This design comes from an exercise in tuning for small area and a short achievable clock period on the open sky130 flow, not from production work. RTL that was checked went through simulation tests only; none was proved equivalent to the original. Not every run is shown, and edits may drop behaviour that the tests do not exercise. Only the layout flow was run in runs 5 to 7; the RTL was not checked for function there.

File: design/flow/config.mk
export PLATFORM = sky130hd
export DESIGN_NAME = glyph_top
export DESIGN_NICKNAME = glyph_top
export VERILOG_FILES = /design/flow/design.v
export SDC_FILE = /design/flow/constraint.sdc
export NUM_CORES = 4
export LEC_CHECK = 0
export CAP_MARGIN = 20
export CORE_MARGIN = 2
export CORE_UTILIZATION = 40
export SLEW_MARGIN = 20
File: design/flow/constraint.sdc
create_clock -name core_clock -period 80.0 [get_ports {clk}]
set_input_delay 16.0000 -clock core_clock [delete_from_list [all_inputs] [get_ports {clk}]]
set_output_delay 16.0000 -clock core_clock [all_outputs]
set_load 0.01 [all_outputs]
File: design/flow/design.v
module glyph_top (
    input            clk,
    input      [7:0] character_generator,
    input      [9:0] x,
    input      [9:0] y,
    input      [9:0] base_x,
    input      [9:0] base_y,
    output reg       pixel
);
    reg [7:0] ch_r;
    reg [9:0] x_r, y_r, bx_r, by_r;
    wire      pix;
    acelerometro_generator gen (
        .character_generator(ch_r),
        .x(x_r),
        .y(y_r),
        .base_x(bx_r),
        .base_y(by_r),
        .pixel(pix)
    );
    always @(posedge clk) begin
        ch_r  <= character_generator;
        x_r   <= x;
        y_r   <= y;
        bx_r  <= base_x;
        by_r  <= base_y;
        pixel <= pix;
    end
endmodule

module acelerometro_generator(
    input [7:0] character_generator,
    input [9:0] x,
    input [9:0] y,
    input [9:0] base_x,
    input [9:0] base_y,
    output pixel
);
    localparam LETTER_HEIGHT = 100;
    localparam LETTER_WIDTH  = 60;
    localparam LINE_WIDTH    = 20;
    reg pix;
    always @(*) begin
        pix = 1'b0;
        case(character_generator)
8'h58: if ((x - base_x) >= ((y - base_y) * (LETTER_WIDTH - LINE_WIDTH)) / LETTER_HEIGHT &&
            (x - base_x) <= ((y - base_y) * (LETTER_WIDTH - LINE_WIDTH)) / LETTER_HEIGHT + LINE_WIDTH &&
            (y >= base_y) && (y < base_y + LETTER_HEIGHT)) 
            pix = 1'b1;
        else if ((x - base_x) >= (((LETTER_HEIGHT - (y - base_y)) * (LETTER_WIDTH - LINE_WIDTH)) / LETTER_HEIGHT) &&
                 (x - base_x) <= (((LETTER_HEIGHT - (y - base_y)) * (LETTER_WIDTH - LINE_WIDTH)) / LETTER_HEIGHT + LINE_WIDTH) &&
                 (y >= base_y) && (y < base_y + LETTER_HEIGHT))
            pix = 1'b1;
				8'h59: begin
    if ((x >= base_x + (y - base_y) * (LETTER_WIDTH/2 - LINE_WIDTH/2) / (LETTER_HEIGHT/2)) &&
        (x < base_x + (y - base_y) * (LETTER_WIDTH/2 - LINE_WIDTH/2) / (LETTER_HEIGHT/2) + LINE_WIDTH) &&
        (y >= base_y) && (y < base_y + LETTER_HEIGHT/2))
        pix = 1'b1;
    else if ((x >= base_x + LETTER_WIDTH - (y - base_y) * (LETTER_WIDTH/2 - LINE_WIDTH/2) / (LETTER_HEIGHT/2) - LINE_WIDTH) &&
             (x < base_x + LETTER_WIDTH - (y - base_y) * (LETTER_WIDTH/2 - LINE_WIDTH/2) / (LETTER_HEIGHT/2)) &&
             (y >= base_y) && (y < base_y + LETTER_HEIGHT/2))
        pix = 1'b1;
    else if ((x >= base_x + LETTER_WIDTH/2 - LINE_WIDTH/2) &&
             (x < base_x + LETTER_WIDTH/2 + LINE_WIDTH/2) &&
             (y >= base_y + LETTER_HEIGHT/2) && (y < base_y + LETTER_HEIGHT))
        pix = 1'b1;
end
8'h5A: begin
    if ((x >= base_x) && (x < base_x + LETTER_WIDTH) && (y >= base_y) && (y < base_y + LINE_WIDTH))
        pix = 1'b1;
    else if ((x >= base_x) && (x < base_x + LETTER_WIDTH) &&
             (y >= base_y + LETTER_HEIGHT - LINE_WIDTH) && (y < base_y + LETTER_HEIGHT))
        pix = 1'b1;
    else if ((x >= base_x + LETTER_WIDTH - (y - base_y) * LETTER_WIDTH / LETTER_HEIGHT - LINE_WIDTH/2) &&
             (x < base_x + LETTER_WIDTH - (y - base_y) * LETTER_WIDTH / LETTER_HEIGHT + LINE_WIDTH/2) &&
             (y > base_y) && (y < base_y + LETTER_HEIGHT))
        pix = 1'b1;
end
    8'h3D: if (((x >= base_x) && (x < base_x + LETTER_WIDTH) &&
            (y >= base_y + LETTER_HEIGHT / 3) && (y < base_y + LETTER_HEIGHT / 3 + LINE_WIDTH)) ||                       ((x >= base_x) && (x < base_x + LETTER_WIDTH) &&
            (y >= base_y + 2 * LETTER_HEIGHT / 3) && (y < base_y + 2 * LETTER_HEIGHT / 3 + LINE_WIDTH)))
    pix = 1'b1;
	 8'h2D: if ((x >= base_x) && (x < base_x + LETTER_WIDTH) &&
           (y >= base_y + LETTER_HEIGHT / 2 - LINE_WIDTH / 2) && 
           (y < base_y + LETTER_HEIGHT / 2 + LINE_WIDTH / 2))
    pix = 1'b1;
    8'h30: if (((x >= base_x) && (x < base_x + LINE_WIDTH) && (y >= base_y) && (y < base_y + LETTER_HEIGHT)) ||   
               ((x >= base_x + LETTER_WIDTH - LINE_WIDTH) && (x < base_x + LETTER_WIDTH) && (y >= base_y) && (y < base_y + LETTER_HEIGHT)) ||  
               ((x >= base_x) && (x < base_x + LETTER_WIDTH) && (y >= base_y) && (y < base_y + LINE_WIDTH)) ||  
               ((x >= base_x) && (x < base_x + LETTER_WIDTH) && (y >= base_y + LETTER_HEIGHT - LINE_WIDTH) && (y < base_y + LETTER_HEIGHT)))  
        pix = 1'b1;
    8'h31: if (((x >= base_x + LETTER_WIDTH / 2 - LINE_WIDTH / 2) && (x < base_x + LETTER_WIDTH / 2 + LINE_WIDTH / 2) && (y >= base_y) && (y < base_y + LETTER_HEIGHT)) ||  
               ((y >= base_y + LETTER_HEIGHT - LINE_WIDTH) && (y < base_y + LETTER_HEIGHT) && (x >= base_x) && (x < base_x + LETTER_WIDTH)))  
        pix = 1'b1;
    8'h32: if (((y >= base_y) && (y < base_y + LINE_WIDTH) && (x >= base_x) && (x < base_x + LETTER_WIDTH)) ||   
               ((y >= base_y + LETTER_HEIGHT - LINE_WIDTH) && (y < base_y + LETTER_HEIGHT) && (x >= base_x) && (x < base_x + LETTER_WIDTH)) ||  
               ((x >= base_x + LETTER_WIDTH - LINE_WIDTH) && (x < base_x + LETTER_WIDTH) && (y >= base_y) && (y < base_y + LETTER_HEIGHT / 2)) ||  
               ((x >= base_x) && (x < base_x + LINE_WIDTH) && (y >= base_y + LETTER_HEIGHT / 2) && (y < base_y + LETTER_HEIGHT)))  
        pix = 1'b1;
    8'h33: if (((x >= base_x) && (x < base_x + LETTER_WIDTH) && (y >= base_y) && (y < base_y + LINE_WIDTH)) ||  
               ((x >= base_x) && (x < base_x + LETTER_WIDTH) && (y >= base_y + LETTER_HEIGHT / 2 - LINE_WIDTH / 2) && (y < base_y + LETTER_HEIGHT / 2 + LINE_WIDTH / 2)) ||  
               ((x >= base_x) && (x < base_x + LETTER_WIDTH) && (y >= base_y + LETTER_HEIGHT - LINE_WIDTH) && (y < base_y + LETTER_HEIGHT)) ||  
               ((x >= base_x + LETTER_WIDTH - LINE_WIDTH) && (x < base_x + LETTER_WIDTH) && (y >= base_y) && (y < base_y + LETTER_HEIGHT)))  
        pix = 1'b1;
    8'h34: if (((x >= base_x) && (x < base_x + LINE_WIDTH) && (y >= base_y) && (y < base_y + LETTER_HEIGHT / 2)) ||  
               ((x >= base_x) && (x < base_x + LETTER_WIDTH) && (y >= base_y + LETTER_HEIGHT / 2 - LINE_WIDTH / 2) && (y < base_y + LETTER_HEIGHT / 2 + LINE_WIDTH / 2)) ||  
               ((x >= base_x + LETTER_WIDTH - LINE_WIDTH) && (x < base_x + LETTER_WIDTH) && (y >= base_y) && (y < base_y + LETTER_HEIGHT)))  
        pix = 1'b1;
    8'h35: if (((x >= base_x) && (x < base_x + LETTER_WIDTH) && (y >= base_y) && (y < base_y + LINE_WIDTH)) ||  
               ((x >= base_x) && (x < base_x + LINE_WIDTH) && (y >= base_y) && (y < base_y + LETTER_HEIGHT / 2)) ||  
               ((x >= base_x) && (x < base_x + LETTER_WIDTH) && (y >= base_y + LETTER_HEIGHT / 2 - LINE_WIDTH / 2) && (y < base_y + LETTER_HEIGHT / 2 + LINE_WIDTH / 2)) ||  
               ((x >= base_x + LETTER_WIDTH - LINE_WIDTH) && (x < base_x + LETTER_WIDTH) && (y >= base_y + LETTER_HEIGHT / 2) && (y < base_y + LETTER_HEIGHT)) ||  
               ((x >= base_x) && (x < base_x + LETTER_WIDTH) && (y >= base_y + LETTER_HEIGHT - LINE_WIDTH) && (y < base_y + LETTER_HEIGHT)))  
        pix = 1'b1;
    8'h36: if (((x >= base_x) && (x < base_x + LINE_WIDTH) && (y >= base_y) && (y < base_y + LETTER_HEIGHT)) ||  
               ((x >= base_x + LETTER_WIDTH - LINE_WIDTH) && (x < base_x + LETTER_WIDTH) && (y >= base_y + LETTER_HEIGHT / 2) && (y < base_y + LETTER_HEIGHT)) ||  
               ((x >= base_x) && (x < base_x + LETTER_WIDTH) && (y >= base_y + LETTER_HEIGHT / 2 - LINE_WIDTH / 2) && (y < base_y + LETTER_HEIGHT / 2 + LINE_WIDTH / 2)) ||  
               ((x >= base_x) && (x < base_x + LETTER_WIDTH) && (y >= base_y + LETTER_HEIGHT - LINE_WIDTH) && (y < base_y + LETTER_HEIGHT)))  
        pix = 1'b1;
    8'h37: if (((x >= base_x) && (x < base_x + LETTER_WIDTH) && (y >= base_y) && (y < base_y + LINE_WIDTH)) ||  
               ((x >= base_x + LETTER_WIDTH - LINE_WIDTH) && (x < base_x + LETTER_WIDTH) && (y >= base_y) && (y < base_y + LETTER_HEIGHT)))  
        pix = 1'b1;
8'h38: if (((x >= base_x) && (x < base_x + LETTER_WIDTH) && (y >= base_y) && (y < base_y + LINE_WIDTH)) ||  
           ((x >= base_x) && (x < base_x + LETTER_WIDTH) && (y >= base_y + LETTER_HEIGHT - LINE_WIDTH) && (y < base_y + LETTER_HEIGHT)) ||  
           ((x >= base_x) && (x < base_x + LINE_WIDTH) && (y >= base_y) && (y < base_y + LETTER_HEIGHT)) ||  
           ((x >= base_x + LETTER_WIDTH - LINE_WIDTH) && (x < base_x + LETTER_WIDTH) && (y >= base_y) && (y < base_y + LETTER_HEIGHT)) ||  
           ((x >= base_x) && (x < base_x + LETTER_WIDTH) && (y >= base_y + LETTER_HEIGHT / 2 - LINE_WIDTH / 2) && (y < base_y + LETTER_HEIGHT / 2 + LINE_WIDTH / 2)))  
    pix = 1'b1;
8'h39: if (((x >= base_x + LETTER_WIDTH - LINE_WIDTH) && (x < base_x + LETTER_WIDTH) && (y >= base_y) && (y < base_y + LETTER_HEIGHT)) ||  
           ((x >= base_x) && (x < base_x + LINE_WIDTH) && (y >= base_y) && (y < base_y + LETTER_HEIGHT / 2)) ||  
           ((x >= base_x) && (x < base_x + LETTER_WIDTH) && (y >= base_y + LETTER_HEIGHT / 2 - LINE_WIDTH / 2) && (y < base_y + LETTER_HEIGHT / 2 + LINE_WIDTH / 2)) ||  
           ((x >= base_x) && (x < base_x + LETTER_WIDTH) && (y >= base_y && y < base_y + LINE_WIDTH)))  
    pix = 1'b1;
        endcase
    end
    assign pixel = pix;
endmodule
File: design/flow/run.sh
#!/bin/bash
# synth_recipe.tcl (not shown) runs the flow's synth.tcl, then flattens the netlist and writes it again
# the make line also repeats each setting of config.mk as NAME=value (left out here)
make -C /OpenROAD-flow-scripts/flow DESIGN_CONFIG=/design/flow/config.mk WORK_HOME=/design/flow/orfs CLKGATE_MAP_FILE= SYNTH_SCRIPT=/design/flow/synth_recipe.tcl finish
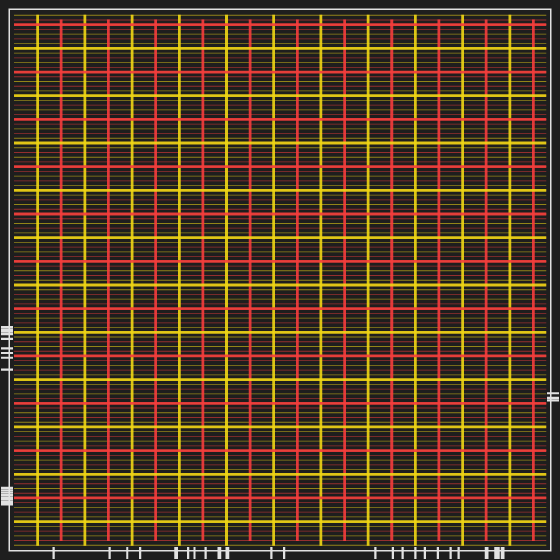
(run_1/power_grid.png)
Pins as bars on the die edge.
Red is VDD. Yellow is VSS.
22 straps on met5. The core has 112 rows.

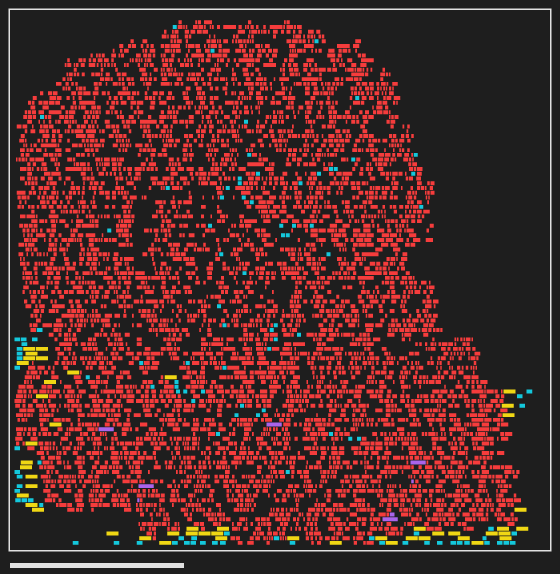
(run_1/placement_by_type.png)
Bar = 100 um.
Red is combinational and other logic, cells 5113. Purple is clock drivers and dummy loads, cells 8. Cyan is remaining buffers and delay cells, cells 112. Yellow is sequential cells, cells 49.

==> results.txt, run 1 <==
most area-consuming cells after synthesis = ha_1 (15%), xnor2_1 (9.9%), a21oi_1 (5.8%)
synth cell count leaders = ha_1 (449), nor2_1 (445), nand2_1 (436)
# nets final = 5800
post-CTS setup buffers = 0
IO Pins = 50
Synth Area in Simple Gates = 28.1%
fin crit period = 45670 ps
RePlAce Congestion = 0.999
Hold EP = pixel
Final Skew = 5.73 ps
die area = 0.0963 sq mm
# setup viols final = 0
r2r startpoint = by_r[1]
Syn Std Cell Area = 0.0375 sq mm
Final Util = 42.3%
Worst Setup Start Kind = flip-flop
WL/cell = 20.7 um
final wirelength = 135 mm
sequential-to-total area share from yosys stat = 2.61%
top_reg_cell synth = dfxtp_1
Pre-Repair DR Iteration Count = 7
Initial Util = 40.3%
fraction of layout cells with a size suffix above 1 = 6.21%
commonest non-fill, non-tap cell in the layout = ha_1
post_cts resized = 0
Mean Syn Cell Area = 7.01 sq um
Synth Area in Compound Gates = 31.1%
max frequency = 21.9 MHz
register area = 981 sq um
Cell Rows = 112
final hold vios = 0
largest net degree at the start of global routing = 60
Synth area leader = ha_1
DP HPWL = 110 mm
most used cell, CP = a21oi_1
yosys warns = 2
Layout area overhead = 5.03%
Post-Synth Adder-Cell Area = 16.6%
worst endpoint data arrival time = 45870 ps
outcome = finished clean
TritonCTS buffer count = 5
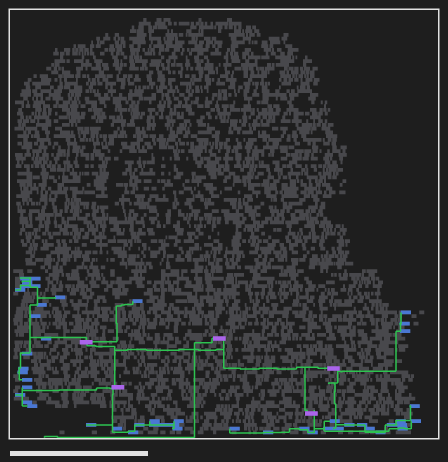
(run_1/clk_routes.png)
Bar = 100 um.
Purple is clock drivers, count 5. Blue is flip-flops, count 49. Green is clock wires, length 1320 um.
There are 6 routed clock nets.

run 1: flip-flops by register name, indices dropped and copies added (netlist names):
| name | cells |
|---|---|
| ch_r | 8 |
| y_r | 10 |
| by_r | 10 |
| bx_r | 10 |
| pixel | 1 |
| x_r | 10 |
run 1: worst max path at each step:
stage | start | endpoint | slack, ps | depth (start not counted)
floorplan | by_r[2] | pixel | 45420 | 164
global placement | by_r[1] | pixel | 36380 | 146
detailed placement | by_r[1] | pixel | 35650 | 141
CTS | by_r[1] | pixel | 35420 | 141
global route | by_r[1] | pixel | 30940 | 143
finish | by_r[1] | pixel | 34330 | 140
run 1: logic make-up (layout without fill, tap and decap cells):
family          after synthesis  count (layout)
flops                        49              49
mux                          94              94
compound gates             1677            1677
fa+ha+maj                   489             489
simple gates               2007            2007
buf+inv                     447             373
xor+xnor                    593             593
run 1: metrics by stage:
stage / hold slack, ps / worst slack, ps / cells / instance area, sq um
floorplan: 637 / 45420 / 5356 / 37500
global placement: 832 / 36380 / 6528 / 39300
detailed placement: 820 / 35650 / 6528 / 39300
CTS: 836 / 35420 / 6536 / 39400
global route: 897 / 30940 / 6536 / 39400
finish: 845 / 34330 / 6536 / 39400
run 1: area by class of cell:
class	count	area share, %
multi-input combinational	4860	88.3
clock buffer	6	0.327
sequential	49	2.49
clock inverter	2	0.0349
tap	1254	3.98
timing repair buffer	112	2.44
inverter	253	2.43
run 1: per-layer routing:
| metal | wire, um | up-vias | GRT usage (%) |
|---|---|---|---|
| met2 | 58000 | 1603 | 42.2 |
| met3 | 10100 | 208 | 3.41 |
| met1 | 63600 | 19242 | 39.2 |
| met5 | 12 | - | 0 |
| met4 | 3520 | 2 | 6.79 |
| li1 | - | 19810 | - |
run 1: worst min-delay path: cells and delay by family (launching register included):
family / cells / cell delay (ps)
flops: 1 / 330
simple gates: 2 / 280
compound gates: 2 / 180
--- run 2 (changed files replaced; the others as in run 1) ---
removed: design/flow/run.sh
==> design/flow/design.v <==
module glyph_top (
    input            clk,
    input      [7:0] character_generator,
    input      [9:0] x,
    input      [9:0] y,
    input      [9:0] base_x,
    input      [9:0] base_y,
    output reg       pixel
);
    reg [7:0] ch_r;
    reg [9:0] x_r, y_r, bx_r, by_r;
    wire      pix;
    acelerometro_generator gen (
        .character_generator(ch_r),
        .x(x_r),
        .y(y_r),
        .base_x(bx_r),
        .base_y(by_r),
        .pixel(pix)
    );
    always @(posedge clk) begin
        ch_r  <= character_generator;
        x_r   <= x;
        y_r   <= y;
        bx_r  <= base_x;
        by_r  <= base_y;
        pixel <= pix;
    end
endmodule

module acelerometro_generator(
    input [7:0] character_generator,
    input [9:0] x,
    input [9:0] y,
    input [9:0] base_x,
    input [9:0] base_y,
    output pixel
);
    function [10:0] sub10(input [9:0] a, input [9:0] b);
        integer i;
        reg bw;
        begin
            bw = 1'b0;
            for (i = 0; i < 10; i = i + 1) begin
                sub10[i] = a[i] ^ b[i] ^ bw;
                bw = (~a[i] & b[i]) | (~(a[i] ^ b[i]) & bw);
            end
            sub10[10] = bw;
        end
    endfunction
    function [6:0] add7(input [6:0] a, input [6:0] b, input c);
        integer i;
        reg cy;
        begin
            cy = c;
            for (i = 0; i < 7; i = i + 1) begin
                add7[i] = a[i] ^ b[i] ^ cy;
                cy = (a[i] & b[i]) | ((a[i] ^ b[i]) & cy);
            end
        end
    endfunction
    function ge7(input [6:0] a, input [6:0] k);
        integer i;
        reg g;
        begin
            g = 1'b1;
            for (i = 0; i < 7; i = i + 1)
                g = k[i] ? (a[i] & g) : (a[i] | g);
            ge7 = g;
        end
    endfunction
    wire [10:0] sx_ = sub10(x, base_x);
    wire [10:0] sy_ = sub10(y, base_y);
    wire [6:0] ux = sx_[6:0];
    wire [6:0] uy = sy_[6:0];
    wire xin = ~sx_[10] & ~|sx_[9:7];               
    wire xneg = sx_[10] & (&sx_[9:4]);              
    wire yin = ~sy_[10] & ~|sy_[9:7] & ~ge7(uy, 7'd100);
    wire x20 = ge7(ux, 7'd20), x40 = ge7(ux, 7'd40), x60 = ge7(ux, 7'd60);
    wire cL = xin & ~x20;
    wire cM = xin & x20 & ~x40;
    wire cR = xin & x40 & ~x60;
    wire cW = xin & ~x60;
    wire rT = ~ge7(uy, 7'd20);
    wire rB = ge7(uy, 7'd80);
    wire rU = ~ge7(uy, 7'd50);
    wire rD = ~rU;
    wire rM = ge7(uy, 7'd40) & ~ge7(uy, 7'd60);
    wire rE1 = ge7(uy, 7'd33) & ~ge7(uy, 7'd53);
    wire rE2 = ge7(uy, 7'd66) & ~ge7(uy, 7'd86);
    reg [4:0] q;
    reg [2:0] r;
    always @(*) begin
        q = 5'd0;
        r = 3'd0;
        case (uy)
            7'd0: begin q = 5'd0; r = 3'd0; end
            7'd1: begin q = 5'd0; r = 3'd1; end
            7'd2: begin q = 5'd0; r = 3'd2; end
            7'd3: begin q = 5'd0; r = 3'd3; end
            7'd4: begin q = 5'd0; r = 3'd4; end
            7'd5: begin q = 5'd1; r = 3'd0; end
            7'd6: begin q = 5'd1; r = 3'd1; end
            7'd7: begin q = 5'd1; r = 3'd2; end
            7'd8: begin q = 5'd1; r = 3'd3; end
            7'd9: begin q = 5'd1; r = 3'd4; end
            7'd10: begin q = 5'd2; r = 3'd0; end
            7'd11: begin q = 5'd2; r = 3'd1; end
            7'd12: begin q = 5'd2; r = 3'd2; end
            7'd13: begin q = 5'd2; r = 3'd3; end
            7'd14: begin q = 5'd2; r = 3'd4; end
            7'd15: begin q = 5'd3; r = 3'd0; end
            7'd16: begin q = 5'd3; r = 3'd1; end
            7'd17: begin q = 5'd3; r = 3'd2; end
            7'd18: begin q = 5'd3; r = 3'd3; end
            7'd19: begin q = 5'd3; r = 3'd4; end
            7'd20: begin q = 5'd4; r = 3'd0; end
            7'd21: begin q = 5'd4; r = 3'd1; end
            7'd22: begin q = 5'd4; r = 3'd2; end
            7'd23: begin q = 5'd4; r = 3'd3; end
            7'd24: begin q = 5'd4; r = 3'd4; end
            7'd25: begin q = 5'd5; r = 3'd0; end
            7'd26: begin q = 5'd5; r = 3'd1; end
            7'd27: begin q = 5'd5; r = 3'd2; end
            7'd28: begin q = 5'd5; r = 3'd3; end
            7'd29: begin q = 5'd5; r = 3'd4; end
            7'd30: begin q = 5'd6; r = 3'd0; end
            7'd31: begin q = 5'd6; r = 3'd1; end
            7'd32: begin q = 5'd6; r = 3'd2; end
            7'd33: begin q = 5'd6; r = 3'd3; end
            7'd34: begin q = 5'd6; r = 3'd4; end
            7'd35: begin q = 5'd7; r = 3'd0; end
            7'd36: begin q = 5'd7; r = 3'd1; end
            7'd37: begin q = 5'd7; r = 3'd2; end
            7'd38: begin q = 5'd7; r = 3'd3; end
            7'd39: begin q = 5'd7; r = 3'd4; end
            7'd40: begin q = 5'd8; r = 3'd0; end
            7'd41: begin q = 5'd8; r = 3'd1; end
            7'd42: begin q = 5'd8; r = 3'd2; end
            7'd43: begin q = 5'd8; r = 3'd3; end
            7'd44: begin q = 5'd8; r = 3'd4; end
            7'd45: begin q = 5'd9; r = 3'd0; end
            7'd46: begin q = 5'd9; r = 3'd1; end
            7'd47: begin q = 5'd9; r = 3'd2; end
            7'd48: begin q = 5'd9; r = 3'd3; end
            7'd49: begin q = 5'd9; r = 3'd4; end
            7'd50: begin q = 5'd10; r = 3'd0; end
            7'd51: begin q = 5'd10; r = 3'd1; end
            7'd52: begin q = 5'd10; r = 3'd2; end
            7'd53: begin q = 5'd10; r = 3'd3; end
            7'd54: begin q = 5'd10; r = 3'd4; end
            7'd55: begin q = 5'd11; r = 3'd0; end
            7'd56: begin q = 5'd11; r = 3'd1; end
            7'd57: begin q = 5'd11; r = 3'd2; end
            7'd58: begin q = 5'd11; r = 3'd3; end
            7'd59: begin q = 5'd11; r = 3'd4; end
            7'd60: begin q = 5'd12; r = 3'd0; end
            7'd61: begin q = 5'd12; r = 3'd1; end
            7'd62: begin q = 5'd12; r = 3'd2; end
            7'd63: begin q = 5'd12; r = 3'd3; end
            7'd64: begin q = 5'd12; r = 3'd4; end
            7'd65: begin q = 5'd13; r = 3'd0; end
            7'd66: begin q = 5'd13; r = 3'd1; end
            7'd67: begin q = 5'd13; r = 3'd2; end
            7'd68: begin q = 5'd13; r = 3'd3; end
            7'd69: begin q = 5'd13; r = 3'd4; end
            7'd70: begin q = 5'd14; r = 3'd0; end
            7'd71: begin q = 5'd14; r = 3'd1; end
            7'd72: begin q = 5'd14; r = 3'd2; end
            7'd73: begin q = 5'd14; r = 3'd3; end
            7'd74: begin q = 5'd14; r = 3'd4; end
            7'd75: begin q = 5'd15; r = 3'd0; end
            7'd76: begin q = 5'd15; r = 3'd1; end
            7'd77: begin q = 5'd15; r = 3'd2; end
            7'd78: begin q = 5'd15; r = 3'd3; end
            7'd79: begin q = 5'd15; r = 3'd4; end
            7'd80: begin q = 5'd16; r = 3'd0; end
            7'd81: begin q = 5'd16; r = 3'd1; end
            7'd82: begin q = 5'd16; r = 3'd2; end
            7'd83: begin q = 5'd16; r = 3'd3; end
            7'd84: begin q = 5'd16; r = 3'd4; end
            7'd85: begin q = 5'd17; r = 3'd0; end
            7'd86: begin q = 5'd17; r = 3'd1; end
            7'd87: begin q = 5'd17; r = 3'd2; end
            7'd88: begin q = 5'd17; r = 3'd3; end
            7'd89: begin q = 5'd17; r = 3'd4; end
            7'd90: begin q = 5'd18; r = 3'd0; end
            7'd91: begin q = 5'd18; r = 3'd1; end
            7'd92: begin q = 5'd18; r = 3'd2; end
            7'd93: begin q = 5'd18; r = 3'd3; end
            7'd94: begin q = 5'd18; r = 3'd4; end
            7'd95: begin q = 5'd19; r = 3'd0; end
            7'd96: begin q = 5'd19; r = 3'd1; end
            7'd97: begin q = 5'd19; r = 3'd2; end
            7'd98: begin q = 5'd19; r = 3'd3; end
            7'd99: begin q = 5'd19; r = 3'd4; end
            default: begin q = 5'd0; r = 3'd0; end
        endcase
    end
    wire r0 = (r == 3'd0), r1 = (r == 3'd1), r2 = (r == 3'd2), r3 = (r == 3'd3), r4 = (r == 3'd4);
    wire r34 = r3 | r4;
    wire [6:0] q2 = {1'b0, q, 1'b0};
    wire [6:0] q3 = add7(q2, {2'b00, q}, 1'b0);
    wire [6:0] am = add7(ux, ~q2, 1'b1);            
    wire [6:0] ap = add7(ux, q2, 1'b0);             
    wire xz = (xin & ~ge7(ux, 7'd70)) | xneg;       
    wire [6:0] az = add7(ux, q3, 1'b0);             
    wire dX1 = xin & (r34 ? (ge7(am, 7'd1) & ~ge7(am, 7'd22)) : ~ge7(am, 7'd21));
    wire dY1 = xin & (r34 ? (ge7(am, 7'd1) & ~ge7(am, 7'd21)) : ~ge7(am, 7'd20));
    wire dX2 = xin & (r0 ? (ge7(ap, 7'd40) & ~ge7(ap, 7'd61)) :
                     r34 ? (ge7(ap, 7'd38) & ~ge7(ap, 7'd59)) :
                           (ge7(ap, 7'd39) & ~ge7(ap, 7'd60)));
    wire dY2 = xin & (r34 ? (ge7(ap, 7'd39) & ~ge7(ap, 7'd59)) :
                           (ge7(ap, 7'd40) & ~ge7(ap, 7'd60)));
    reg [3:0] kk;
    always @(*) begin
        case (uy)
            85, 86: kk = 1;  87, 88: kk = 2;  89: kk = 3;  90, 91: kk = 4;
            92, 93: kk = 5;  94: kk = 6;  95, 96: kk = 7;  97, 98: kk = 8;
            99: kk = 9;
            default: kk = 0;
        endcase
    end
    wire zwrap = ~|base_x[9:4] & ~ge7({3'b000, base_x[3:0]}, {3'b000, kk});
    wire dZ = xz & (|uy) & ~zwrap &
              ((r0 | r1) ? (ge7(az, 7'd50) & ~ge7(az, 7'd70)) :
               r4        ? (ge7(az, 7'd48) & ~ge7(az, 7'd68)) :
                           (ge7(az, 7'd49) & ~ge7(az, 7'd69)));
    reg pix;
    always @(*) begin
        case (character_generator)
            8'h58: pix = dX1 | dX2;
            8'h59: pix = (rU & (dY1 | dY2)) | (rD & cM);
            8'h5A: pix = (cW & (rT | rB)) | dZ;
            8'h3D: pix = cW & (rE1 | rE2);
            8'h2D: pix = cW & rM;
            8'h30: pix = cL | cR | (cW & (rT | rB));
            8'h31: pix = cM | (cW & rB);
            8'h32: pix = (cW & (rT | rB)) | (cR & rU) | (cL & rD);
            8'h33: pix = (cW & (rT | rM | rB)) | cR;
            8'h34: pix = (cL & rU) | (cW & rM) | cR;
            8'h35: pix = (cW & (rT | rM | rB)) | (cL & rU) | (cR & rD);
            8'h36: pix = cL | (cR & rD) | (cW & (rM | rB));
            8'h37: pix = (cW & rT) | cR;
            8'h38: pix = (cW & (rT | rM | rB)) | cL | cR;
            8'h39: pix = cR | (cL & rU) | (cW & (rM | rT));
            default: pix = 1'b0;
        endcase
    end
    assign pixel = pix & yin;
endmodule
==> design/flow/flow/run.sh <==
#!/bin/bash
set -e
export BUFFER_PORTS_ARGS="-buffer_cell sky130_fd_sc_hd__buf_1"
bash standard.sh > standard.log 2>&1
==> design/flow/standard.sh <==
#!/bin/bash
# synth_recipe.tcl (not shown) runs the flow's synth.tcl, then flattens the netlist and writes it again
# the make line also repeats each setting of config.mk as NAME=value (left out here)
make -C /OpenROAD-flow-scripts/flow DESIGN_CONFIG=/design/flow/config.mk WORK_HOME=/design/flow/orfs CLKGATE_MAP_FILE= SYNTH_SCRIPT=/design/flow/synth_recipe.tcl "${@:-finish}"
==> design/flow/config.mk <==
export PLATFORM = sky130hd
export DESIGN_NAME = glyph_top
export DESIGN_NICKNAME = glyph_top
export VERILOG_FILES = /design/flow/design.v
export SDC_FILE = /design/flow/constraint.sdc
export NUM_CORES = 4
export LEC_CHECK = 0
export ABC_AREA = 1
export CAP_MARGIN = 20
export CORE_MARGIN = 2
export CORE_UTILIZATION = 40
export SLEW_MARGIN = 20
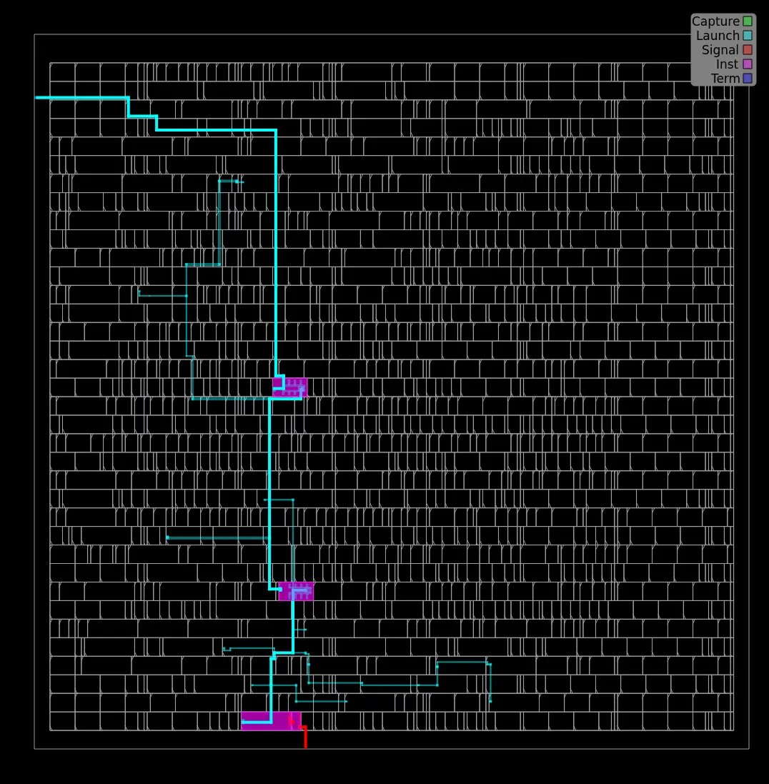
(run_2/worst_path.png)
Final WS setup: 63250 ps
post-route setup TNS: 0 ps

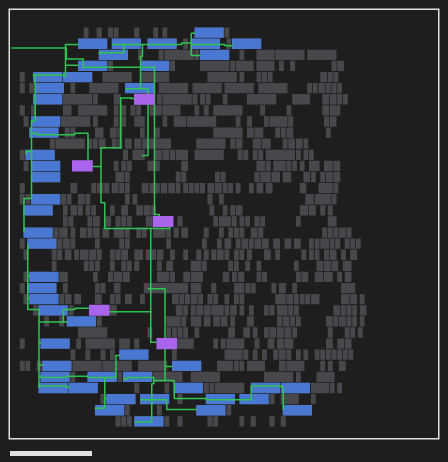
(run_2/clk_routes.png)
Bar = 20 um.
Blue is flip-flops, count 49. Purple is clock drivers, count 5. Green is clock wires, length 585 um.
There are 6 routed clock nets.

==> results.txt, run 2 <==
M2 GR Usage = 28.8% (-13 points)
RePlAce Congestion = 0.952 (-4.7%)
final wirelength = 9.71 mm (-93%)
DP HPWL = 7.86 mm (-93%)
largest net degree at the start of global routing = 27 (-55%)
dpl cells = 761 (-88%)
fraction of layout cells with a size suffix above 1 = 5.03% (-1.2 points)
Cell Count, Final, Fillers Out = 769 (-88%)
Pre-Repair DR Iteration Count = 5 (-2)
final hold vios = 0 (unchanged)
Post-DP Area = 0.00433 sq mm (-89%)
# setup viols final = 0 (unchanged)
worst endpoint data arrival time = 750 ps (-45120 ps)
IO Pins = 50 (unchanged)
most area-consuming cells after synthesis = dfxtp_1 (24%), fa_1 (17%), nand2_1 (13%)
design area = 0.00444 sq mm (-89%)
die area = 0.0110 sq mm (-89%)
fin crit period = 16750 ps (-28920 ps)
Syn Std Cell Area = 0.00407 sq mm (-89%)
yosys warns = 2 (unchanged)
Layout area overhead = 9.17%
outcome = finished clean
Worst Setup Start Kind = flip-flop
met3 Use GR = 2.81% (-0.60 points)
top_reg_cell synth = dfxtp_1
Mean Syn Cell Area = 6.88 sq um (-1.8%)
[run 2: cell types whose count changed after synthesis, moves of 259 or more]
| cell | change |
|---|---|
| ha_1 | -436 |
| xnor2_1 | -424 |
| a21oi_1 | -416 |
| nor2_1 | -370 |
| nand2_1 | -296 |
| o21ai_0 | -259 |
[run 2: logic make-up (layout without fill, tap and decap cells)]
kind of cell	Yosys count	after routing	share of synthesized area [%]
AND/OR/NAND/NOR	323	323	34.9
buffers and inverters	111	156	11.3
flip-flops	49	49	24.1
AO/OA/AOI/OAI	58	58	8.31
XOR/XNOR	3	3	0.646
adder cells (fa/ha/maj)	47	47	20.7
[run 2: path summary, 6_finish.rpt]
kind                              from     to  slack [ps]  depth (start not counted)
worst max-delay path             pixel  pixel       63250                          1
worst min-delay path            y_r[9]  pixel         700                          4
worst max register to register  y_r[0]  pixel       71800                         34
worst min register to register  y_r[9]  pixel         700                          4
[run 2: metal layers]
metal | vias to the layer above | part of all wire, %
met4 | 0 | 2.4
met5 | - | 0
met1 | 1779 | 45
met3 | 22 | 6.7
met2 | 160 | 46
li1 | 1957 | -
[run 2: per-stage QoR]
step                hold WS (ps)  utilization (%)  setup slack (ps)
global route                 755             45.2             63220
finish                       698             45.2             63250
detailed placement           696             44.1             63580
floorplan                    642                -             63670
CTS                          711             45.2             63230
global placement             674             44.1             63570
[run 2: final cells by class]
| class | count | area (sq um) | area share (%) |
|---|---|---|---|
| multi-input combinational | 431 | 2630 | 59.1 |
| sequential | 49 | 981 | 22.1 |
| inverter | 99 | 372 | 8.37 |
| timing repair buffer | 49 | 184 | 4.14 |
| tap | 133 | 166 | 3.75 |
| clock buffer | 6 | 72.6 | 1.63 |
| clock inverter | 2 | 38.8 | 0.874 |
==> inputs of run 3 (changes only) <==
--- a/design/flow/config.mk
+++ b/design/flow/config.mk
@@ -10,3 +10,5 @@
 export CORE_MARGIN = 2
 export CORE_UTILIZATION = 40
+export CTS_CLUSTER_DIAMETER = 500
+export CTS_CLUSTER_SIZE = 64
 export SLEW_MARGIN = 20
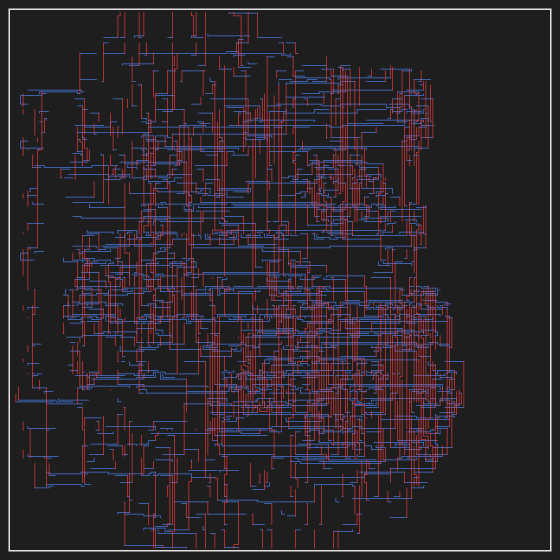
(run_3/wires.png)
Only two layers are drawn.
Red is metal 2, wire length 4470 um. Blue is metal 1, wire length 4350 um.

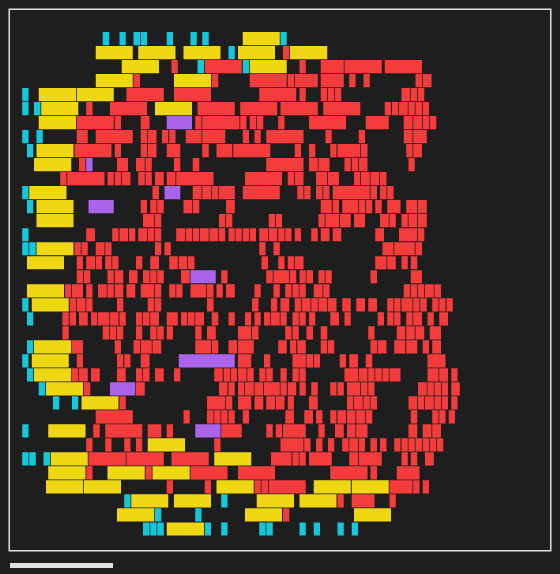
(run_3/placement_by_type.png)
Bar = 20 um.
Yellow is sequential cells, cells 49. Purple is clock drivers and dummy loads, cells 8. Red is combinational and other logic, cells 530. Cyan is remaining buffers and delay cells, cells 49.

==> results.txt, run 3 <==
synth cell count leaders = nand2_1 (140), inv_1 (92), nor2_1 (75)
r2r startpoint = y_r[0]
die area = 0.0110 sq mm (unchanged)
#FFs+latches synth = 49
# setup viols final = 0 (unchanged)
yosys warns = 2 (unchanged)
reg2reg end = pixel
Mean Syn Cell Area = 6.88 sq um (unchanged)
Pre-Repair DR Iteration Count = 5 (unchanged)
IO Pins = 50 (unchanged)
Layout area overhead = 9.17% (unchanged)
hold_ws = 698 ps (unchanged)
most area-consuming cells after synthesis = dfxtp_1 (24%), fa_1 (17%), nand2_1 (13%)
Final WS setup = 63250 ps (unchanged)
outcome = finished clean
fin crit period = 16750 ps (unchanged)
Setup crit start = pixel
Worst Setup Start Kind = flip-flop
Syn Std Cell Area = 0.00407 sq mm (unchanged)
top_reg_cell synth = dfxtp_1
final wirelength = 9.71 mm (unchanged)
critical path endpoint category = output pin
r2r setup slk = 71800 ps (about the same)
worst endpoint data arrival time = 750 ps (about the same)
RePlAce Congestion = 0.952 (unchanged)
fraction of layout cells with a size suffix above 1 = 5.03% (unchanged)
final hold vios = 0 (unchanged)
FF-to-FF path depth = 34 (unchanged)
Worst Setup EP = pixel
[run 3: per-layer routing]
layer	global-route usage (%)	vias up	share of wire, %
li1	-	1957	-
met1	25.0	1779	45
met2	28.8	160	46
met3	2.81	22	6.7
met4	7.14	0	2.4
met5	0	-	0
[run 3: area by class of cell]
class                   count  area (sq um)  share of cell area, %
well taps                 133           166                   3.75
flip-flops and latches     49           981                   22.1
inverters                  99           372                   8.37
clock inverters             2          38.8                  0.874
multi-input cells         431          2630                   59.1
repair buffers             49           184                   4.14
clock buffers               6          72.6                   1.63
[run 3: how the worst min path moves through the flow]
stage / start / endpoint / depth (start not counted)
2_1_floorplan: y_r[9] / pixel / 4
3_3_place_gp: y_r[9] / pixel / 4
3_5_place_dp: y_r[9] / pixel / 4
4_1_cts: y_r[9] / pixel / 4
5_1_grt: y_r[9] / pixel / 4
6_report: y_r[9] / pixel / 4
[run 3: cells by family (layout without fill, tap and decap cells)]
group / Yosys count / in the layout / share of synthesized area [%]
adder cells (fa/ha/maj): 47 / 47 / 20.7
AO/OA/AOI/OAI: 58 / 58 / 8.31
AND/OR/NAND/NOR: 323 / 323 / 34.9
XOR/XNOR: 3 / 3 / 0.646
buffers and inverters: 111 / 156 / 11.3
flip-flops: 49 / 49 / 24.1
[run 3: stage by stage]
stage	std cells	area, sq um	utilization (%)
after detailed placement	761	4330	44.1
after floorplan	591	4070	-
after global routing	769	4440	45.2
final	769	4440	45.2
after CTS	769	4440	45.2
after global placement	761	4330	44.1
==> run_3/power_grid.png <==
Pins as bars on the die edge.
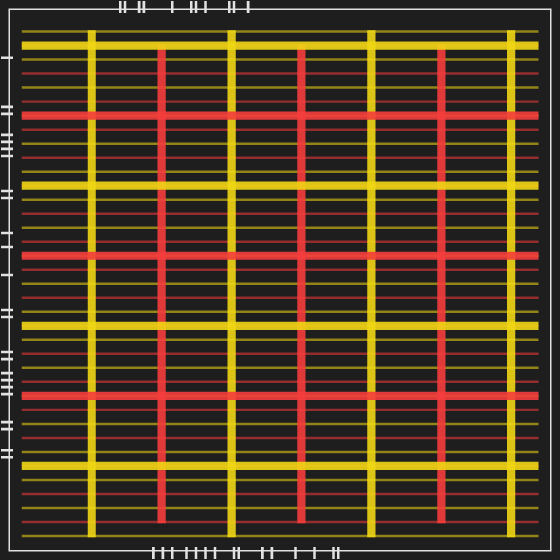

==> inputs of run 4 (changes only) <==
==> design/flow/run.sh (new file) <==
#!/bin/bash
# synth_recipe.tcl (not shown) runs the flow's synth.tcl, then flattens the netlist and writes it again
# the make line also repeats each setting of config.mk as NAME=value (left out here)
make -C /OpenROAD-flow-scripts/flow DESIGN_CONFIG=/design/flow/config.mk WORK_HOME=/design/flow/orfs CLKGATE_MAP_FILE= SYNTH_SCRIPT=/design/flow/synth_recipe.tcl finish
--- a/design/flow/config.mk
+++ b/design/flow/config.mk
@@ -6,9 +6,6 @@
 export NUM_CORES = 4
 export LEC_CHECK = 0
-export ABC_AREA = 1
 export CAP_MARGIN = 20
 export CORE_MARGIN = 2
 export CORE_UTILIZATION = 40
-export CTS_CLUSTER_DIAMETER = 500
-export CTS_CLUSTER_SIZE = 64
 export SLEW_MARGIN = 20
removed: design/flow/flow/run.sh
removed: design/flow/standard.sh
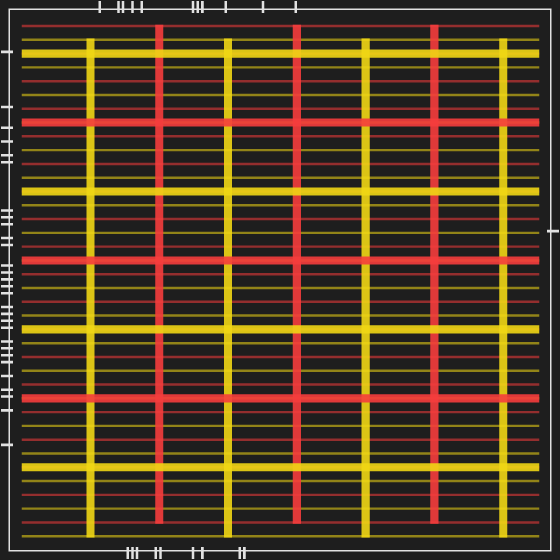
(run_4/power_grid.png)
Pins as bars on the die edge.
Yellow is VSS. Red is VDD.
7 straps on met5. 7 straps on met4.

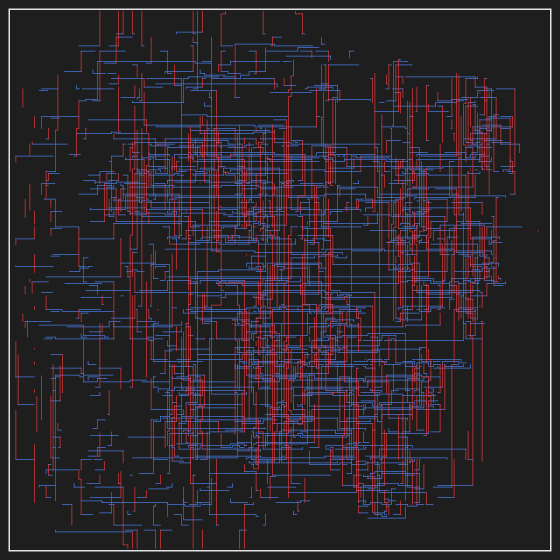
(run_4/wires.png)
Only two layers are drawn.
Blue is metal 1, wire length 5090 um. Red is metal 2, wire length 5210 um.

==> results.txt, run 4 <==
CTS Buffer Depth = 2
final wirelength = 11.1 mm (+14%)
RePlAce Congestion = 0.943 (-0.98%)
Syn Nets = 592
outcome = finished clean
#FFs+latches synth = 49 (unchanged)
worst endpoint data arrival time = 1160 ps (+410 ps)
Post-DP Area = 0.00474 sq mm (+9.5%)
total core area = 0.0103 sq mm
insertion delay to the later sink of the worst-skew pair = 310 ps
vias in the first global route = 3790
required time of the critical path = 64000 ps
Syn Inst Count = 496
Layout area overhead = 15.6%
critical path endpoint category = output pin
synth cell count leaders = inv_1 (56), dfxtp_1 (49), nand2_1 (37)
IO Pins = 50 (unchanged)
Reg clk slew, reported paths = 110 ps
TritonCTS clock tree = yes
fin crit period = 17160 ps (+405 ps)
# nets final = 621
sequential-to-total area share from yosys stat = 23.3%
post-CTS setup buffers = 0
RSZ-0062 raised after global routing = no
Final Skew = 21.0 ps
Syn Std Cell Area = 0.00420 sq mm (+3.4%)
Cell Rows = 37
first-pass GRT wire length = 18.9 mm
hold_ws = 910 ps (+212 ps)
Pre-Repair DR Iteration Count = 5 (unchanged)
vias per inst = 5.75
commonest non-fill, non-tap cell in the layout = inv_1
die area = 0.0113 sq mm (+3.3%)
top_reg_cell synth = dfxtp_1
HP Class = flip-flop to flip-flop
yosys warns = 2 (unchanged)
Final period util = 21.4%
# setup viols final = 0 (unchanged)
Mean Syn Cell Area = 8.48 sq um (+23%)
slowest cell on the critical path = clkdlybuf4s50_1
Initial Util = 40.9%
post-route setup TNS = 0 ps
design area = 0.00486 sq mm (+9.4%)
commonest cells after routing, fill and taps aside = inv_1 (56), dfxtp_1 (49), clkdlybuf4s50_1 (49)
fraction of layout cells with a size suffix above 1 = 5.32% (+0.29 points)
most area-consuming cells after synthesis = dfxtp_1 (23%), fa_1 (16%), inv_1 (5.0%)
count of max-cap constraint violations = 0
Worst Setup Start Kind = flip-flop
number of enable flip-flop cells after synthesis = 0
final hold vios = 0 (unchanged)
crit-path leading delay family = buffers and inverters
CTS Hold Bufs = 0
==> run 4: cell type report <==
type | count | area, sq um
Clock buffer | 6 | 82.6
Clock inverter | 2 | 37.5
Fill cell | 1052 | 5420
Inverter | 60 | 225
Multi-Input combinational cell | 357 | 2850
Sequential cell | 49 | 981
Tap cell | 136 | 170
Timing Repair Buffer | 52 | 513
==> run 4: cell families after synthesis <==
family | Yosys count | share of synthesized area [%]
flops | 49 | 23.3
buf+inv | 90 | 8.90
fa+ha+maj | 52 | 21.3
xor+xnor | 6 | 1.25
compound gates | 152 | 25.9
simple gates | 142 | 17.6
mux | 5 | 1.79
==> run 4: path summary, 6_finish.rpt <==
path / cells after the start / from / to / slack (ps)
max: 1 / pixel / pixel / 62840
min: 4 / y_r[9] / pixel / 910
max reg2reg: 30 / y_r[0] / pixel / 71430
min reg2reg: 4 / y_r[9] / pixel / 910
==> run 4: layer usage <==
| layer | track usage [%] | part of all wire (%) | vias up |
|---|---|---|---|
| met5 | 0 | 0 | - |
| met4 | 3.53 | 1.0 | 0 |
| met3 | 2.21 | 5.7 | 10 |
| met2 | 34.4 | 47 | 145 |
| met1 | 29.5 | 46 | 1819 |
| li1 | - | - | 1834 |
==> run 4: per-stage QoR <==
stage,utilization (%),setup WS (ps),instances
6_report,47.3,62840,662
5_1_grt,47.3,62790,662
4_1_cts,47.3,62830,662
3_5_place_dp,46.1,63190,654
3_3_place_gp,46.1,63190,654
2_1_floorplan,-,63670,496
==> run_4/worst_path.png <==
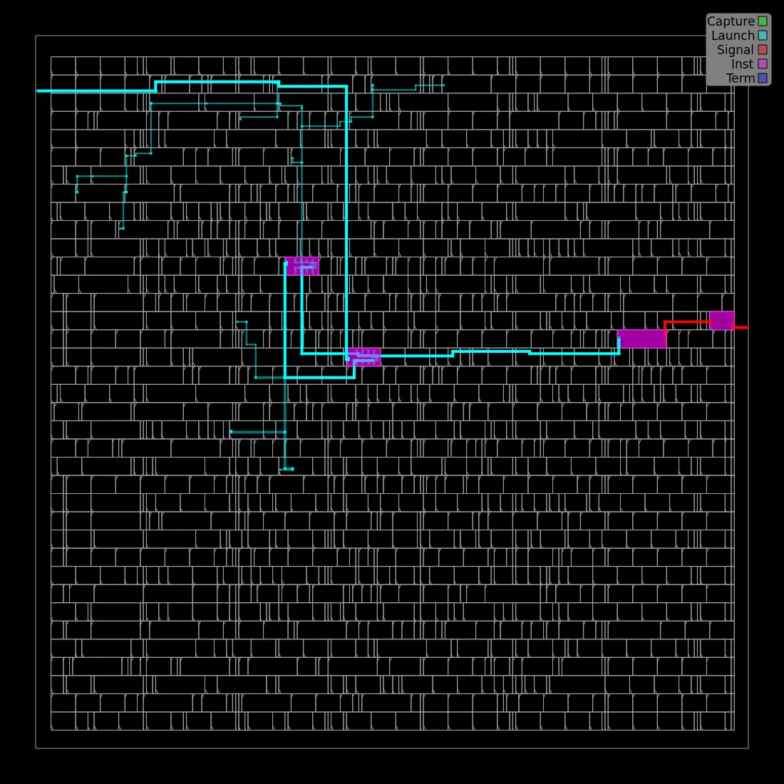

## Run 5: files that changed since run 4, shown whole
removed: design/flow/run.sh
==> design/flow/design.v <==
module glyph_top (
    input            clk,
    input      [7:0] character_generator,
    input      [9:0] x,
    input      [9:0] y,
    input      [9:0] base_x,
    input      [9:0] base_y,
    output reg       pixel
);
    reg [7:0] ch_r;
    reg [9:0] x_r, y_r, bx_r, by_r;
    wire      pix;
    acelerometro_generator gen (
        .character_generator(ch_r),
        .x(x_r),
        .y(y_r),
        .base_x(bx_r),
        .base_y(by_r),
        .pixel(pix)
    );
    always @(posedge clk) begin
        ch_r  <= character_generator;
        x_r   <= x;
        y_r   <= y;
        bx_r  <= base_x;
        by_r  <= base_y;
        pixel <= pix;
    end
endmodule

module acelerometro_generator(
    input [7:0] character_generator,
    input [9:0] x,
    input [9:0] y,
    input [9:0] base_x,
    input [9:0] base_y,
    output pixel
);
    wire new_n50;
    wire new_n51;
    wire new_n52;
    wire new_n53;
    wire new_n54;
    wire new_n55;
    wire new_n56;
    wire new_n57;
    wire new_n58;
    wire new_n59;
    wire new_n60;
    wire new_n61;
    wire new_n62;
    wire new_n63;
    wire new_n64;
    wire new_n65;
    wire new_n66;
    wire new_n67;
    wire new_n68;
    wire new_n69;
    wire new_n70;
    wire new_n71;
    wire new_n72;
    wire new_n73;
    wire new_n74;
    wire new_n75;
    wire new_n76;
    wire new_n77;
    wire new_n78;
    wire new_n79;
    wire new_n80;
    wire new_n81;
    wire new_n82;
    wire new_n83;
    wire new_n84;
    wire new_n85;
    wire new_n86;
    wire new_n87;
    wire new_n88;
    wire new_n89;
    wire new_n90;
    wire new_n91;
    wire new_n92;
    wire new_n93;
    wire new_n94;
    wire new_n95;
    wire new_n96;
    wire new_n97;
    wire new_n98;
    wire new_n99;
    wire new_n100;
    wire new_n101;
    wire new_n102;
    wire new_n103;
    wire new_n104;
    wire new_n105;
    wire new_n106;
    wire new_n107;
    wire new_n108;
    wire new_n109;
    wire new_n110;
    wire new_n111;
    wire new_n112;
    wire new_n113;
    wire new_n114;
    wire new_n115;
    wire new_n116;
    wire new_n117;
    wire new_n118;
    wire new_n119;
    wire new_n120;
    wire new_n121;
    wire new_n122;
    wire new_n123;
    wire new_n124;
    wire new_n125;
    wire new_n126;
    wire new_n127;
    wire new_n128;
    wire new_n129;
    wire new_n130;
    wire new_n131;
    wire new_n132;
    wire new_n133;
    wire new_n134;
    wire new_n135;
    wire new_n136;
    wire new_n137;
    wire new_n138;
    wire new_n139;
    wire new_n140;
    wire new_n141;
    wire new_n142;
    wire new_n143;
    wire new_n144;
    wire new_n145;
    wire new_n146;
    wire new_n147;
    wire new_n148;
    wire new_n149;
    wire new_n150;
    wire new_n151;
    wire new_n152;
    wire new_n153;
    wire new_n154;
    wire new_n155;
    wire new_n156;
    wire new_n157;
    wire new_n158;
    wire new_n159;
    wire new_n160;
    wire new_n161;
    wire new_n162;
    wire new_n163;
    wire new_n164;
    wire new_n165;
    wire new_n166;
    wire new_n167;
    wire new_n168;
    wire new_n169;
    wire new_n170;
    wire new_n171;
    wire new_n172;
    wire new_n173;
    wire new_n174;
    wire new_n175;
    wire new_n176;
    wire new_n177;
    wire new_n178;
    wire new_n179;
    wire new_n180;
    wire new_n181;
    wire new_n182;
    wire new_n183;
    wire new_n184;
    wire new_n185;
    wire new_n186;
    wire new_n187;
    wire new_n188;
    wire new_n189;
    wire new_n190;
    wire new_n191;
    wire new_n192;
    wire new_n193;
    wire new_n194;
    wire new_n195;
    wire new_n196;
    wire new_n197;
    wire new_n198;
    wire new_n199;
    wire new_n200;
    wire new_n201;
    wire new_n202;
    wire new_n203;
    wire new_n204;
    wire new_n205;
    wire new_n206;
    wire new_n207;
    wire new_n208;
    wire new_n209;
    wire new_n210;
    wire new_n211;
    wire new_n212;
    wire new_n213;
    wire new_n214;
    wire new_n215;
    wire new_n216;
    wire new_n217;
    wire new_n218;
    wire new_n219;
    wire new_n220;
    wire new_n221;
    wire new_n222;
    wire new_n223;
    wire new_n224;
    wire new_n225;
    wire new_n226;
    wire new_n227;
    wire new_n228;
    wire new_n229;
    wire new_n230;
    wire new_n231;
    wire new_n232;
    wire new_n233;
    wire new_n234;
    wire new_n235;
    wire new_n236;
    wire new_n237;
    wire new_n238;
    wire new_n239;
    wire new_n240;
    wire new_n241;
    wire new_n242;
    wire new_n243;
    wire new_n244;
    wire new_n245;
    wire new_n246;
    wire new_n247;
    wire new_n248;
    wire new_n249;
    wire new_n250;
    wire new_n251;
    wire new_n252;
    wire new_n253;
    wire new_n254;
    wire new_n255;
    wire new_n256;
    wire new_n257;
    wire new_n258;
    wire new_n259;
    wire new_n260;
    wire new_n261;
    wire new_n262;
    wire new_n263;
    wire new_n264;
    wire new_n265;
    wire new_n266;
    wire new_n267;
    wire new_n268;
    wire new_n269;
    wire new_n270;
    wire new_n271;
    wire new_n272;
    wire new_n273;
    wire new_n274;
    wire new_n275;
    wire new_n276;
    wire new_n277;
    wire new_n278;
    wire new_n279;
    wire new_n280;
    wire new_n281;
    wire new_n282;
    wire new_n283;
    wire new_n284;
    wire new_n285;
    wire new_n286;
    wire new_n287;
    wire new_n288;
    wire new_n289;
    wire new_n290;
    wire new_n291;
    wire new_n292;
    wire new_n293;
    wire new_n294;
    wire new_n295;
    wire new_n296;
    wire new_n297;
    wire new_n298;
    wire new_n299;
    wire new_n300;
    wire new_n301;
    wire new_n302;
    wire new_n303;
    wire new_n304;
    wire new_n305;
    wire new_n306;
    wire new_n307;
    wire new_n308;
    wire new_n309;
    wire new_n310;
    wire new_n311;
    wire new_n312;
    wire new_n313;
    wire new_n314;
    wire new_n315;
    wire new_n316;
    wire new_n317;
    wire new_n318;
    wire new_n319;
    wire new_n320;
    wire new_n321;
    wire new_n322;
    wire new_n323;
    wire new_n324;
    wire new_n325;
    wire new_n326;
    wire new_n327;
    wire new_n328;
    wire new_n329;
    wire new_n330;
    wire new_n331;
    wire new_n332;
    wire new_n333;
    wire new_n334;
    wire new_n335;
    wire new_n336;
    wire new_n337;
    wire new_n338;
    wire new_n339;
    wire new_n340;
    wire new_n341;
    wire new_n342;
    wire new_n343;
    wire new_n344;
    wire new_n345;
    wire new_n346;
    wire new_n347;
    wire new_n348;
    wire new_n349;
    wire new_n350;
    wire new_n351;
    wire new_n352;
    wire new_n353;
    wire new_n354;
    wire new_n355;
    wire new_n356;
    wire new_n357;
    wire new_n358;
    wire new_n359;
    wire new_n360;
    wire new_n361;
    wire new_n362;
    wire new_n363;
    wire new_n364;
    wire new_n365;
    wire new_n366;
    wire new_n367;
    wire new_n368;
    wire new_n369;
    wire new_n370;
    wire new_n371;
    wire new_n372;
    wire new_n373;
    wire new_n374;
    wire new_n375;
    wire new_n376;
    wire new_n377;
    wire new_n378;
    wire new_n379;
    wire new_n380;
    wire new_n381;
    wire new_n382;
    wire new_n383;
    wire new_n384;
    wire new_n385;
    wire new_n386;
    wire new_n387;
    wire new_n388;
    wire new_n389;
    wire new_n390;
    wire new_n391;
    wire new_n392;
    wire new_n393;
    wire new_n394;
    wire new_n395;
    wire new_n396;
    wire new_n397;
    wire new_n398;
    wire new_n399;
    wire new_n400;
    wire new_n401;
    wire new_n402;
    wire new_n403;
    wire new_n404;
    wire new_n405;
    wire new_n406;
    wire new_n407;
    wire new_n408;
    wire new_n409;
    wire new_n410;
    wire new_n411;
    wire new_n412;
    wire new_n413;
    wire new_n414;
    wire new_n415;
    wire new_n416;
    wire new_n417;
    wire new_n418;
    wire new_n419;
    wire new_n420;
    wire new_n421;
    wire new_n422;
    wire new_n423;
    wire new_n424;
    wire new_n425;
    wire new_n426;
    wire new_n427;
    wire new_n428;
    wire new_n429;
    wire new_n430;
    wire new_n431;
    wire new_n432;
    wire new_n433;
    wire new_n434;
    wire new_n435;
    wire new_n436;
    wire new_n437;
    wire new_n438;
    wire new_n439;
    wire new_n440;
    wire new_n441;
    wire new_n442;
    wire new_n443;
    wire new_n444;
    wire new_n445;
    wire new_n446;
    wire new_n447;
    wire new_n448;
    wire new_n449;
    wire new_n450;
    wire new_n451;
    wire new_n452;
    wire new_n453;
    wire new_n454;
    wire new_n455;
    wire new_n456;
    wire new_n457;
    wire new_n458;
    wire new_n459;
    wire new_n460;
    wire new_n461;
    wire new_n462;
    wire new_n463;
    wire new_n464;
    wire new_n465;
    wire new_n466;
    wire new_n467;
    wire new_n468;
    wire new_n469;
    wire new_n470;
    wire new_n471;
    wire new_n472;
    wire new_n473;
    wire new_n474;
    wire new_n475;
    wire new_n476;
    wire new_n477;
    wire new_n478;
    wire new_n479;
    wire new_n480;
    wire new_n481;
    wire new_n482;
    wire new_n483;
    wire new_n484;
    wire new_n485;
    wire new_n486;
    wire new_n487;
    wire new_n488;
    wire new_n489;
    wire new_n490;
    wire new_n491;
    wire new_n492;
    wire new_n493;
    wire new_n494;
    wire new_n495;
    wire new_n496;
    wire new_n497;
    wire new_n498;
    wire new_n499;
    wire new_n500;
    wire new_n501;
    wire new_n502;
    wire new_n503;
    wire new_n504;
    wire new_n505;
    wire new_n506;
    wire new_n507;
    wire new_n508;
    wire new_n509;
    wire new_n510;
    wire new_n511;
    wire new_n512;
    wire new_n513;
    wire new_n514;
    wire new_n515;
    wire new_n516;
    wire new_n517;
    wire new_n518;
    wire new_n519;
    wire new_n520;
    wire new_n521;
    wire new_n522;
    wire new_n523;
    wire new_n524;
    wire new_n525;
    wire new_n526;
    wire new_n527;
    wire new_n528;
    wire new_n529;
    wire new_n530;
    wire new_n531;
    wire new_n532;
    wire new_n533;
    wire new_n534;
    wire new_n535;
    wire new_n536;
    wire new_n537;
    wire new_n538;
    wire new_n539;
    wire new_n540;
    wire new_n541;
    wire new_n542;
    wire new_n543;
    wire new_n544;
    wire new_n545;
    wire new_n546;
    wire new_n547;
    wire new_n548;
    wire new_n549;
    wire new_n550;
    wire new_n551;
    wire new_n552;
    wire new_n553;
    wire new_n554;
    wire new_n555;
    wire new_n556;
    wire new_n557;
    wire new_n558;
    wire new_n559;
    wire new_n560;
    wire new_n561;
    wire new_n562;
    wire new_n563;
    wire new_n564;
    wire new_n565;
    wire new_n566;
    wire new_n567;
    wire new_n568;
    wire new_n569;
    wire new_n570;
    wire new_n571;
    wire new_n572;
    wire new_n573;
    wire new_n574;
    wire new_n575;
    wire new_n576;
    wire new_n577;
    wire new_n578;
    wire new_n579;
    wire new_n580;
    wire new_n581;
    wire new_n582;
    wire new_n583;
    wire new_n584;
    wire new_n585;
    wire new_n586;
    wire new_n587;
    wire new_n588;
    wire new_n589;
    wire new_n590;
    wire new_n591;
    wire new_n592;
    wire new_n593;
    wire new_n594;
    wire new_n595;
    wire new_n596;
    wire new_n597;
    wire new_n598;
    wire new_n599;
    wire new_n600;
    wire new_n601;
    wire new_n602;
    wire new_n603;
    wire new_n604;
    wire new_n605;
    wire new_n606;
    wire new_n607;
    wire new_n608;
    wire new_n609;
    wire new_n610;
    wire new_n611;
    wire new_n612;
    wire new_n613;
    wire new_n614;
    wire new_n615;
    wire new_n616;
    wire new_n617;
    wire new_n618;
    wire new_n619;
    wire new_n620;
    wire new_n621;
    wire new_n622;
    wire new_n623;
    wire new_n624;
    wire new_n625;
    wire new_n626;
    wire new_n627;
    wire new_n628;
    wire new_n629;
    wire new_n630;
    wire new_n631;
    wire new_n632;
    wire new_n633;
    wire new_n634;
    wire new_n635;
    wire new_n636;
    wire new_n637;
    wire new_n638;
    wire new_n639;
    wire new_n640;
    assign new_n50 = x[5] & ~base_x[5];
    assign new_n51 = ~x[5] & base_x[5];
    assign new_n52 = ~new_n50 & ~new_n51;
    assign new_n53 = ~x[4] & base_x[4];
    assign new_n54 = x[4] & ~base_x[4];
    assign new_n55 = ~new_n53 & ~new_n54;
    assign new_n56 = ~x[3] & base_x[3];
    assign new_n57 = ~x[2] & base_x[2];
    assign new_n58 = x[2] & ~base_x[2];
    assign new_n59 = ~new_n57 & ~new_n58;
    assign new_n60 = x[1] & ~base_x[1];
    assign new_n61 = ~x[1] & base_x[1];
    assign new_n62 = ~x[0] & base_x[0];
    assign new_n63 = ~new_n61 & ~new_n62;
    assign new_n64 = ~new_n60 & ~new_n63;
    assign new_n65 = new_n59 & new_n64;
    assign new_n66 = ~new_n57 & ~new_n65;
    assign new_n67 = x[3] & ~base_x[3];
    assign new_n68 = ~new_n56 & ~new_n67;
    assign new_n69 = ~new_n66 & new_n68;
    assign new_n70 = ~new_n56 & ~new_n69;
    assign new_n71 = new_n55 & ~new_n70;
    assign new_n72 = ~new_n53 & ~new_n71;
    assign new_n73 = ~new_n52 & new_n72;
    assign new_n74 = new_n52 & ~new_n72;
    assign new_n75 = ~new_n73 & ~new_n74;
    assign new_n76 = ~new_n55 & new_n70;
    assign new_n77 = ~new_n71 & ~new_n76;
    assign new_n78 = new_n66 & ~new_n68;
    assign new_n79 = ~new_n69 & ~new_n78;
    assign new_n80 = ~new_n59 & ~new_n64;
    assign new_n81 = ~new_n65 & ~new_n80;
    assign new_n82 = new_n79 & new_n81;
    assign new_n83 = ~new_n77 & ~new_n82;
    assign new_n84 = new_n75 & ~new_n83;
    assign new_n85 = ~new_n75 & ~new_n77;
    assign new_n86 = ~new_n75 & ~new_n79;
    assign new_n87 = ~new_n85 & ~new_n86;
    assign new_n88 = ~new_n84 & new_n87;
    assign new_n89 = ~character_generator[1] & ~new_n88;
    assign new_n90 = y[6] & ~base_y[6];
    assign new_n91 = ~y[6] & base_y[6];
    assign new_n92 = ~new_n90 & ~new_n91;
    assign new_n93 = y[5] & ~base_y[5];
    assign new_n94 = ~y[5] & base_y[5];
    assign new_n95 = ~new_n93 & ~new_n94;
    assign new_n96 = y[4] & ~base_y[4];
    assign new_n97 = ~y[4] & base_y[4];
    assign new_n98 = ~new_n96 & ~new_n97;
    assign new_n99 = ~y[3] & base_y[3];
    assign new_n100 = y[3] & ~base_y[3];
    assign new_n101 = ~new_n99 & ~new_n100;
    assign new_n102 = ~y[2] & base_y[2];
    assign new_n103 = ~y[1] & base_y[1];
    assign new_n104 = ~y[0] & base_y[0];
    assign new_n105 = y[1] & ~base_y[1];
    assign new_n106 = ~new_n103 & ~new_n105;
    assign new_n107 = new_n104 & new_n106;
    assign new_n108 = ~new_n103 & ~new_n107;
    assign new_n109 = y[2] & ~base_y[2];
    assign new_n110 = ~new_n102 & ~new_n109;
    assign new_n111 = ~new_n108 & new_n110;
    assign new_n112 = ~new_n102 & ~new_n111;
    assign new_n113 = new_n101 & ~new_n112;
    assign new_n114 = ~new_n99 & ~new_n113;
    assign new_n115 = new_n98 & new_n114;
    assign new_n116 = ~new_n96 & ~new_n115;
    assign new_n117 = new_n95 & ~new_n116;
    assign new_n118 = ~new_n93 & ~new_n117;
    assign new_n119 = new_n92 & ~new_n118;
    assign new_n120 = ~new_n92 & new_n118;
    assign new_n121 = ~new_n119 & ~new_n120;
    assign new_n122 = ~new_n95 & new_n116;
    assign new_n123 = ~new_n117 & ~new_n122;
    assign new_n124 = ~new_n98 & ~new_n114;
    assign new_n125 = ~new_n115 & ~new_n124;
    assign new_n126 = ~new_n101 & new_n112;
    assign new_n127 = ~new_n113 & ~new_n126;
    assign new_n128 = new_n108 & ~new_n110;
    assign new_n129 = ~new_n111 & ~new_n128;
    assign new_n130 = new_n127 & new_n129;
    assign new_n131 = new_n125 & ~new_n130;
    assign new_n132 = ~new_n123 & ~new_n131;
    assign new_n133 = ~new_n121 & ~new_n132;
    assign new_n134 = ~new_n123 & ~new_n125;
    assign new_n135 = new_n121 & new_n134;
    assign new_n136 = ~new_n133 & ~new_n135;
    assign new_n137 = ~new_n89 & ~new_n136;
    assign new_n138 = x[6] & ~base_x[6];
    assign new_n139 = ~x[6] & base_x[6];
    assign new_n140 = ~new_n138 & ~new_n139;
    assign new_n141 = ~new_n51 & ~new_n74;
    assign new_n142 = new_n140 & ~new_n141;
    assign new_n143 = ~new_n140 & new_n141;
    assign new_n144 = ~new_n142 & ~new_n143;
    assign new_n145 = ~new_n139 & ~new_n142;
    assign new_n146 = x[8] & ~base_x[8];
    assign new_n147 = ~x[8] & base_x[8];
    assign new_n148 = ~new_n146 & ~new_n147;
    assign new_n149 = ~x[9] & base_x[9];
    assign new_n150 = x[9] & ~base_x[9];
    assign new_n151 = ~new_n149 & ~new_n150;
    assign new_n152 = new_n148 & new_n151;
    assign new_n153 = x[7] & ~base_x[7];
    assign new_n154 = ~x[7] & base_x[7];
    assign new_n155 = ~new_n153 & ~new_n154;
    assign new_n156 = new_n152 & new_n155;
    assign new_n157 = new_n145 & ~new_n156;
    assign new_n158 = ~new_n147 & new_n151;
    assign new_n159 = ~new_n146 & ~new_n151;
    assign new_n160 = ~new_n158 & ~new_n159;
    assign new_n161 = ~new_n149 & new_n154;
    assign new_n162 = ~new_n148 & new_n161;
    assign new_n163 = ~new_n160 & new_n162;
    assign new_n164 = new_n152 & new_n153;
    assign new_n165 = ~new_n163 & ~new_n164;
    assign new_n166 = ~new_n145 & new_n165;
    assign new_n167 = ~new_n157 & ~new_n166;
    assign new_n168 = new_n144 & new_n167;
    assign new_n169 = ~new_n77 & ~new_n81;
    assign new_n170 = new_n86 & new_n169;
    assign new_n171 = new_n168 & ~new_n170;
    assign new_n172 = ~new_n137 & new_n171;
    assign new_n173 = new_n123 & new_n125;
    assign new_n174 = ~new_n125 & new_n127;
    assign new_n175 = new_n123 & ~new_n174;
    assign new_n176 = ~new_n127 & ~new_n129;
    assign new_n177 = new_n125 & new_n176;
    assign new_n178 = new_n175 & ~new_n177;
    assign new_n179 = ~new_n136 & ~new_n178;
    assign new_n180 = ~new_n104 & ~new_n106;
    assign new_n181 = ~new_n107 & ~new_n180;
    assign new_n182 = ~new_n129 & ~new_n181;
    assign new_n183 = new_n127 & ~new_n182;
    assign new_n184 = y[0] & ~base_y[0];
    assign new_n185 = new_n106 & new_n184;
    assign new_n186 = ~new_n106 & ~new_n184;
    assign new_n187 = ~new_n185 & ~new_n186;
    assign new_n188 = new_n183 & new_n187;
    assign new_n189 = ~new_n104 & ~new_n184;
    assign new_n190 = new_n129 & ~new_n189;
    assign new_n191 = ~new_n129 & new_n189;
    assign new_n192 = ~new_n190 & ~new_n191;
    assign new_n193 = new_n187 & ~new_n192;
    assign new_n194 = ~new_n127 & ~new_n193;
    assign new_n195 = ~new_n188 & ~new_n194;
    assign new_n196 = ~new_n127 & ~new_n181;
    assign new_n197 = new_n127 & new_n181;
    assign new_n198 = ~new_n196 & ~new_n197;
    assign new_n199 = new_n192 & ~new_n198;
    assign new_n200 = ~new_n195 & ~new_n199;
    assign new_n201 = ~new_n125 & ~new_n200;
    assign new_n202 = ~new_n187 & ~new_n192;
    assign new_n203 = new_n198 & ~new_n202;
    assign new_n204 = new_n125 & new_n203;
    assign new_n205 = new_n176 & new_n204;
    assign new_n206 = new_n125 & ~new_n203;
    assign new_n207 = new_n129 & new_n206;
    assign new_n208 = ~new_n132 & ~new_n207;
    assign new_n209 = ~new_n205 & new_n208;
    assign new_n210 = ~new_n201 & ~new_n209;
    assign new_n211 = ~new_n195 & new_n203;
    assign new_n212 = ~new_n121 & new_n199;
    assign new_n213 = ~new_n211 & ~new_n212;
    assign new_n214 = new_n125 & ~new_n213;
    assign new_n215 = ~new_n125 & ~new_n203;
    assign new_n216 = ~new_n192 & new_n215;
    assign new_n217 = ~new_n204 & ~new_n211;
    assign new_n218 = ~new_n123 & ~new_n217;
    assign new_n219 = ~new_n216 & ~new_n218;
    assign new_n220 = ~new_n121 & ~new_n219;
    assign new_n221 = new_n195 & ~new_n199;
    assign new_n222 = new_n206 & new_n221;
    assign new_n223 = new_n195 & ~new_n203;
    assign new_n224 = ~new_n125 & ~new_n211;
    assign new_n225 = ~new_n223 & new_n224;
    assign new_n226 = ~new_n222 & ~new_n225;
    assign new_n227 = new_n121 & ~new_n226;
    assign new_n228 = ~new_n220 & ~new_n227;
    assign new_n229 = ~new_n214 & new_n228;
    assign new_n230 = new_n121 & ~new_n195;
    assign new_n231 = ~new_n201 & ~new_n206;
    assign new_n232 = ~new_n230 & ~new_n231;
    assign new_n233 = new_n123 & ~new_n232;
    assign new_n234 = ~new_n121 & ~new_n199;
    assign new_n235 = ~new_n226 & new_n234;
    assign new_n236 = ~new_n123 & ~new_n231;
    assign new_n237 = ~new_n235 & new_n236;
    assign new_n238 = ~new_n233 & ~new_n237;
    assign new_n239 = new_n229 & ~new_n238;
    assign new_n240 = ~new_n134 & ~new_n199;
    assign new_n241 = new_n239 & new_n240;
    assign new_n242 = new_n134 & new_n199;
    assign new_n243 = new_n121 & ~new_n242;
    assign new_n244 = ~new_n241 & new_n243;
    assign new_n245 = new_n174 & new_n193;
    assign new_n246 = new_n125 & ~new_n127;
    assign new_n247 = new_n106 & new_n189;
    assign new_n248 = ~new_n129 & ~new_n247;
    assign new_n249 = ~new_n246 & ~new_n248;
    assign new_n250 = ~new_n245 & new_n249;
    assign new_n251 = ~new_n123 & new_n125;
    assign new_n252 = ~new_n206 & ~new_n251;
    assign new_n253 = ~new_n250 & new_n252;
    assign new_n254 = ~new_n244 & new_n253;
    assign new_n255 = new_n244 & ~new_n253;
    assign new_n256 = ~new_n254 & ~new_n255;
    assign new_n257 = new_n210 & new_n256;
    assign new_n258 = ~new_n210 & ~new_n256;
    assign new_n259 = ~new_n257 & ~new_n258;
    assign new_n260 = ~new_n179 & new_n259;
    assign new_n261 = new_n123 & new_n127;
    assign new_n262 = new_n125 & ~new_n182;
    assign new_n263 = ~new_n121 & new_n262;
    assign new_n264 = ~new_n261 & new_n263;
    assign new_n265 = ~new_n179 & new_n264;
    assign new_n266 = new_n129 & new_n181;
    assign new_n267 = new_n174 & new_n266;
    assign new_n268 = new_n125 & ~new_n183;
    assign new_n269 = ~new_n267 & ~new_n268;
    assign new_n270 = new_n121 & new_n269;
    assign new_n271 = ~new_n183 & new_n270;
    assign new_n272 = ~new_n207 & new_n261;
    assign new_n273 = ~new_n127 & ~new_n266;
    assign new_n274 = ~new_n123 & new_n273;
    assign new_n275 = ~new_n263 & new_n274;
    assign new_n276 = ~new_n272 & ~new_n275;
    assign new_n277 = ~new_n271 & new_n276;
    assign new_n278 = ~new_n265 & new_n277;
    assign new_n279 = ~new_n260 & ~new_n278;
    assign new_n280 = new_n127 & ~new_n279;
    assign new_n281 = new_n173 & ~new_n280;
    assign new_n282 = new_n123 & ~new_n281;
    assign new_n283 = ~new_n127 & new_n279;
    assign new_n284 = ~new_n121 & ~new_n283;
    assign new_n285 = new_n251 & ~new_n284;
    assign new_n286 = ~new_n282 & ~new_n285;
    assign new_n287 = x[0] & ~base_x[0];
    assign new_n288 = ~new_n62 & ~new_n287;
    assign new_n289 = ~new_n60 & ~new_n61;
    assign new_n290 = new_n62 & ~new_n289;
    assign new_n291 = ~new_n62 & new_n289;
    assign new_n292 = ~new_n290 & ~new_n291;
    assign new_n293 = ~new_n278 & ~new_n292;
    assign new_n294 = new_n278 & new_n292;
    assign new_n295 = ~new_n293 & ~new_n294;
    assign new_n296 = ~new_n259 & new_n288;
    assign new_n297 = new_n295 & new_n296;
    assign new_n298 = ~new_n295 & ~new_n296;
    assign new_n299 = ~new_n297 & ~new_n298;
    assign new_n300 = new_n288 & ~new_n299;
    assign new_n301 = new_n179 & ~new_n293;
    assign new_n302 = ~new_n179 & new_n293;
    assign new_n303 = ~new_n301 & ~new_n302;
    assign new_n304 = new_n81 & ~new_n303;
    assign new_n305 = ~new_n81 & new_n303;
    assign new_n306 = ~new_n304 & ~new_n305;
    assign new_n307 = new_n300 & ~new_n306;
    assign new_n308 = ~new_n179 & ~new_n278;
    assign new_n309 = new_n259 & ~new_n308;
    assign new_n310 = ~new_n293 & ~new_n309;
    assign new_n311 = new_n81 & ~new_n310;
    assign new_n312 = ~new_n301 & new_n309;
    assign new_n313 = ~new_n81 & ~new_n293;
    assign new_n314 = ~new_n278 & new_n288;
    assign new_n315 = new_n313 & ~new_n314;
    assign new_n316 = ~new_n179 & ~new_n315;
    assign new_n317 = ~new_n259 & new_n316;
    assign new_n318 = ~new_n312 & ~new_n317;
    assign new_n319 = ~new_n311 & new_n318;
    assign new_n320 = ~new_n307 & new_n319;
    assign new_n321 = ~new_n79 & new_n320;
    assign new_n322 = new_n79 & ~new_n320;
    assign new_n323 = ~new_n321 & ~new_n322;
    assign new_n324 = ~new_n133 & new_n279;
    assign new_n325 = new_n133 & ~new_n279;
    assign new_n326 = ~new_n281 & new_n325;
    assign new_n327 = ~new_n324 & ~new_n326;
    assign new_n328 = new_n323 & ~new_n327;
    assign new_n329 = ~new_n321 & ~new_n328;
    assign new_n330 = new_n286 & new_n329;
    assign new_n331 = ~new_n286 & ~new_n329;
    assign new_n332 = ~new_n77 & new_n331;
    assign new_n333 = ~new_n330 & ~new_n332;
    assign new_n334 = new_n75 & ~new_n333;
    assign new_n335 = new_n77 & new_n330;
    assign new_n336 = new_n77 & ~new_n331;
    assign new_n337 = ~new_n330 & ~new_n336;
    assign new_n338 = ~new_n335 & ~new_n337;
    assign new_n339 = ~new_n334 & ~new_n338;
    assign new_n340 = new_n144 & ~new_n339;
    assign new_n341 = ~new_n144 & new_n339;
    assign new_n342 = ~new_n340 & ~new_n341;
    assign new_n343 = new_n75 & ~new_n121;
    assign new_n344 = ~new_n75 & new_n121;
    assign new_n345 = ~new_n343 & ~new_n344;
    assign new_n346 = new_n281 & new_n345;
    assign new_n347 = ~new_n281 & ~new_n345;
    assign new_n348 = ~new_n346 & ~new_n347;
    assign new_n349 = ~new_n338 & new_n348;
    assign new_n350 = new_n333 & new_n349;
    assign new_n351 = new_n335 & ~new_n348;
    assign new_n352 = ~new_n350 & ~new_n351;
    assign new_n353 = ~new_n323 & new_n327;
    assign new_n354 = ~new_n328 & ~new_n353;
    assign new_n355 = ~new_n259 & ~new_n300;
    assign new_n356 = new_n306 & new_n355;
    assign new_n357 = ~new_n306 & ~new_n355;
    assign new_n358 = ~new_n356 & ~new_n357;
    assign new_n359 = new_n259 & ~new_n288;
    assign new_n360 = ~new_n296 & ~new_n359;
    assign new_n361 = new_n238 & ~new_n360;
    assign new_n362 = new_n123 & new_n221;
    assign new_n363 = ~new_n226 & new_n362;
    assign new_n364 = ~new_n204 & ~new_n215;
    assign new_n365 = ~new_n123 & new_n200;
    assign new_n366 = ~new_n364 & new_n365;
    assign new_n367 = ~new_n121 & ~new_n366;
    assign new_n368 = ~new_n363 & new_n367;
    assign new_n369 = ~new_n244 & ~new_n368;
    assign new_n370 = new_n299 & ~new_n369;
    assign new_n371 = ~new_n361 & new_n370;
    assign new_n372 = ~new_n358 & ~new_n371;
    assign new_n373 = ~new_n354 & ~new_n372;
    assign new_n374 = ~new_n352 & new_n373;
    assign new_n375 = new_n342 & ~new_n374;
    assign new_n376 = ~new_n332 & ~new_n348;
    assign new_n377 = new_n358 & new_n371;
    assign new_n378 = ~new_n354 & new_n377;
    assign new_n379 = ~new_n376 & ~new_n378;
    assign new_n380 = ~new_n349 & new_n379;
    assign new_n381 = ~new_n342 & ~new_n380;
    assign new_n382 = ~new_n127 & ~new_n192;
    assign new_n383 = ~new_n187 & ~new_n382;
    assign new_n384 = ~new_n193 & ~new_n383;
    assign new_n385 = ~new_n130 & ~new_n196;
    assign new_n386 = ~new_n187 & ~new_n385;
    assign new_n387 = ~new_n176 & new_n187;
    assign new_n388 = ~new_n183 & new_n387;
    assign new_n389 = ~base_x[0] & ~new_n388;
    assign new_n390 = ~new_n386 & new_n389;
    assign new_n391 = new_n384 & new_n390;
    assign new_n392 = base_x[1] & ~new_n391;
    assign new_n393 = ~new_n384 & ~new_n390;
    assign new_n394 = new_n121 & ~new_n134;
    assign new_n395 = ~new_n393 & new_n394;
    assign new_n396 = ~new_n392 & new_n395;
    assign new_n397 = ~base_x[2] & new_n121;
    assign new_n398 = ~new_n396 & ~new_n397;
    assign new_n399 = new_n131 & ~new_n188;
    assign new_n400 = ~new_n125 & new_n130;
    assign new_n401 = new_n247 & new_n400;
    assign new_n402 = new_n123 & ~new_n401;
    assign new_n403 = ~new_n399 & new_n402;
    assign new_n404 = ~new_n270 & ~new_n403;
    assign new_n405 = ~new_n276 & new_n404;
    assign new_n406 = ~new_n398 & new_n405;
    assign new_n407 = new_n121 & new_n123;
    assign new_n408 = ~new_n247 & new_n407;
    assign new_n409 = ~base_x[3] & new_n408;
    assign new_n410 = ~base_x[2] & new_n396;
    assign new_n411 = ~new_n409 & ~new_n410;
    assign new_n412 = ~new_n406 & new_n411;
    assign new_n413 = base_x[3] & ~new_n408;
    assign new_n414 = ~base_x[4] & ~base_x[5];
    assign new_n415 = ~base_x[6] & ~base_x[7];
    assign new_n416 = ~base_x[8] & ~base_x[9];
    assign new_n417 = new_n415 & new_n416;
    assign new_n418 = new_n414 & new_n417;
    assign new_n419 = ~new_n413 & new_n418;
    assign new_n420 = ~new_n412 & new_n419;
    assign new_n421 = ~new_n75 & ~new_n144;
    assign new_n422 = new_n167 & new_n421;
    assign new_n423 = character_generator[1] & ~new_n422;
    assign new_n424 = ~new_n121 & new_n132;
    assign new_n425 = new_n401 & new_n424;
    assign new_n426 = ~base_x[7] & ~new_n160;
    assign new_n427 = new_n138 & ~new_n426;
    assign new_n428 = ~new_n155 & ~new_n427;
    assign new_n429 = ~new_n152 & ~new_n153;
    assign new_n430 = ~new_n428 & ~new_n429;
    assign new_n431 = new_n421 & new_n430;
    assign new_n432 = ~new_n167 & ~new_n431;
    assign new_n433 = ~new_n425 & ~new_n432;
    assign new_n434 = new_n423 & new_n433;
    assign new_n435 = ~new_n420 & new_n434;
    assign new_n436 = ~new_n381 & new_n435;
    assign new_n437 = ~new_n375 & new_n436;
    assign new_n438 = ~new_n172 & ~new_n437;
    assign new_n439 = character_generator[5] & ~character_generator[6];
    assign new_n440 = ~character_generator[7] & new_n439;
    assign new_n441 = character_generator[4] & new_n440;
    assign new_n442 = ~character_generator[3] & new_n441;
    assign new_n443 = ~character_generator[2] & new_n442;
    assign new_n444 = ~character_generator[1] & ~new_n443;
    assign new_n445 = ~character_generator[2] & character_generator[3];
    assign new_n446 = character_generator[4] & new_n445;
    assign new_n447 = ~character_generator[5] & character_generator[6];
    assign new_n448 = ~character_generator[7] & new_n447;
    assign new_n449 = new_n446 & new_n448;
    assign new_n450 = character_generator[1] & ~new_n449;
    assign new_n451 = ~character_generator[0] & ~new_n450;
    assign new_n452 = ~new_n444 & new_n451;
    assign new_n453 = ~new_n438 & new_n452;
    assign new_n454 = character_generator[1] & new_n442;
    assign new_n455 = new_n130 & ~new_n203;
    assign new_n456 = new_n173 & ~new_n455;
    assign new_n457 = ~new_n121 & ~new_n456;
    assign new_n458 = character_generator[2] & new_n457;
    assign new_n459 = new_n136 & ~new_n458;
    assign new_n460 = ~new_n84 & ~new_n178;
    assign new_n461 = character_generator[2] & ~new_n460;
    assign new_n462 = character_generator[2] & ~new_n87;
    assign new_n463 = ~new_n84 & ~new_n462;
    assign new_n464 = ~new_n457 & ~new_n463;
    assign new_n465 = ~new_n461 & ~new_n464;
    assign new_n466 = ~new_n459 & new_n465;
    assign new_n467 = ~character_generator[0] & ~new_n466;
    assign new_n468 = ~character_generator[2] & ~new_n87;
    assign new_n469 = new_n457 & new_n468;
    assign new_n470 = ~new_n467 & ~new_n469;
    assign new_n471 = new_n454 & ~new_n470;
    assign new_n472 = ~new_n178 & ~new_n457;
    assign new_n473 = character_generator[2] & character_generator[3];
    assign new_n474 = new_n441 & ~new_n473;
    assign new_n475 = ~new_n443 & new_n474;
    assign new_n476 = ~character_generator[1] & new_n475;
    assign new_n477 = ~new_n460 & new_n476;
    assign new_n478 = ~new_n472 & new_n477;
    assign new_n479 = ~new_n471 & ~new_n478;
    assign new_n480 = ~character_generator[1] & new_n84;
    assign new_n481 = new_n179 & ~new_n480;
    assign new_n482 = ~character_generator[2] & ~new_n481;
    assign new_n483 = character_generator[1] & new_n424;
    assign new_n484 = new_n87 & ~new_n483;
    assign new_n485 = ~new_n482 & new_n484;
    assign new_n486 = character_generator[0] & ~new_n454;
    assign new_n487 = ~character_generator[0] & ~new_n476;
    assign new_n488 = ~new_n486 & ~new_n487;
    assign new_n489 = ~new_n485 & new_n488;
    assign new_n490 = ~new_n404 & ~new_n407;
    assign new_n491 = character_generator[4] & ~new_n490;
    assign new_n492 = ~character_generator[4] & ~new_n178;
    assign new_n493 = new_n440 & new_n473;
    assign new_n494 = ~new_n492 & new_n493;
    assign new_n495 = ~new_n491 & new_n494;
    assign new_n496 = new_n449 & ~new_n457;
    assign new_n497 = ~new_n443 & ~new_n496;
    assign new_n498 = new_n88 & ~new_n497;
    assign new_n499 = ~new_n87 & new_n446;
    assign new_n500 = ~new_n424 & ~new_n499;
    assign new_n501 = new_n475 & ~new_n500;
    assign new_n502 = ~new_n134 & ~new_n173;
    assign new_n503 = ~new_n462 & ~new_n502;
    assign new_n504 = new_n442 & ~new_n457;
    assign new_n505 = ~new_n503 & new_n504;
    assign new_n506 = ~new_n501 & ~new_n505;
    assign new_n507 = ~new_n498 & new_n506;
    assign new_n508 = ~new_n495 & new_n507;
    assign new_n509 = character_generator[0] & ~character_generator[1];
    assign new_n510 = ~new_n508 & new_n509;
    assign new_n511 = ~new_n489 & ~new_n510;
    assign new_n512 = new_n479 & new_n511;
    assign new_n513 = new_n171 & ~new_n512;
    assign new_n514 = new_n81 & new_n278;
    assign new_n515 = ~new_n259 & new_n292;
    assign new_n516 = ~new_n81 & ~new_n278;
    assign new_n517 = ~new_n514 & ~new_n516;
    assign new_n518 = ~new_n515 & new_n517;
    assign new_n519 = ~new_n514 & ~new_n518;
    assign new_n520 = ~new_n79 & ~new_n179;
    assign new_n521 = new_n79 & new_n179;
    assign new_n522 = ~new_n520 & ~new_n521;
    assign new_n523 = ~new_n135 & ~new_n175;
    assign new_n524 = new_n77 & ~new_n523;
    assign new_n525 = ~new_n77 & new_n523;
    assign new_n526 = ~new_n524 & ~new_n525;
    assign new_n527 = ~new_n522 & ~new_n526;
    assign new_n528 = new_n519 & new_n527;
    assign new_n529 = new_n79 & new_n526;
    assign new_n530 = ~new_n79 & ~new_n526;
    assign new_n531 = ~new_n529 & ~new_n530;
    assign new_n532 = new_n522 & ~new_n531;
    assign new_n533 = ~new_n519 & new_n532;
    assign new_n534 = new_n75 & ~new_n394;
    assign new_n535 = ~new_n75 & new_n394;
    assign new_n536 = ~new_n534 & ~new_n535;
    assign new_n537 = new_n77 & ~new_n532;
    assign new_n538 = ~new_n523 & ~new_n537;
    assign new_n539 = ~new_n77 & new_n532;
    assign new_n540 = ~new_n538 & ~new_n539;
    assign new_n541 = new_n536 & ~new_n540;
    assign new_n542 = ~new_n536 & new_n540;
    assign new_n543 = ~new_n541 & ~new_n542;
    assign new_n544 = ~new_n533 & new_n543;
    assign new_n545 = ~new_n528 & new_n544;
    assign new_n546 = ~new_n259 & ~new_n292;
    assign new_n547 = new_n259 & new_n292;
    assign new_n548 = ~new_n546 & ~new_n547;
    assign new_n549 = ~new_n545 & new_n548;
    assign new_n550 = new_n515 & ~new_n517;
    assign new_n551 = ~new_n518 & ~new_n550;
    assign new_n552 = ~new_n519 & new_n527;
    assign new_n553 = new_n522 & new_n531;
    assign new_n554 = new_n519 & new_n553;
    assign new_n555 = ~new_n552 & ~new_n554;
    assign new_n556 = ~new_n551 & ~new_n555;
    assign new_n557 = new_n517 & new_n543;
    assign new_n558 = ~new_n548 & ~new_n557;
    assign new_n559 = ~new_n556 & ~new_n558;
    assign new_n560 = ~new_n549 & new_n559;
    assign new_n561 = new_n288 & new_n548;
    assign new_n562 = new_n239 & ~new_n369;
    assign new_n563 = new_n561 & new_n562;
    assign new_n564 = ~new_n560 & ~new_n563;
    assign new_n565 = ~new_n239 & ~new_n288;
    assign new_n566 = ~new_n229 & new_n238;
    assign new_n567 = ~new_n369 & ~new_n566;
    assign new_n568 = ~new_n565 & new_n567;
    assign new_n569 = ~new_n545 & new_n568;
    assign new_n570 = ~character_generator[0] & ~new_n569;
    assign new_n571 = ~new_n564 & new_n570;
    assign new_n572 = ~new_n288 & ~new_n567;
    assign new_n573 = new_n560 & new_n572;
    assign new_n574 = ~new_n555 & new_n572;
    assign new_n575 = new_n545 & ~new_n556;
    assign new_n576 = ~new_n574 & new_n575;
    assign new_n577 = ~new_n525 & ~new_n536;
    assign new_n578 = ~new_n524 & new_n536;
    assign new_n579 = ~new_n577 & ~new_n578;
    assign new_n580 = ~new_n520 & new_n579;
    assign new_n581 = ~new_n517 & ~new_n546;
    assign new_n582 = ~new_n313 & ~new_n581;
    assign new_n583 = ~new_n521 & ~new_n582;
    assign new_n584 = ~new_n581 & new_n583;
    assign new_n585 = new_n580 & ~new_n584;
    assign new_n586 = new_n517 & new_n546;
    assign new_n587 = ~character_generator[0] & new_n288;
    assign new_n588 = new_n567 & ~new_n587;
    assign new_n589 = character_generator[0] & ~new_n288;
    assign new_n590 = ~new_n588 & ~new_n589;
    assign new_n591 = new_n548 & new_n590;
    assign new_n592 = ~new_n586 & ~new_n591;
    assign new_n593 = ~new_n75 & new_n179;
    assign new_n594 = new_n529 & new_n593;
    assign new_n595 = ~new_n579 & ~new_n594;
    assign new_n596 = new_n582 & ~new_n595;
    assign new_n597 = ~new_n580 & ~new_n596;
    assign new_n598 = ~new_n592 & ~new_n597;
    assign new_n599 = ~new_n520 & ~new_n583;
    assign new_n600 = new_n526 & ~new_n536;
    assign new_n601 = ~new_n599 & new_n600;
    assign new_n602 = ~new_n598 & ~new_n601;
    assign new_n603 = ~new_n585 & new_n602;
    assign new_n604 = ~new_n576 & new_n603;
    assign new_n605 = ~new_n573 & new_n604;
    assign new_n606 = character_generator[0] & ~new_n457;
    assign new_n607 = new_n522 & new_n600;
    assign new_n608 = ~new_n517 & new_n607;
    assign new_n609 = ~new_n567 & new_n608;
    assign new_n610 = new_n561 & new_n609;
    assign new_n611 = ~new_n606 & ~new_n610;
    assign new_n612 = ~new_n605 & new_n611;
    assign new_n613 = ~new_n571 & ~new_n612;
    assign new_n614 = ~character_generator[1] & new_n449;
    assign new_n615 = new_n168 & new_n614;
    assign new_n616 = ~new_n613 & new_n615;
    assign new_n617 = ~new_n513 & ~new_n616;
    assign new_n618 = ~new_n453 & new_n617;
    assign new_n619 = ~new_n400 & new_n407;
    assign new_n620 = ~y[7] & base_y[7];
    assign new_n621 = y[7] & ~base_y[7];
    assign new_n622 = ~new_n620 & ~new_n621;
    assign new_n623 = ~new_n90 & ~new_n119;
    assign new_n624 = ~new_n622 & ~new_n623;
    assign new_n625 = new_n622 & new_n623;
    assign new_n626 = y[8] & ~new_n620;
    assign new_n627 = ~y[8] & new_n620;
    assign new_n628 = ~new_n626 & ~new_n627;
    assign new_n629 = ~base_y[8] & ~new_n628;
    assign new_n630 = y[9] & ~base_y[9];
    assign new_n631 = base_y[8] & ~new_n630;
    assign new_n632 = ~new_n626 & new_n631;
    assign new_n633 = ~new_n627 & new_n630;
    assign new_n634 = ~y[9] & base_y[9];
    assign new_n635 = ~new_n633 & ~new_n634;
    assign new_n636 = ~new_n632 & new_n635;
    assign new_n637 = ~new_n629 & new_n636;
    assign new_n638 = ~new_n625 & new_n637;
    assign new_n639 = ~new_n624 & new_n638;
    assign new_n640 = ~new_n619 & new_n639;
    assign pixel = ~new_n618 & new_n640;
endmodule
==> design/flow/flow/run.sh <==
#!/bin/bash
set -e
export BUFFER_PORTS_ARGS="-buffer_cell sky130_fd_sc_hd__buf_1"
bash standard.sh > standard.log 2>&1
==> design/flow/standard.sh <==
#!/bin/bash
# synth_recipe.tcl (not shown) runs the flow's synth.tcl, then flattens the netlist and writes it again
# the make line also repeats each setting of config.mk as NAME=value (left out here)
make -C /OpenROAD-flow-scripts/flow DESIGN_CONFIG=/design/flow/config.mk WORK_HOME=/design/flow/orfs CLKGATE_MAP_FILE= SYNTH_SCRIPT=/design/flow/synth_recipe.tcl "${@:-finish}"
==> design/flow/config.mk <==
export PLATFORM = sky130hd
export DESIGN_NAME = glyph_top
export DESIGN_NICKNAME = glyph_top
export VERILOG_FILES = /design/flow/design.v
export SDC_FILE = /design/flow/constraint.sdc
export NUM_CORES = 4
export LEC_CHECK = 0
export ABC_AREA = 1
export CAP_MARGIN = 20
export CORE_MARGIN = 2
export CORE_UTILIZATION = 40
export SLEW_MARGIN = 20
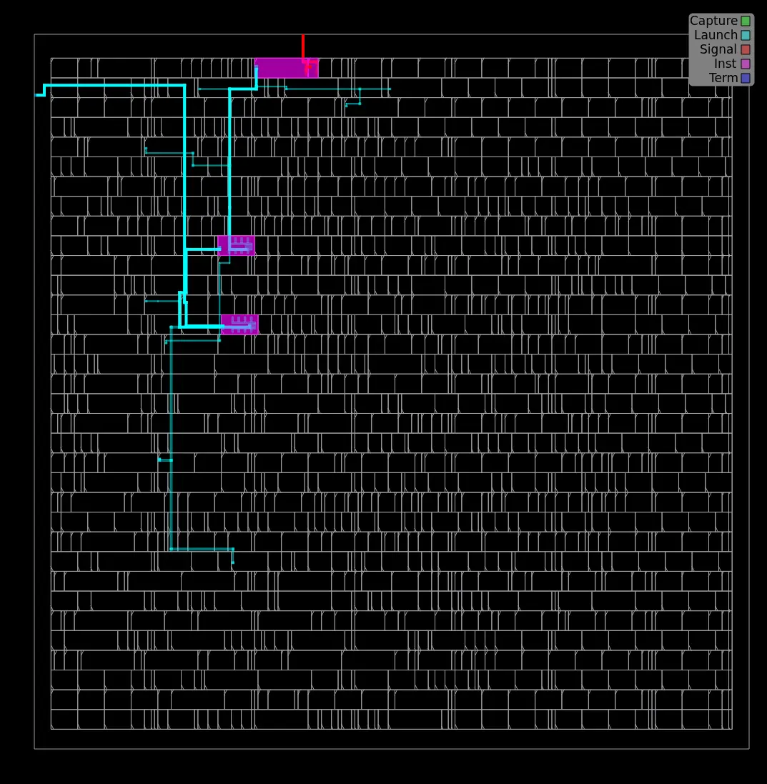
(run_5/worst_path.png)
Final WS setup: 63250 ps
Final Util: 45.5%
Cell Count, Final, Fillers Out: 629

==> results.txt, run 5 <==
reg2reg end = pixel
WP depth = 1 (unchanged)
#FFs+latches synth = 49 (unchanged)
post-CTS setup buffers = 0 (unchanged)
top_reg_cell synth = dfxtp_1
count of max-cap constraint violations = 0 (unchanged)
Cell Rows = 34 (-8.1%)
first-pass GRT wire length = 13.6 mm (-28%)
Final period util = 20.9% (-0.51 points)
Post-DP Area = 0.00385 sq mm (-19%)
total core area = 0.00868 sq mm (-16%)
FF-to-FF path depth = 36 (+20%)
slowest cell on the critical path = dfxtp_1
# setup viols final = 0 (unchanged)
insertion delay to the later sink of the worst-skew pair = 300 ps (about the same)
CTS Hold Bufs = 0 (unchanged)
TritonCTS clock tree = yes
yosys warns = 1 (-1)
Layout area overhead = 10.7%
vias per inst = 4.86 (-15%)
most area-consuming cells after synthesis = dfxtp_1 (27%), ha_1 (11%), nand2_1 (8.0%)
final hold vios = 0 (unchanged)
vias in the first global route = 3091 (-18%)
Syn Nets = 562 (-5.1%)
final wirelength = 7.64 mm (-31%)
fraction of layout cells with a size suffix above 1 = 12.1% (+6.8 points)
required time of the critical path = 64000 ps (about the same)
RePlAce Congestion = 0.890 (-5.6%)
Worst Setup Start Kind = flip-flop
# nets final = 613 (-1.3%)
outcome = finished clean
Hold EP = pixel
r2r startpoint = y_r[0]
Setup crit start = pixel
HP Class = flip-flop to flip-flop
Initial Util = 41.1% (+0.24 points)
post-route setup TNS = 0 ps (unchanged)
Final Skew = 2.31 ps (-18.7 ps)
Syn Inst Count = 469 (-5.4%)
worst endpoint data arrival time = 750 ps (-410 ps)
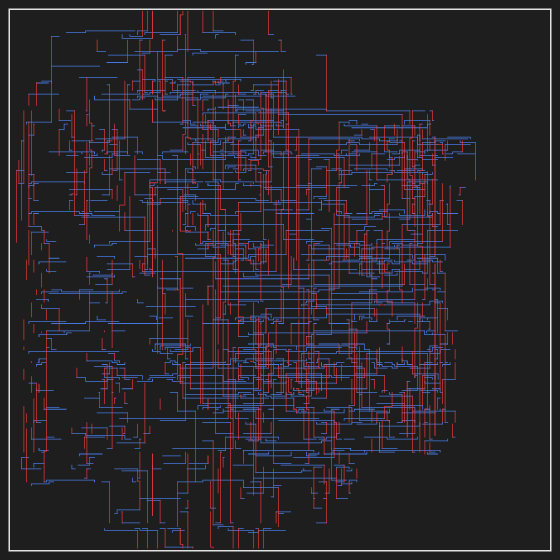
(run_5/wires.png)
Only two layers are drawn.
Red is metal 2, wire length 3560 um. Blue is metal 1, wire length 3690 um.

==> run 5: kinds of logic (layout without fill, tap and decap cells) <==
logic type	Yosys count	count (layout)	share of synthesized area [%]
simple gates	194	194	26.7
buf+inv	93	145	10.5
compound gates	77	77	13.8
flops	49	49	27.5
fa+ha+maj	45	45	18.6
xor+xnor	9	9	2.42
mux	2	2	0.561
==> run 5: stage by stage <==
stage	worst slack, ps	instances
final	63250	629
after detailed placement	63580	621
after global placement	63570	621
after global routing	63220	629
after CTS	63230	629
after floorplan	63670	469
==> run 5: layout make-up <==
| class | instances | area, sq um | share of cell area (%) |
|---|---|---|---|
| Multi-Input combinational cell | 327 | 2220 | 56.1 |
| Sequential cell | 49 | 981 | 24.8 |
| Inverter | 88 | 338 | 8.55 |
| Timing Repair Buffer | 49 | 184 | 4.65 |
| Tap cell | 108 | 135 | 3.42 |
| Clock buffer | 5 | 68.8 | 1.74 |
| Clock inverter | 3 | 28.8 | 0.728 |
==> run 5: how the worst max path moves through the flow <==
stage and endpoint:
3_5_place_dp pixel, 5_1_grt pixel, 3_3_place_gp pixel, 2_1_floorplan pixel, 6_report pixel, 4_1_cts pixel
==> run 5: per-layer routing <==
layer	wire [um]	global-route usage, %
met1	3690	22.8
met2	3560	28.6
met3	295	1.91
met4	99	4.64
met5	0	0
==> inputs of run 6 (changes only) <==
==> design/flow/flow/run.sh (replaced) <==
#!/bin/bash
set -e
export BUFFER_PORTS_ARGS="-buffer_cell sky130_fd_sc_hd__buf_1"
export CTS_ARGS="-sink_clustering_enable -repair_clock_nets -dont_use_dummy_load"
bash standard.sh > standard.log 2>&1
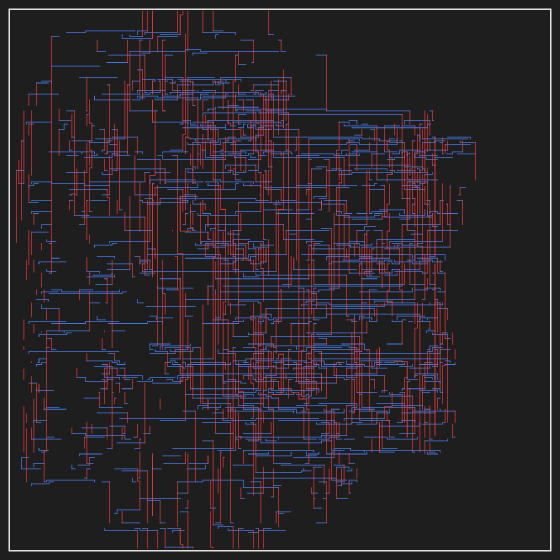
(run_6/wires.png)
Only two layers are drawn.
Red is metal 2, wire length 3550 um. Blue is metal 1, wire length 3670 um.

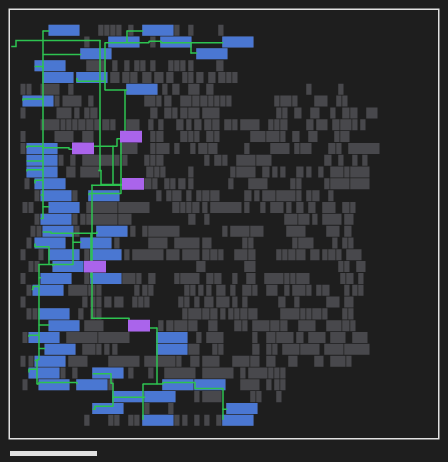
(run_6/clk_routes.png)
Bar = 20 um.
Blue is flip-flops, count 49. Green is clock wires, length 497 um. Purple is clock drivers, count 5.
There are 6 routed clock nets.

==> results.txt, run 6 <==
total core area = 0.00868 sq mm (unchanged)
TritonCTS buffer count = 5
HP Class = flip-flop to flip-flop
#FFs+latches synth = 49 (unchanged)
Mean Syn Cell Area = 7.61 sq um
commonest cells after routing, fill and taps aside = nand2_1 (76), inv_1 (70), dfxtp_1 (49), buf_1 (49), nor2_1 (43)
Syn Nets = 562 (unchanged)
outcome = finished clean
Cell Rows = 34 (unchanged)
CTS H-tree lvls = 2
sequential-to-total area share from yosys stat = 27.5%
# setup viols final = 0 (unchanged)
Layout area overhead = 9.85%
required time of the critical path = 64000 ps (about the same)
first-pass GRT wire length = 13.6 mm (about the same)
vias in the first global route = 3086 (-0.16%)
Final Skew = 24.1 ps (+21.8 ps)
Final WS setup = 63280 ps (+32.1 ps)
top_reg_cell synth = dfxtp_1
insertion delay to the later sink of the worst-skew pair = 300 ps (about the same)
FILL cells = 952
final wirelength = 7.62 mm (-0.25%)
count of max-cap constraint violations = 0 (unchanged)
yosys warns = 1 (unchanged)
total grt overflow = 0
# nets final = 613 (unchanged)
number of enable flip-flop cells after synthesis = 0
Final period util = 20.9% (-0.040 points)
post_cts resized = 0
Worst Setup Start Kind = flip-flop
Syn Inst Count = 469 (unchanged)
r2r setup slk = 73340 ps
worst endpoint data arrival time = 720 ps (-30 ps)
CTS Hold Bufs = 0 (unchanged)
Initial Util = 41.1% (unchanged)
most area-consuming cells after synthesis = dfxtp_1 (27%), ha_1 (11%), nand2_1 (8.0%)
IO Pins = 50
RePlAce Congestion = 0.890 (unchanged)
dpl ws = 63580 ps (unchanged)
post-CTS setup buffers = 0 (unchanged)
fraction of layout cells with a size suffix above 1 = 11.6% (-0.51 points)
slowest cell on the critical path = dfxtp_1
Post-DP Area = 0.00385 sq mm (unchanged)
vias per inst = 4.88 (+0.38%)
critical path endpoint category = output pin
TritonCTS clock tree = yes
post-route setup TNS = 0 ps (unchanged)
final hold vios = 0 (unchanged)
Synth area leader = dfxtp_1
==> run 6: final timing paths <==
path	cells past startpoint	startpoint	to
min reg2reg	3	by_r[9]	pixel
max	1	pixel	pixel
max reg2reg	36	y_r[0]	pixel
min	3	by_r[9]	pixel
==> run 6: layout make-up <==
class                           count  area (sq um)  area share (%)
Timing Repair Buffer               49           184            4.69
Sequential cell                    49           981            25.0
Inverter                           88           338            8.61
Multi-Input combinational cell    327          2220            56.5
Clock buffer                        5          68.8            1.75
Tap cell                          108           135            3.44
==> run 6: cell families (layout without fill, tap and decap cells) <==
logic type                 count (synthesis)  in the layout  synth area share (%)
DFF                                       49             49                  27.5
buffers and inverters                     93            142                  10.5
AOI/OAI and AO/OA                         77             77                  13.8
xor gates and xnor gates                   9              9                  2.42
adders and majority gates                 45             45                  18.6
and+or+nand+nor                          194            194                  26.7
muxes                                      2              2                 0.561
==> run 6: worst min-delay path: cells and delay by family, from the launching register on <==
kind / cells / cell delay [ps]
AND/OR/NAND/NOR: 1 / 140
AO/OA/AOI/OAI: 2 / 120
flip-flops: 1 / 340
==> run 6: routing by layer <==
metal	vias to the layer above	track usage [%]	wire length, um
li1	1613	-	-
met1	1368	22.8	3670
met2	66	28.7	3550
met3	10	2.13	295
met4	0	4.64	109
met5	-	0	0
==> run 6: metrics by stage <==
stage | utilization (%) | std cells
2_1_floorplan | - | 469
3_3_place_gp | 44.4 | 621
3_5_place_dp | 44.4 | 621
4_1_cts | 45.2 | 626
5_1_grt | 45.2 | 626
6_report | 45.2 | 626
==> run_6/worst_path.png <==
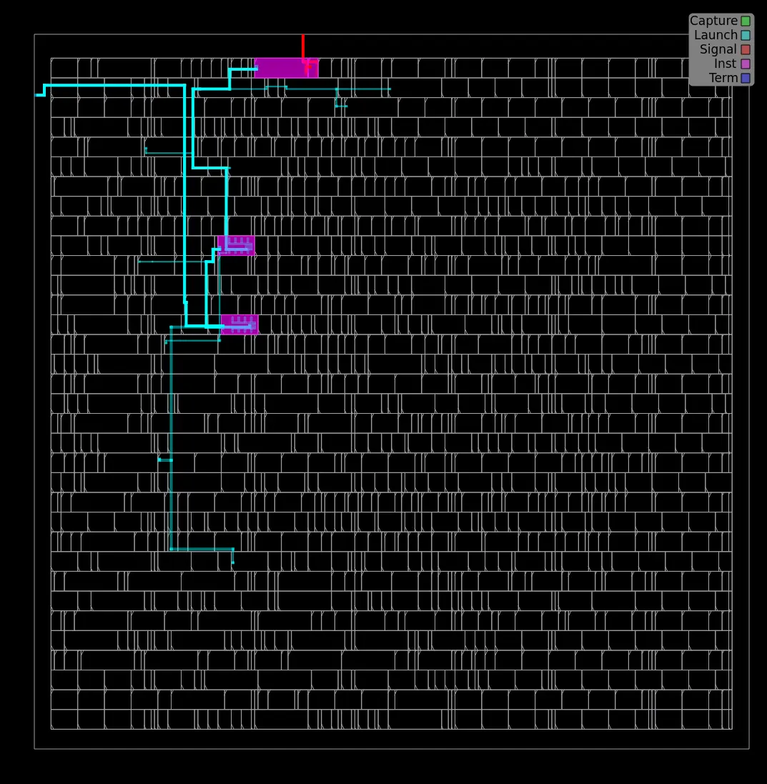

==> inputs of run 7 (changes only) <==
==> design/flow/flow/run.sh (replaced) <==
#!/bin/bash
set -e
export BUFFER_PORTS_ARGS="-buffer_cell sky130_fd_sc_hd__buf_1"
export CTS_ARGS="-sink_clustering_enable -repair_clock_nets -dont_use_dummy_load -root_buf sky130_fd_sc_hd__clkbuf_16 -buf_list sky130_fd_sc_hd__clkbuf_16 -sink_clustering_size 64 -sink_clustering_max_diameter 500"
bash standard.sh > standard.log 2>&1
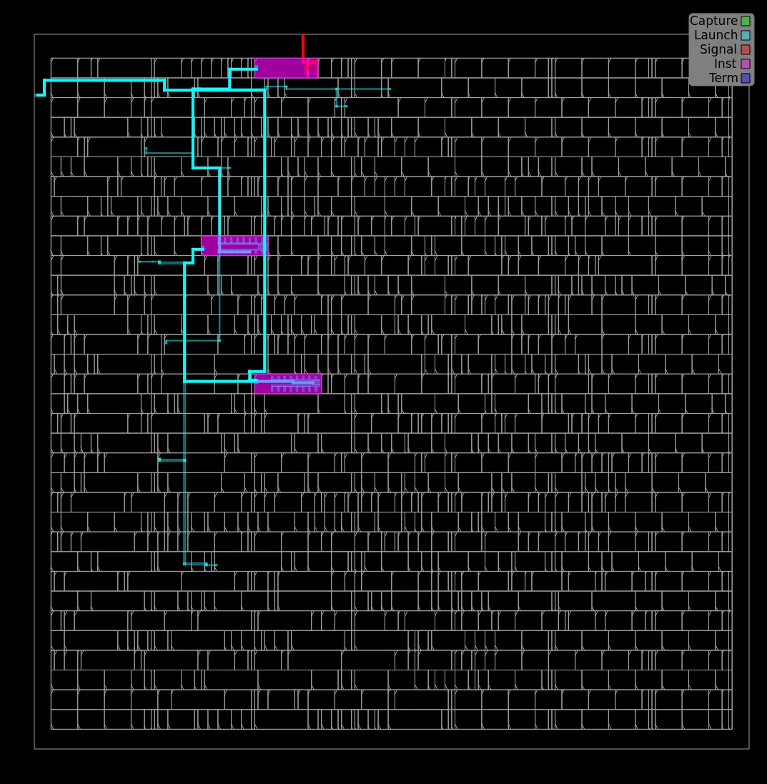
(run_7/worst_path.png)
fin crit period: 16710 ps
Final Util: 45.8%
Cell Count, Final, Fillers Out: 626
Final WS setup: 63290 ps

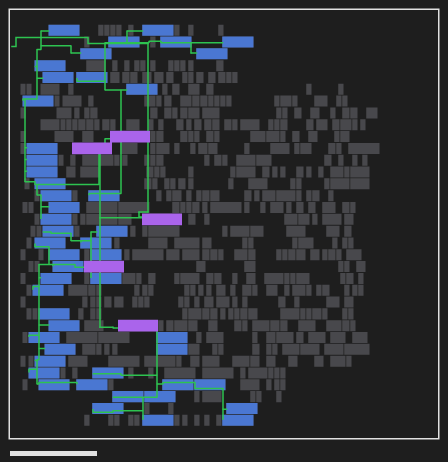
(run_7/clk_routes.png)
Bar = 20 um.
Purple is clock drivers, count 5. Blue is flip-flops, count 49. Green is clock wires, length 529 um.
There are 6 routed clock nets.

==> results.txt, run 7 <==
Syn Nets = 562 (unchanged)
#FFs+latches synth = 49 (unchanged)
commonest cells after routing, fill and taps aside = nand2_1 (76), inv_1 (70), dfxtp_1 (49), buf_1 (49), nor2_1 (43)
Syn Inst Count = 469 (unchanged)
multiplexer share of the synthesized area = 0.561% (unchanged)
IO Pins = 50 (unchanged)
slowest cell on the critical path = dfxtp_1
Mean Syn Cell Area = 7.61 sq um (unchanged)
insertion delay to the later sink of the worst-skew pair = 290 ps (about the same)
FILL cells = 945 (-0.74%)
footprint of the multi-input gates = 0.00222 sq mm (unchanged)
Initial Util = 41.1% (unchanged)
Post-DP Area = 0.00385 sq mm (unchanged)
Layout area overhead = 11.4%
first-pass GRT wire length = 13.7 mm (+0.35%)
CTS H-tree lvls = 2 (unchanged)
Cell Rows = 34 (unchanged)
largest family of logic cells by synthesized area = simple AND/OR/NAND/NOR gates
count of max-cap constraint violations = 0 (unchanged)
outcome = finished clean
critical path endpoint category = output pin
# nets final = 613 (unchanged)
Synth Area in Compound Gates = 13.8% (unchanged)
final wirelength = 7.67 mm (+0.63%)
post_cts resized = 0 (unchanged)
most area-consuming cells after synthesis = dfxtp_1 (27%), ha_1 (11%), nand2_1 (8.0%)
required time of the critical path = 64000 ps (about the same)
yosys warns = 1 (unchanged)
Final Skew = 14.9 ps (-9.19 ps)
top_reg_cell synth = dfxtp_1
post-CTS setup buffers = 0 (unchanged)
Worst Setup Start Kind = flip-flop
fraction of layout cells with a size suffix above 1 = 11.6% (unchanged)
sequential-to-total area share from yosys stat = 27.5% (unchanged)
Synth area leader = dfxtp_1
final hold vios = 0 (unchanged)
CTS Hold Bufs = 0 (unchanged)
# setup viols final = 0 (unchanged)
Post-Synth Adder-Cell Area = 18.6% (unchanged)
TritonCTS buffer count = 5 (unchanged)
post-route setup TNS = 0 ps (unchanged)
number of enable flip-flop cells after synthesis = 0 (unchanged)
[run 7: cell counts after synthesis]
No cell type changed its count.
[run 7: stage by stage]
stage | cells | setup WS [ps]
after detailed placement | 621 | 63580
after global placement | 621 | 63570
after CTS | 626 | 63280
final | 626 | 63290
after global routing | 626 | 63270
after floorplan | 469 | 63670
[run 7: final cells by class]
class                   count  share of cell area, %
multi-input cells         327                   55.7
flip-flops and latches     49                   24.7
inverters                  88                   8.49
repair buffers             49                   4.62
well taps                 108                   3.40
clock buffers               5                   3.14
[run 7: path summary, 6_finish.rpt]
| kind | start | endpoint | slack [ps] | depth (start not counted) |
|---|---|---|---|---|
| worst max-delay path | pixel | pixel | 63290 | 1 |
| worst min-delay path | by_r[9] | pixel | 650 | 3 |
| worst max register to register | y_r[0] | pixel | 73350 | 36 |
| worst min register to register | by_r[9] | pixel | 650 | 3 |
[run 7: logic make-up after synthesis]
logic type | count (synthesis)
AOI/OAI and AO/OA | 77
xor gates and xnor gates | 9
adders and majority gates | 45
buffers and inverters | 93
DFF | 49
muxes | 2
and+or+nand+nor | 194
[run 7: layer usage]
layer	global-route usage, %	vias to the layer above	part of all wire, %
li1	-	1614	-
met1	22.7	1359	48
met2	28.9	64	46
met3	2.34	11	4.3
met4	4.95	0	1.6
met5	0	-	0

==> afterwards: timing with drivers on the ports <==
The flow's constraints put no driver on any port. The routed layouts listed below were extracted and timed again, unchanged, in two steps.
Step 1 assumes that a clkbuf_16 drives the clock port and a buf_2 every other input.
Step 2 adds t to the input delays and takes it off the output delays; t is the mean of the earliest and latest rising clock arrival at the registers after step 1. Input paths then give back, and output paths get back, about the clock's delay inside the block.
Three values: ideal ports, drivers, drivers and shift; two values: the first two.
run	t (ns)	slack for setup (ns)	latest minus earliest clock arrival (ns)
run 1	0.381	34.325 / 34.325 / 34.325	0.011 / 0.011
run 2	0.332	63.247 / 63.217 / 63.548	0.005 / 0.005
run 3	0.332	63.247 / 63.217 / 63.548	0.005 / 0.005
run 4	0.334	62.841 / 62.809 / 63.143	0.022 / 0.023
run 5	0.324	63.247 / 63.221 / 63.545	0.004 / 0.005
run 6	0.314	63.280 / 63.253 / 63.567	0.025 / 0.025
run 7	0.313	63.290 / 63.254 / 63.567	0.016 / 0.016
After both steps setup and hold are still met in every run listed.
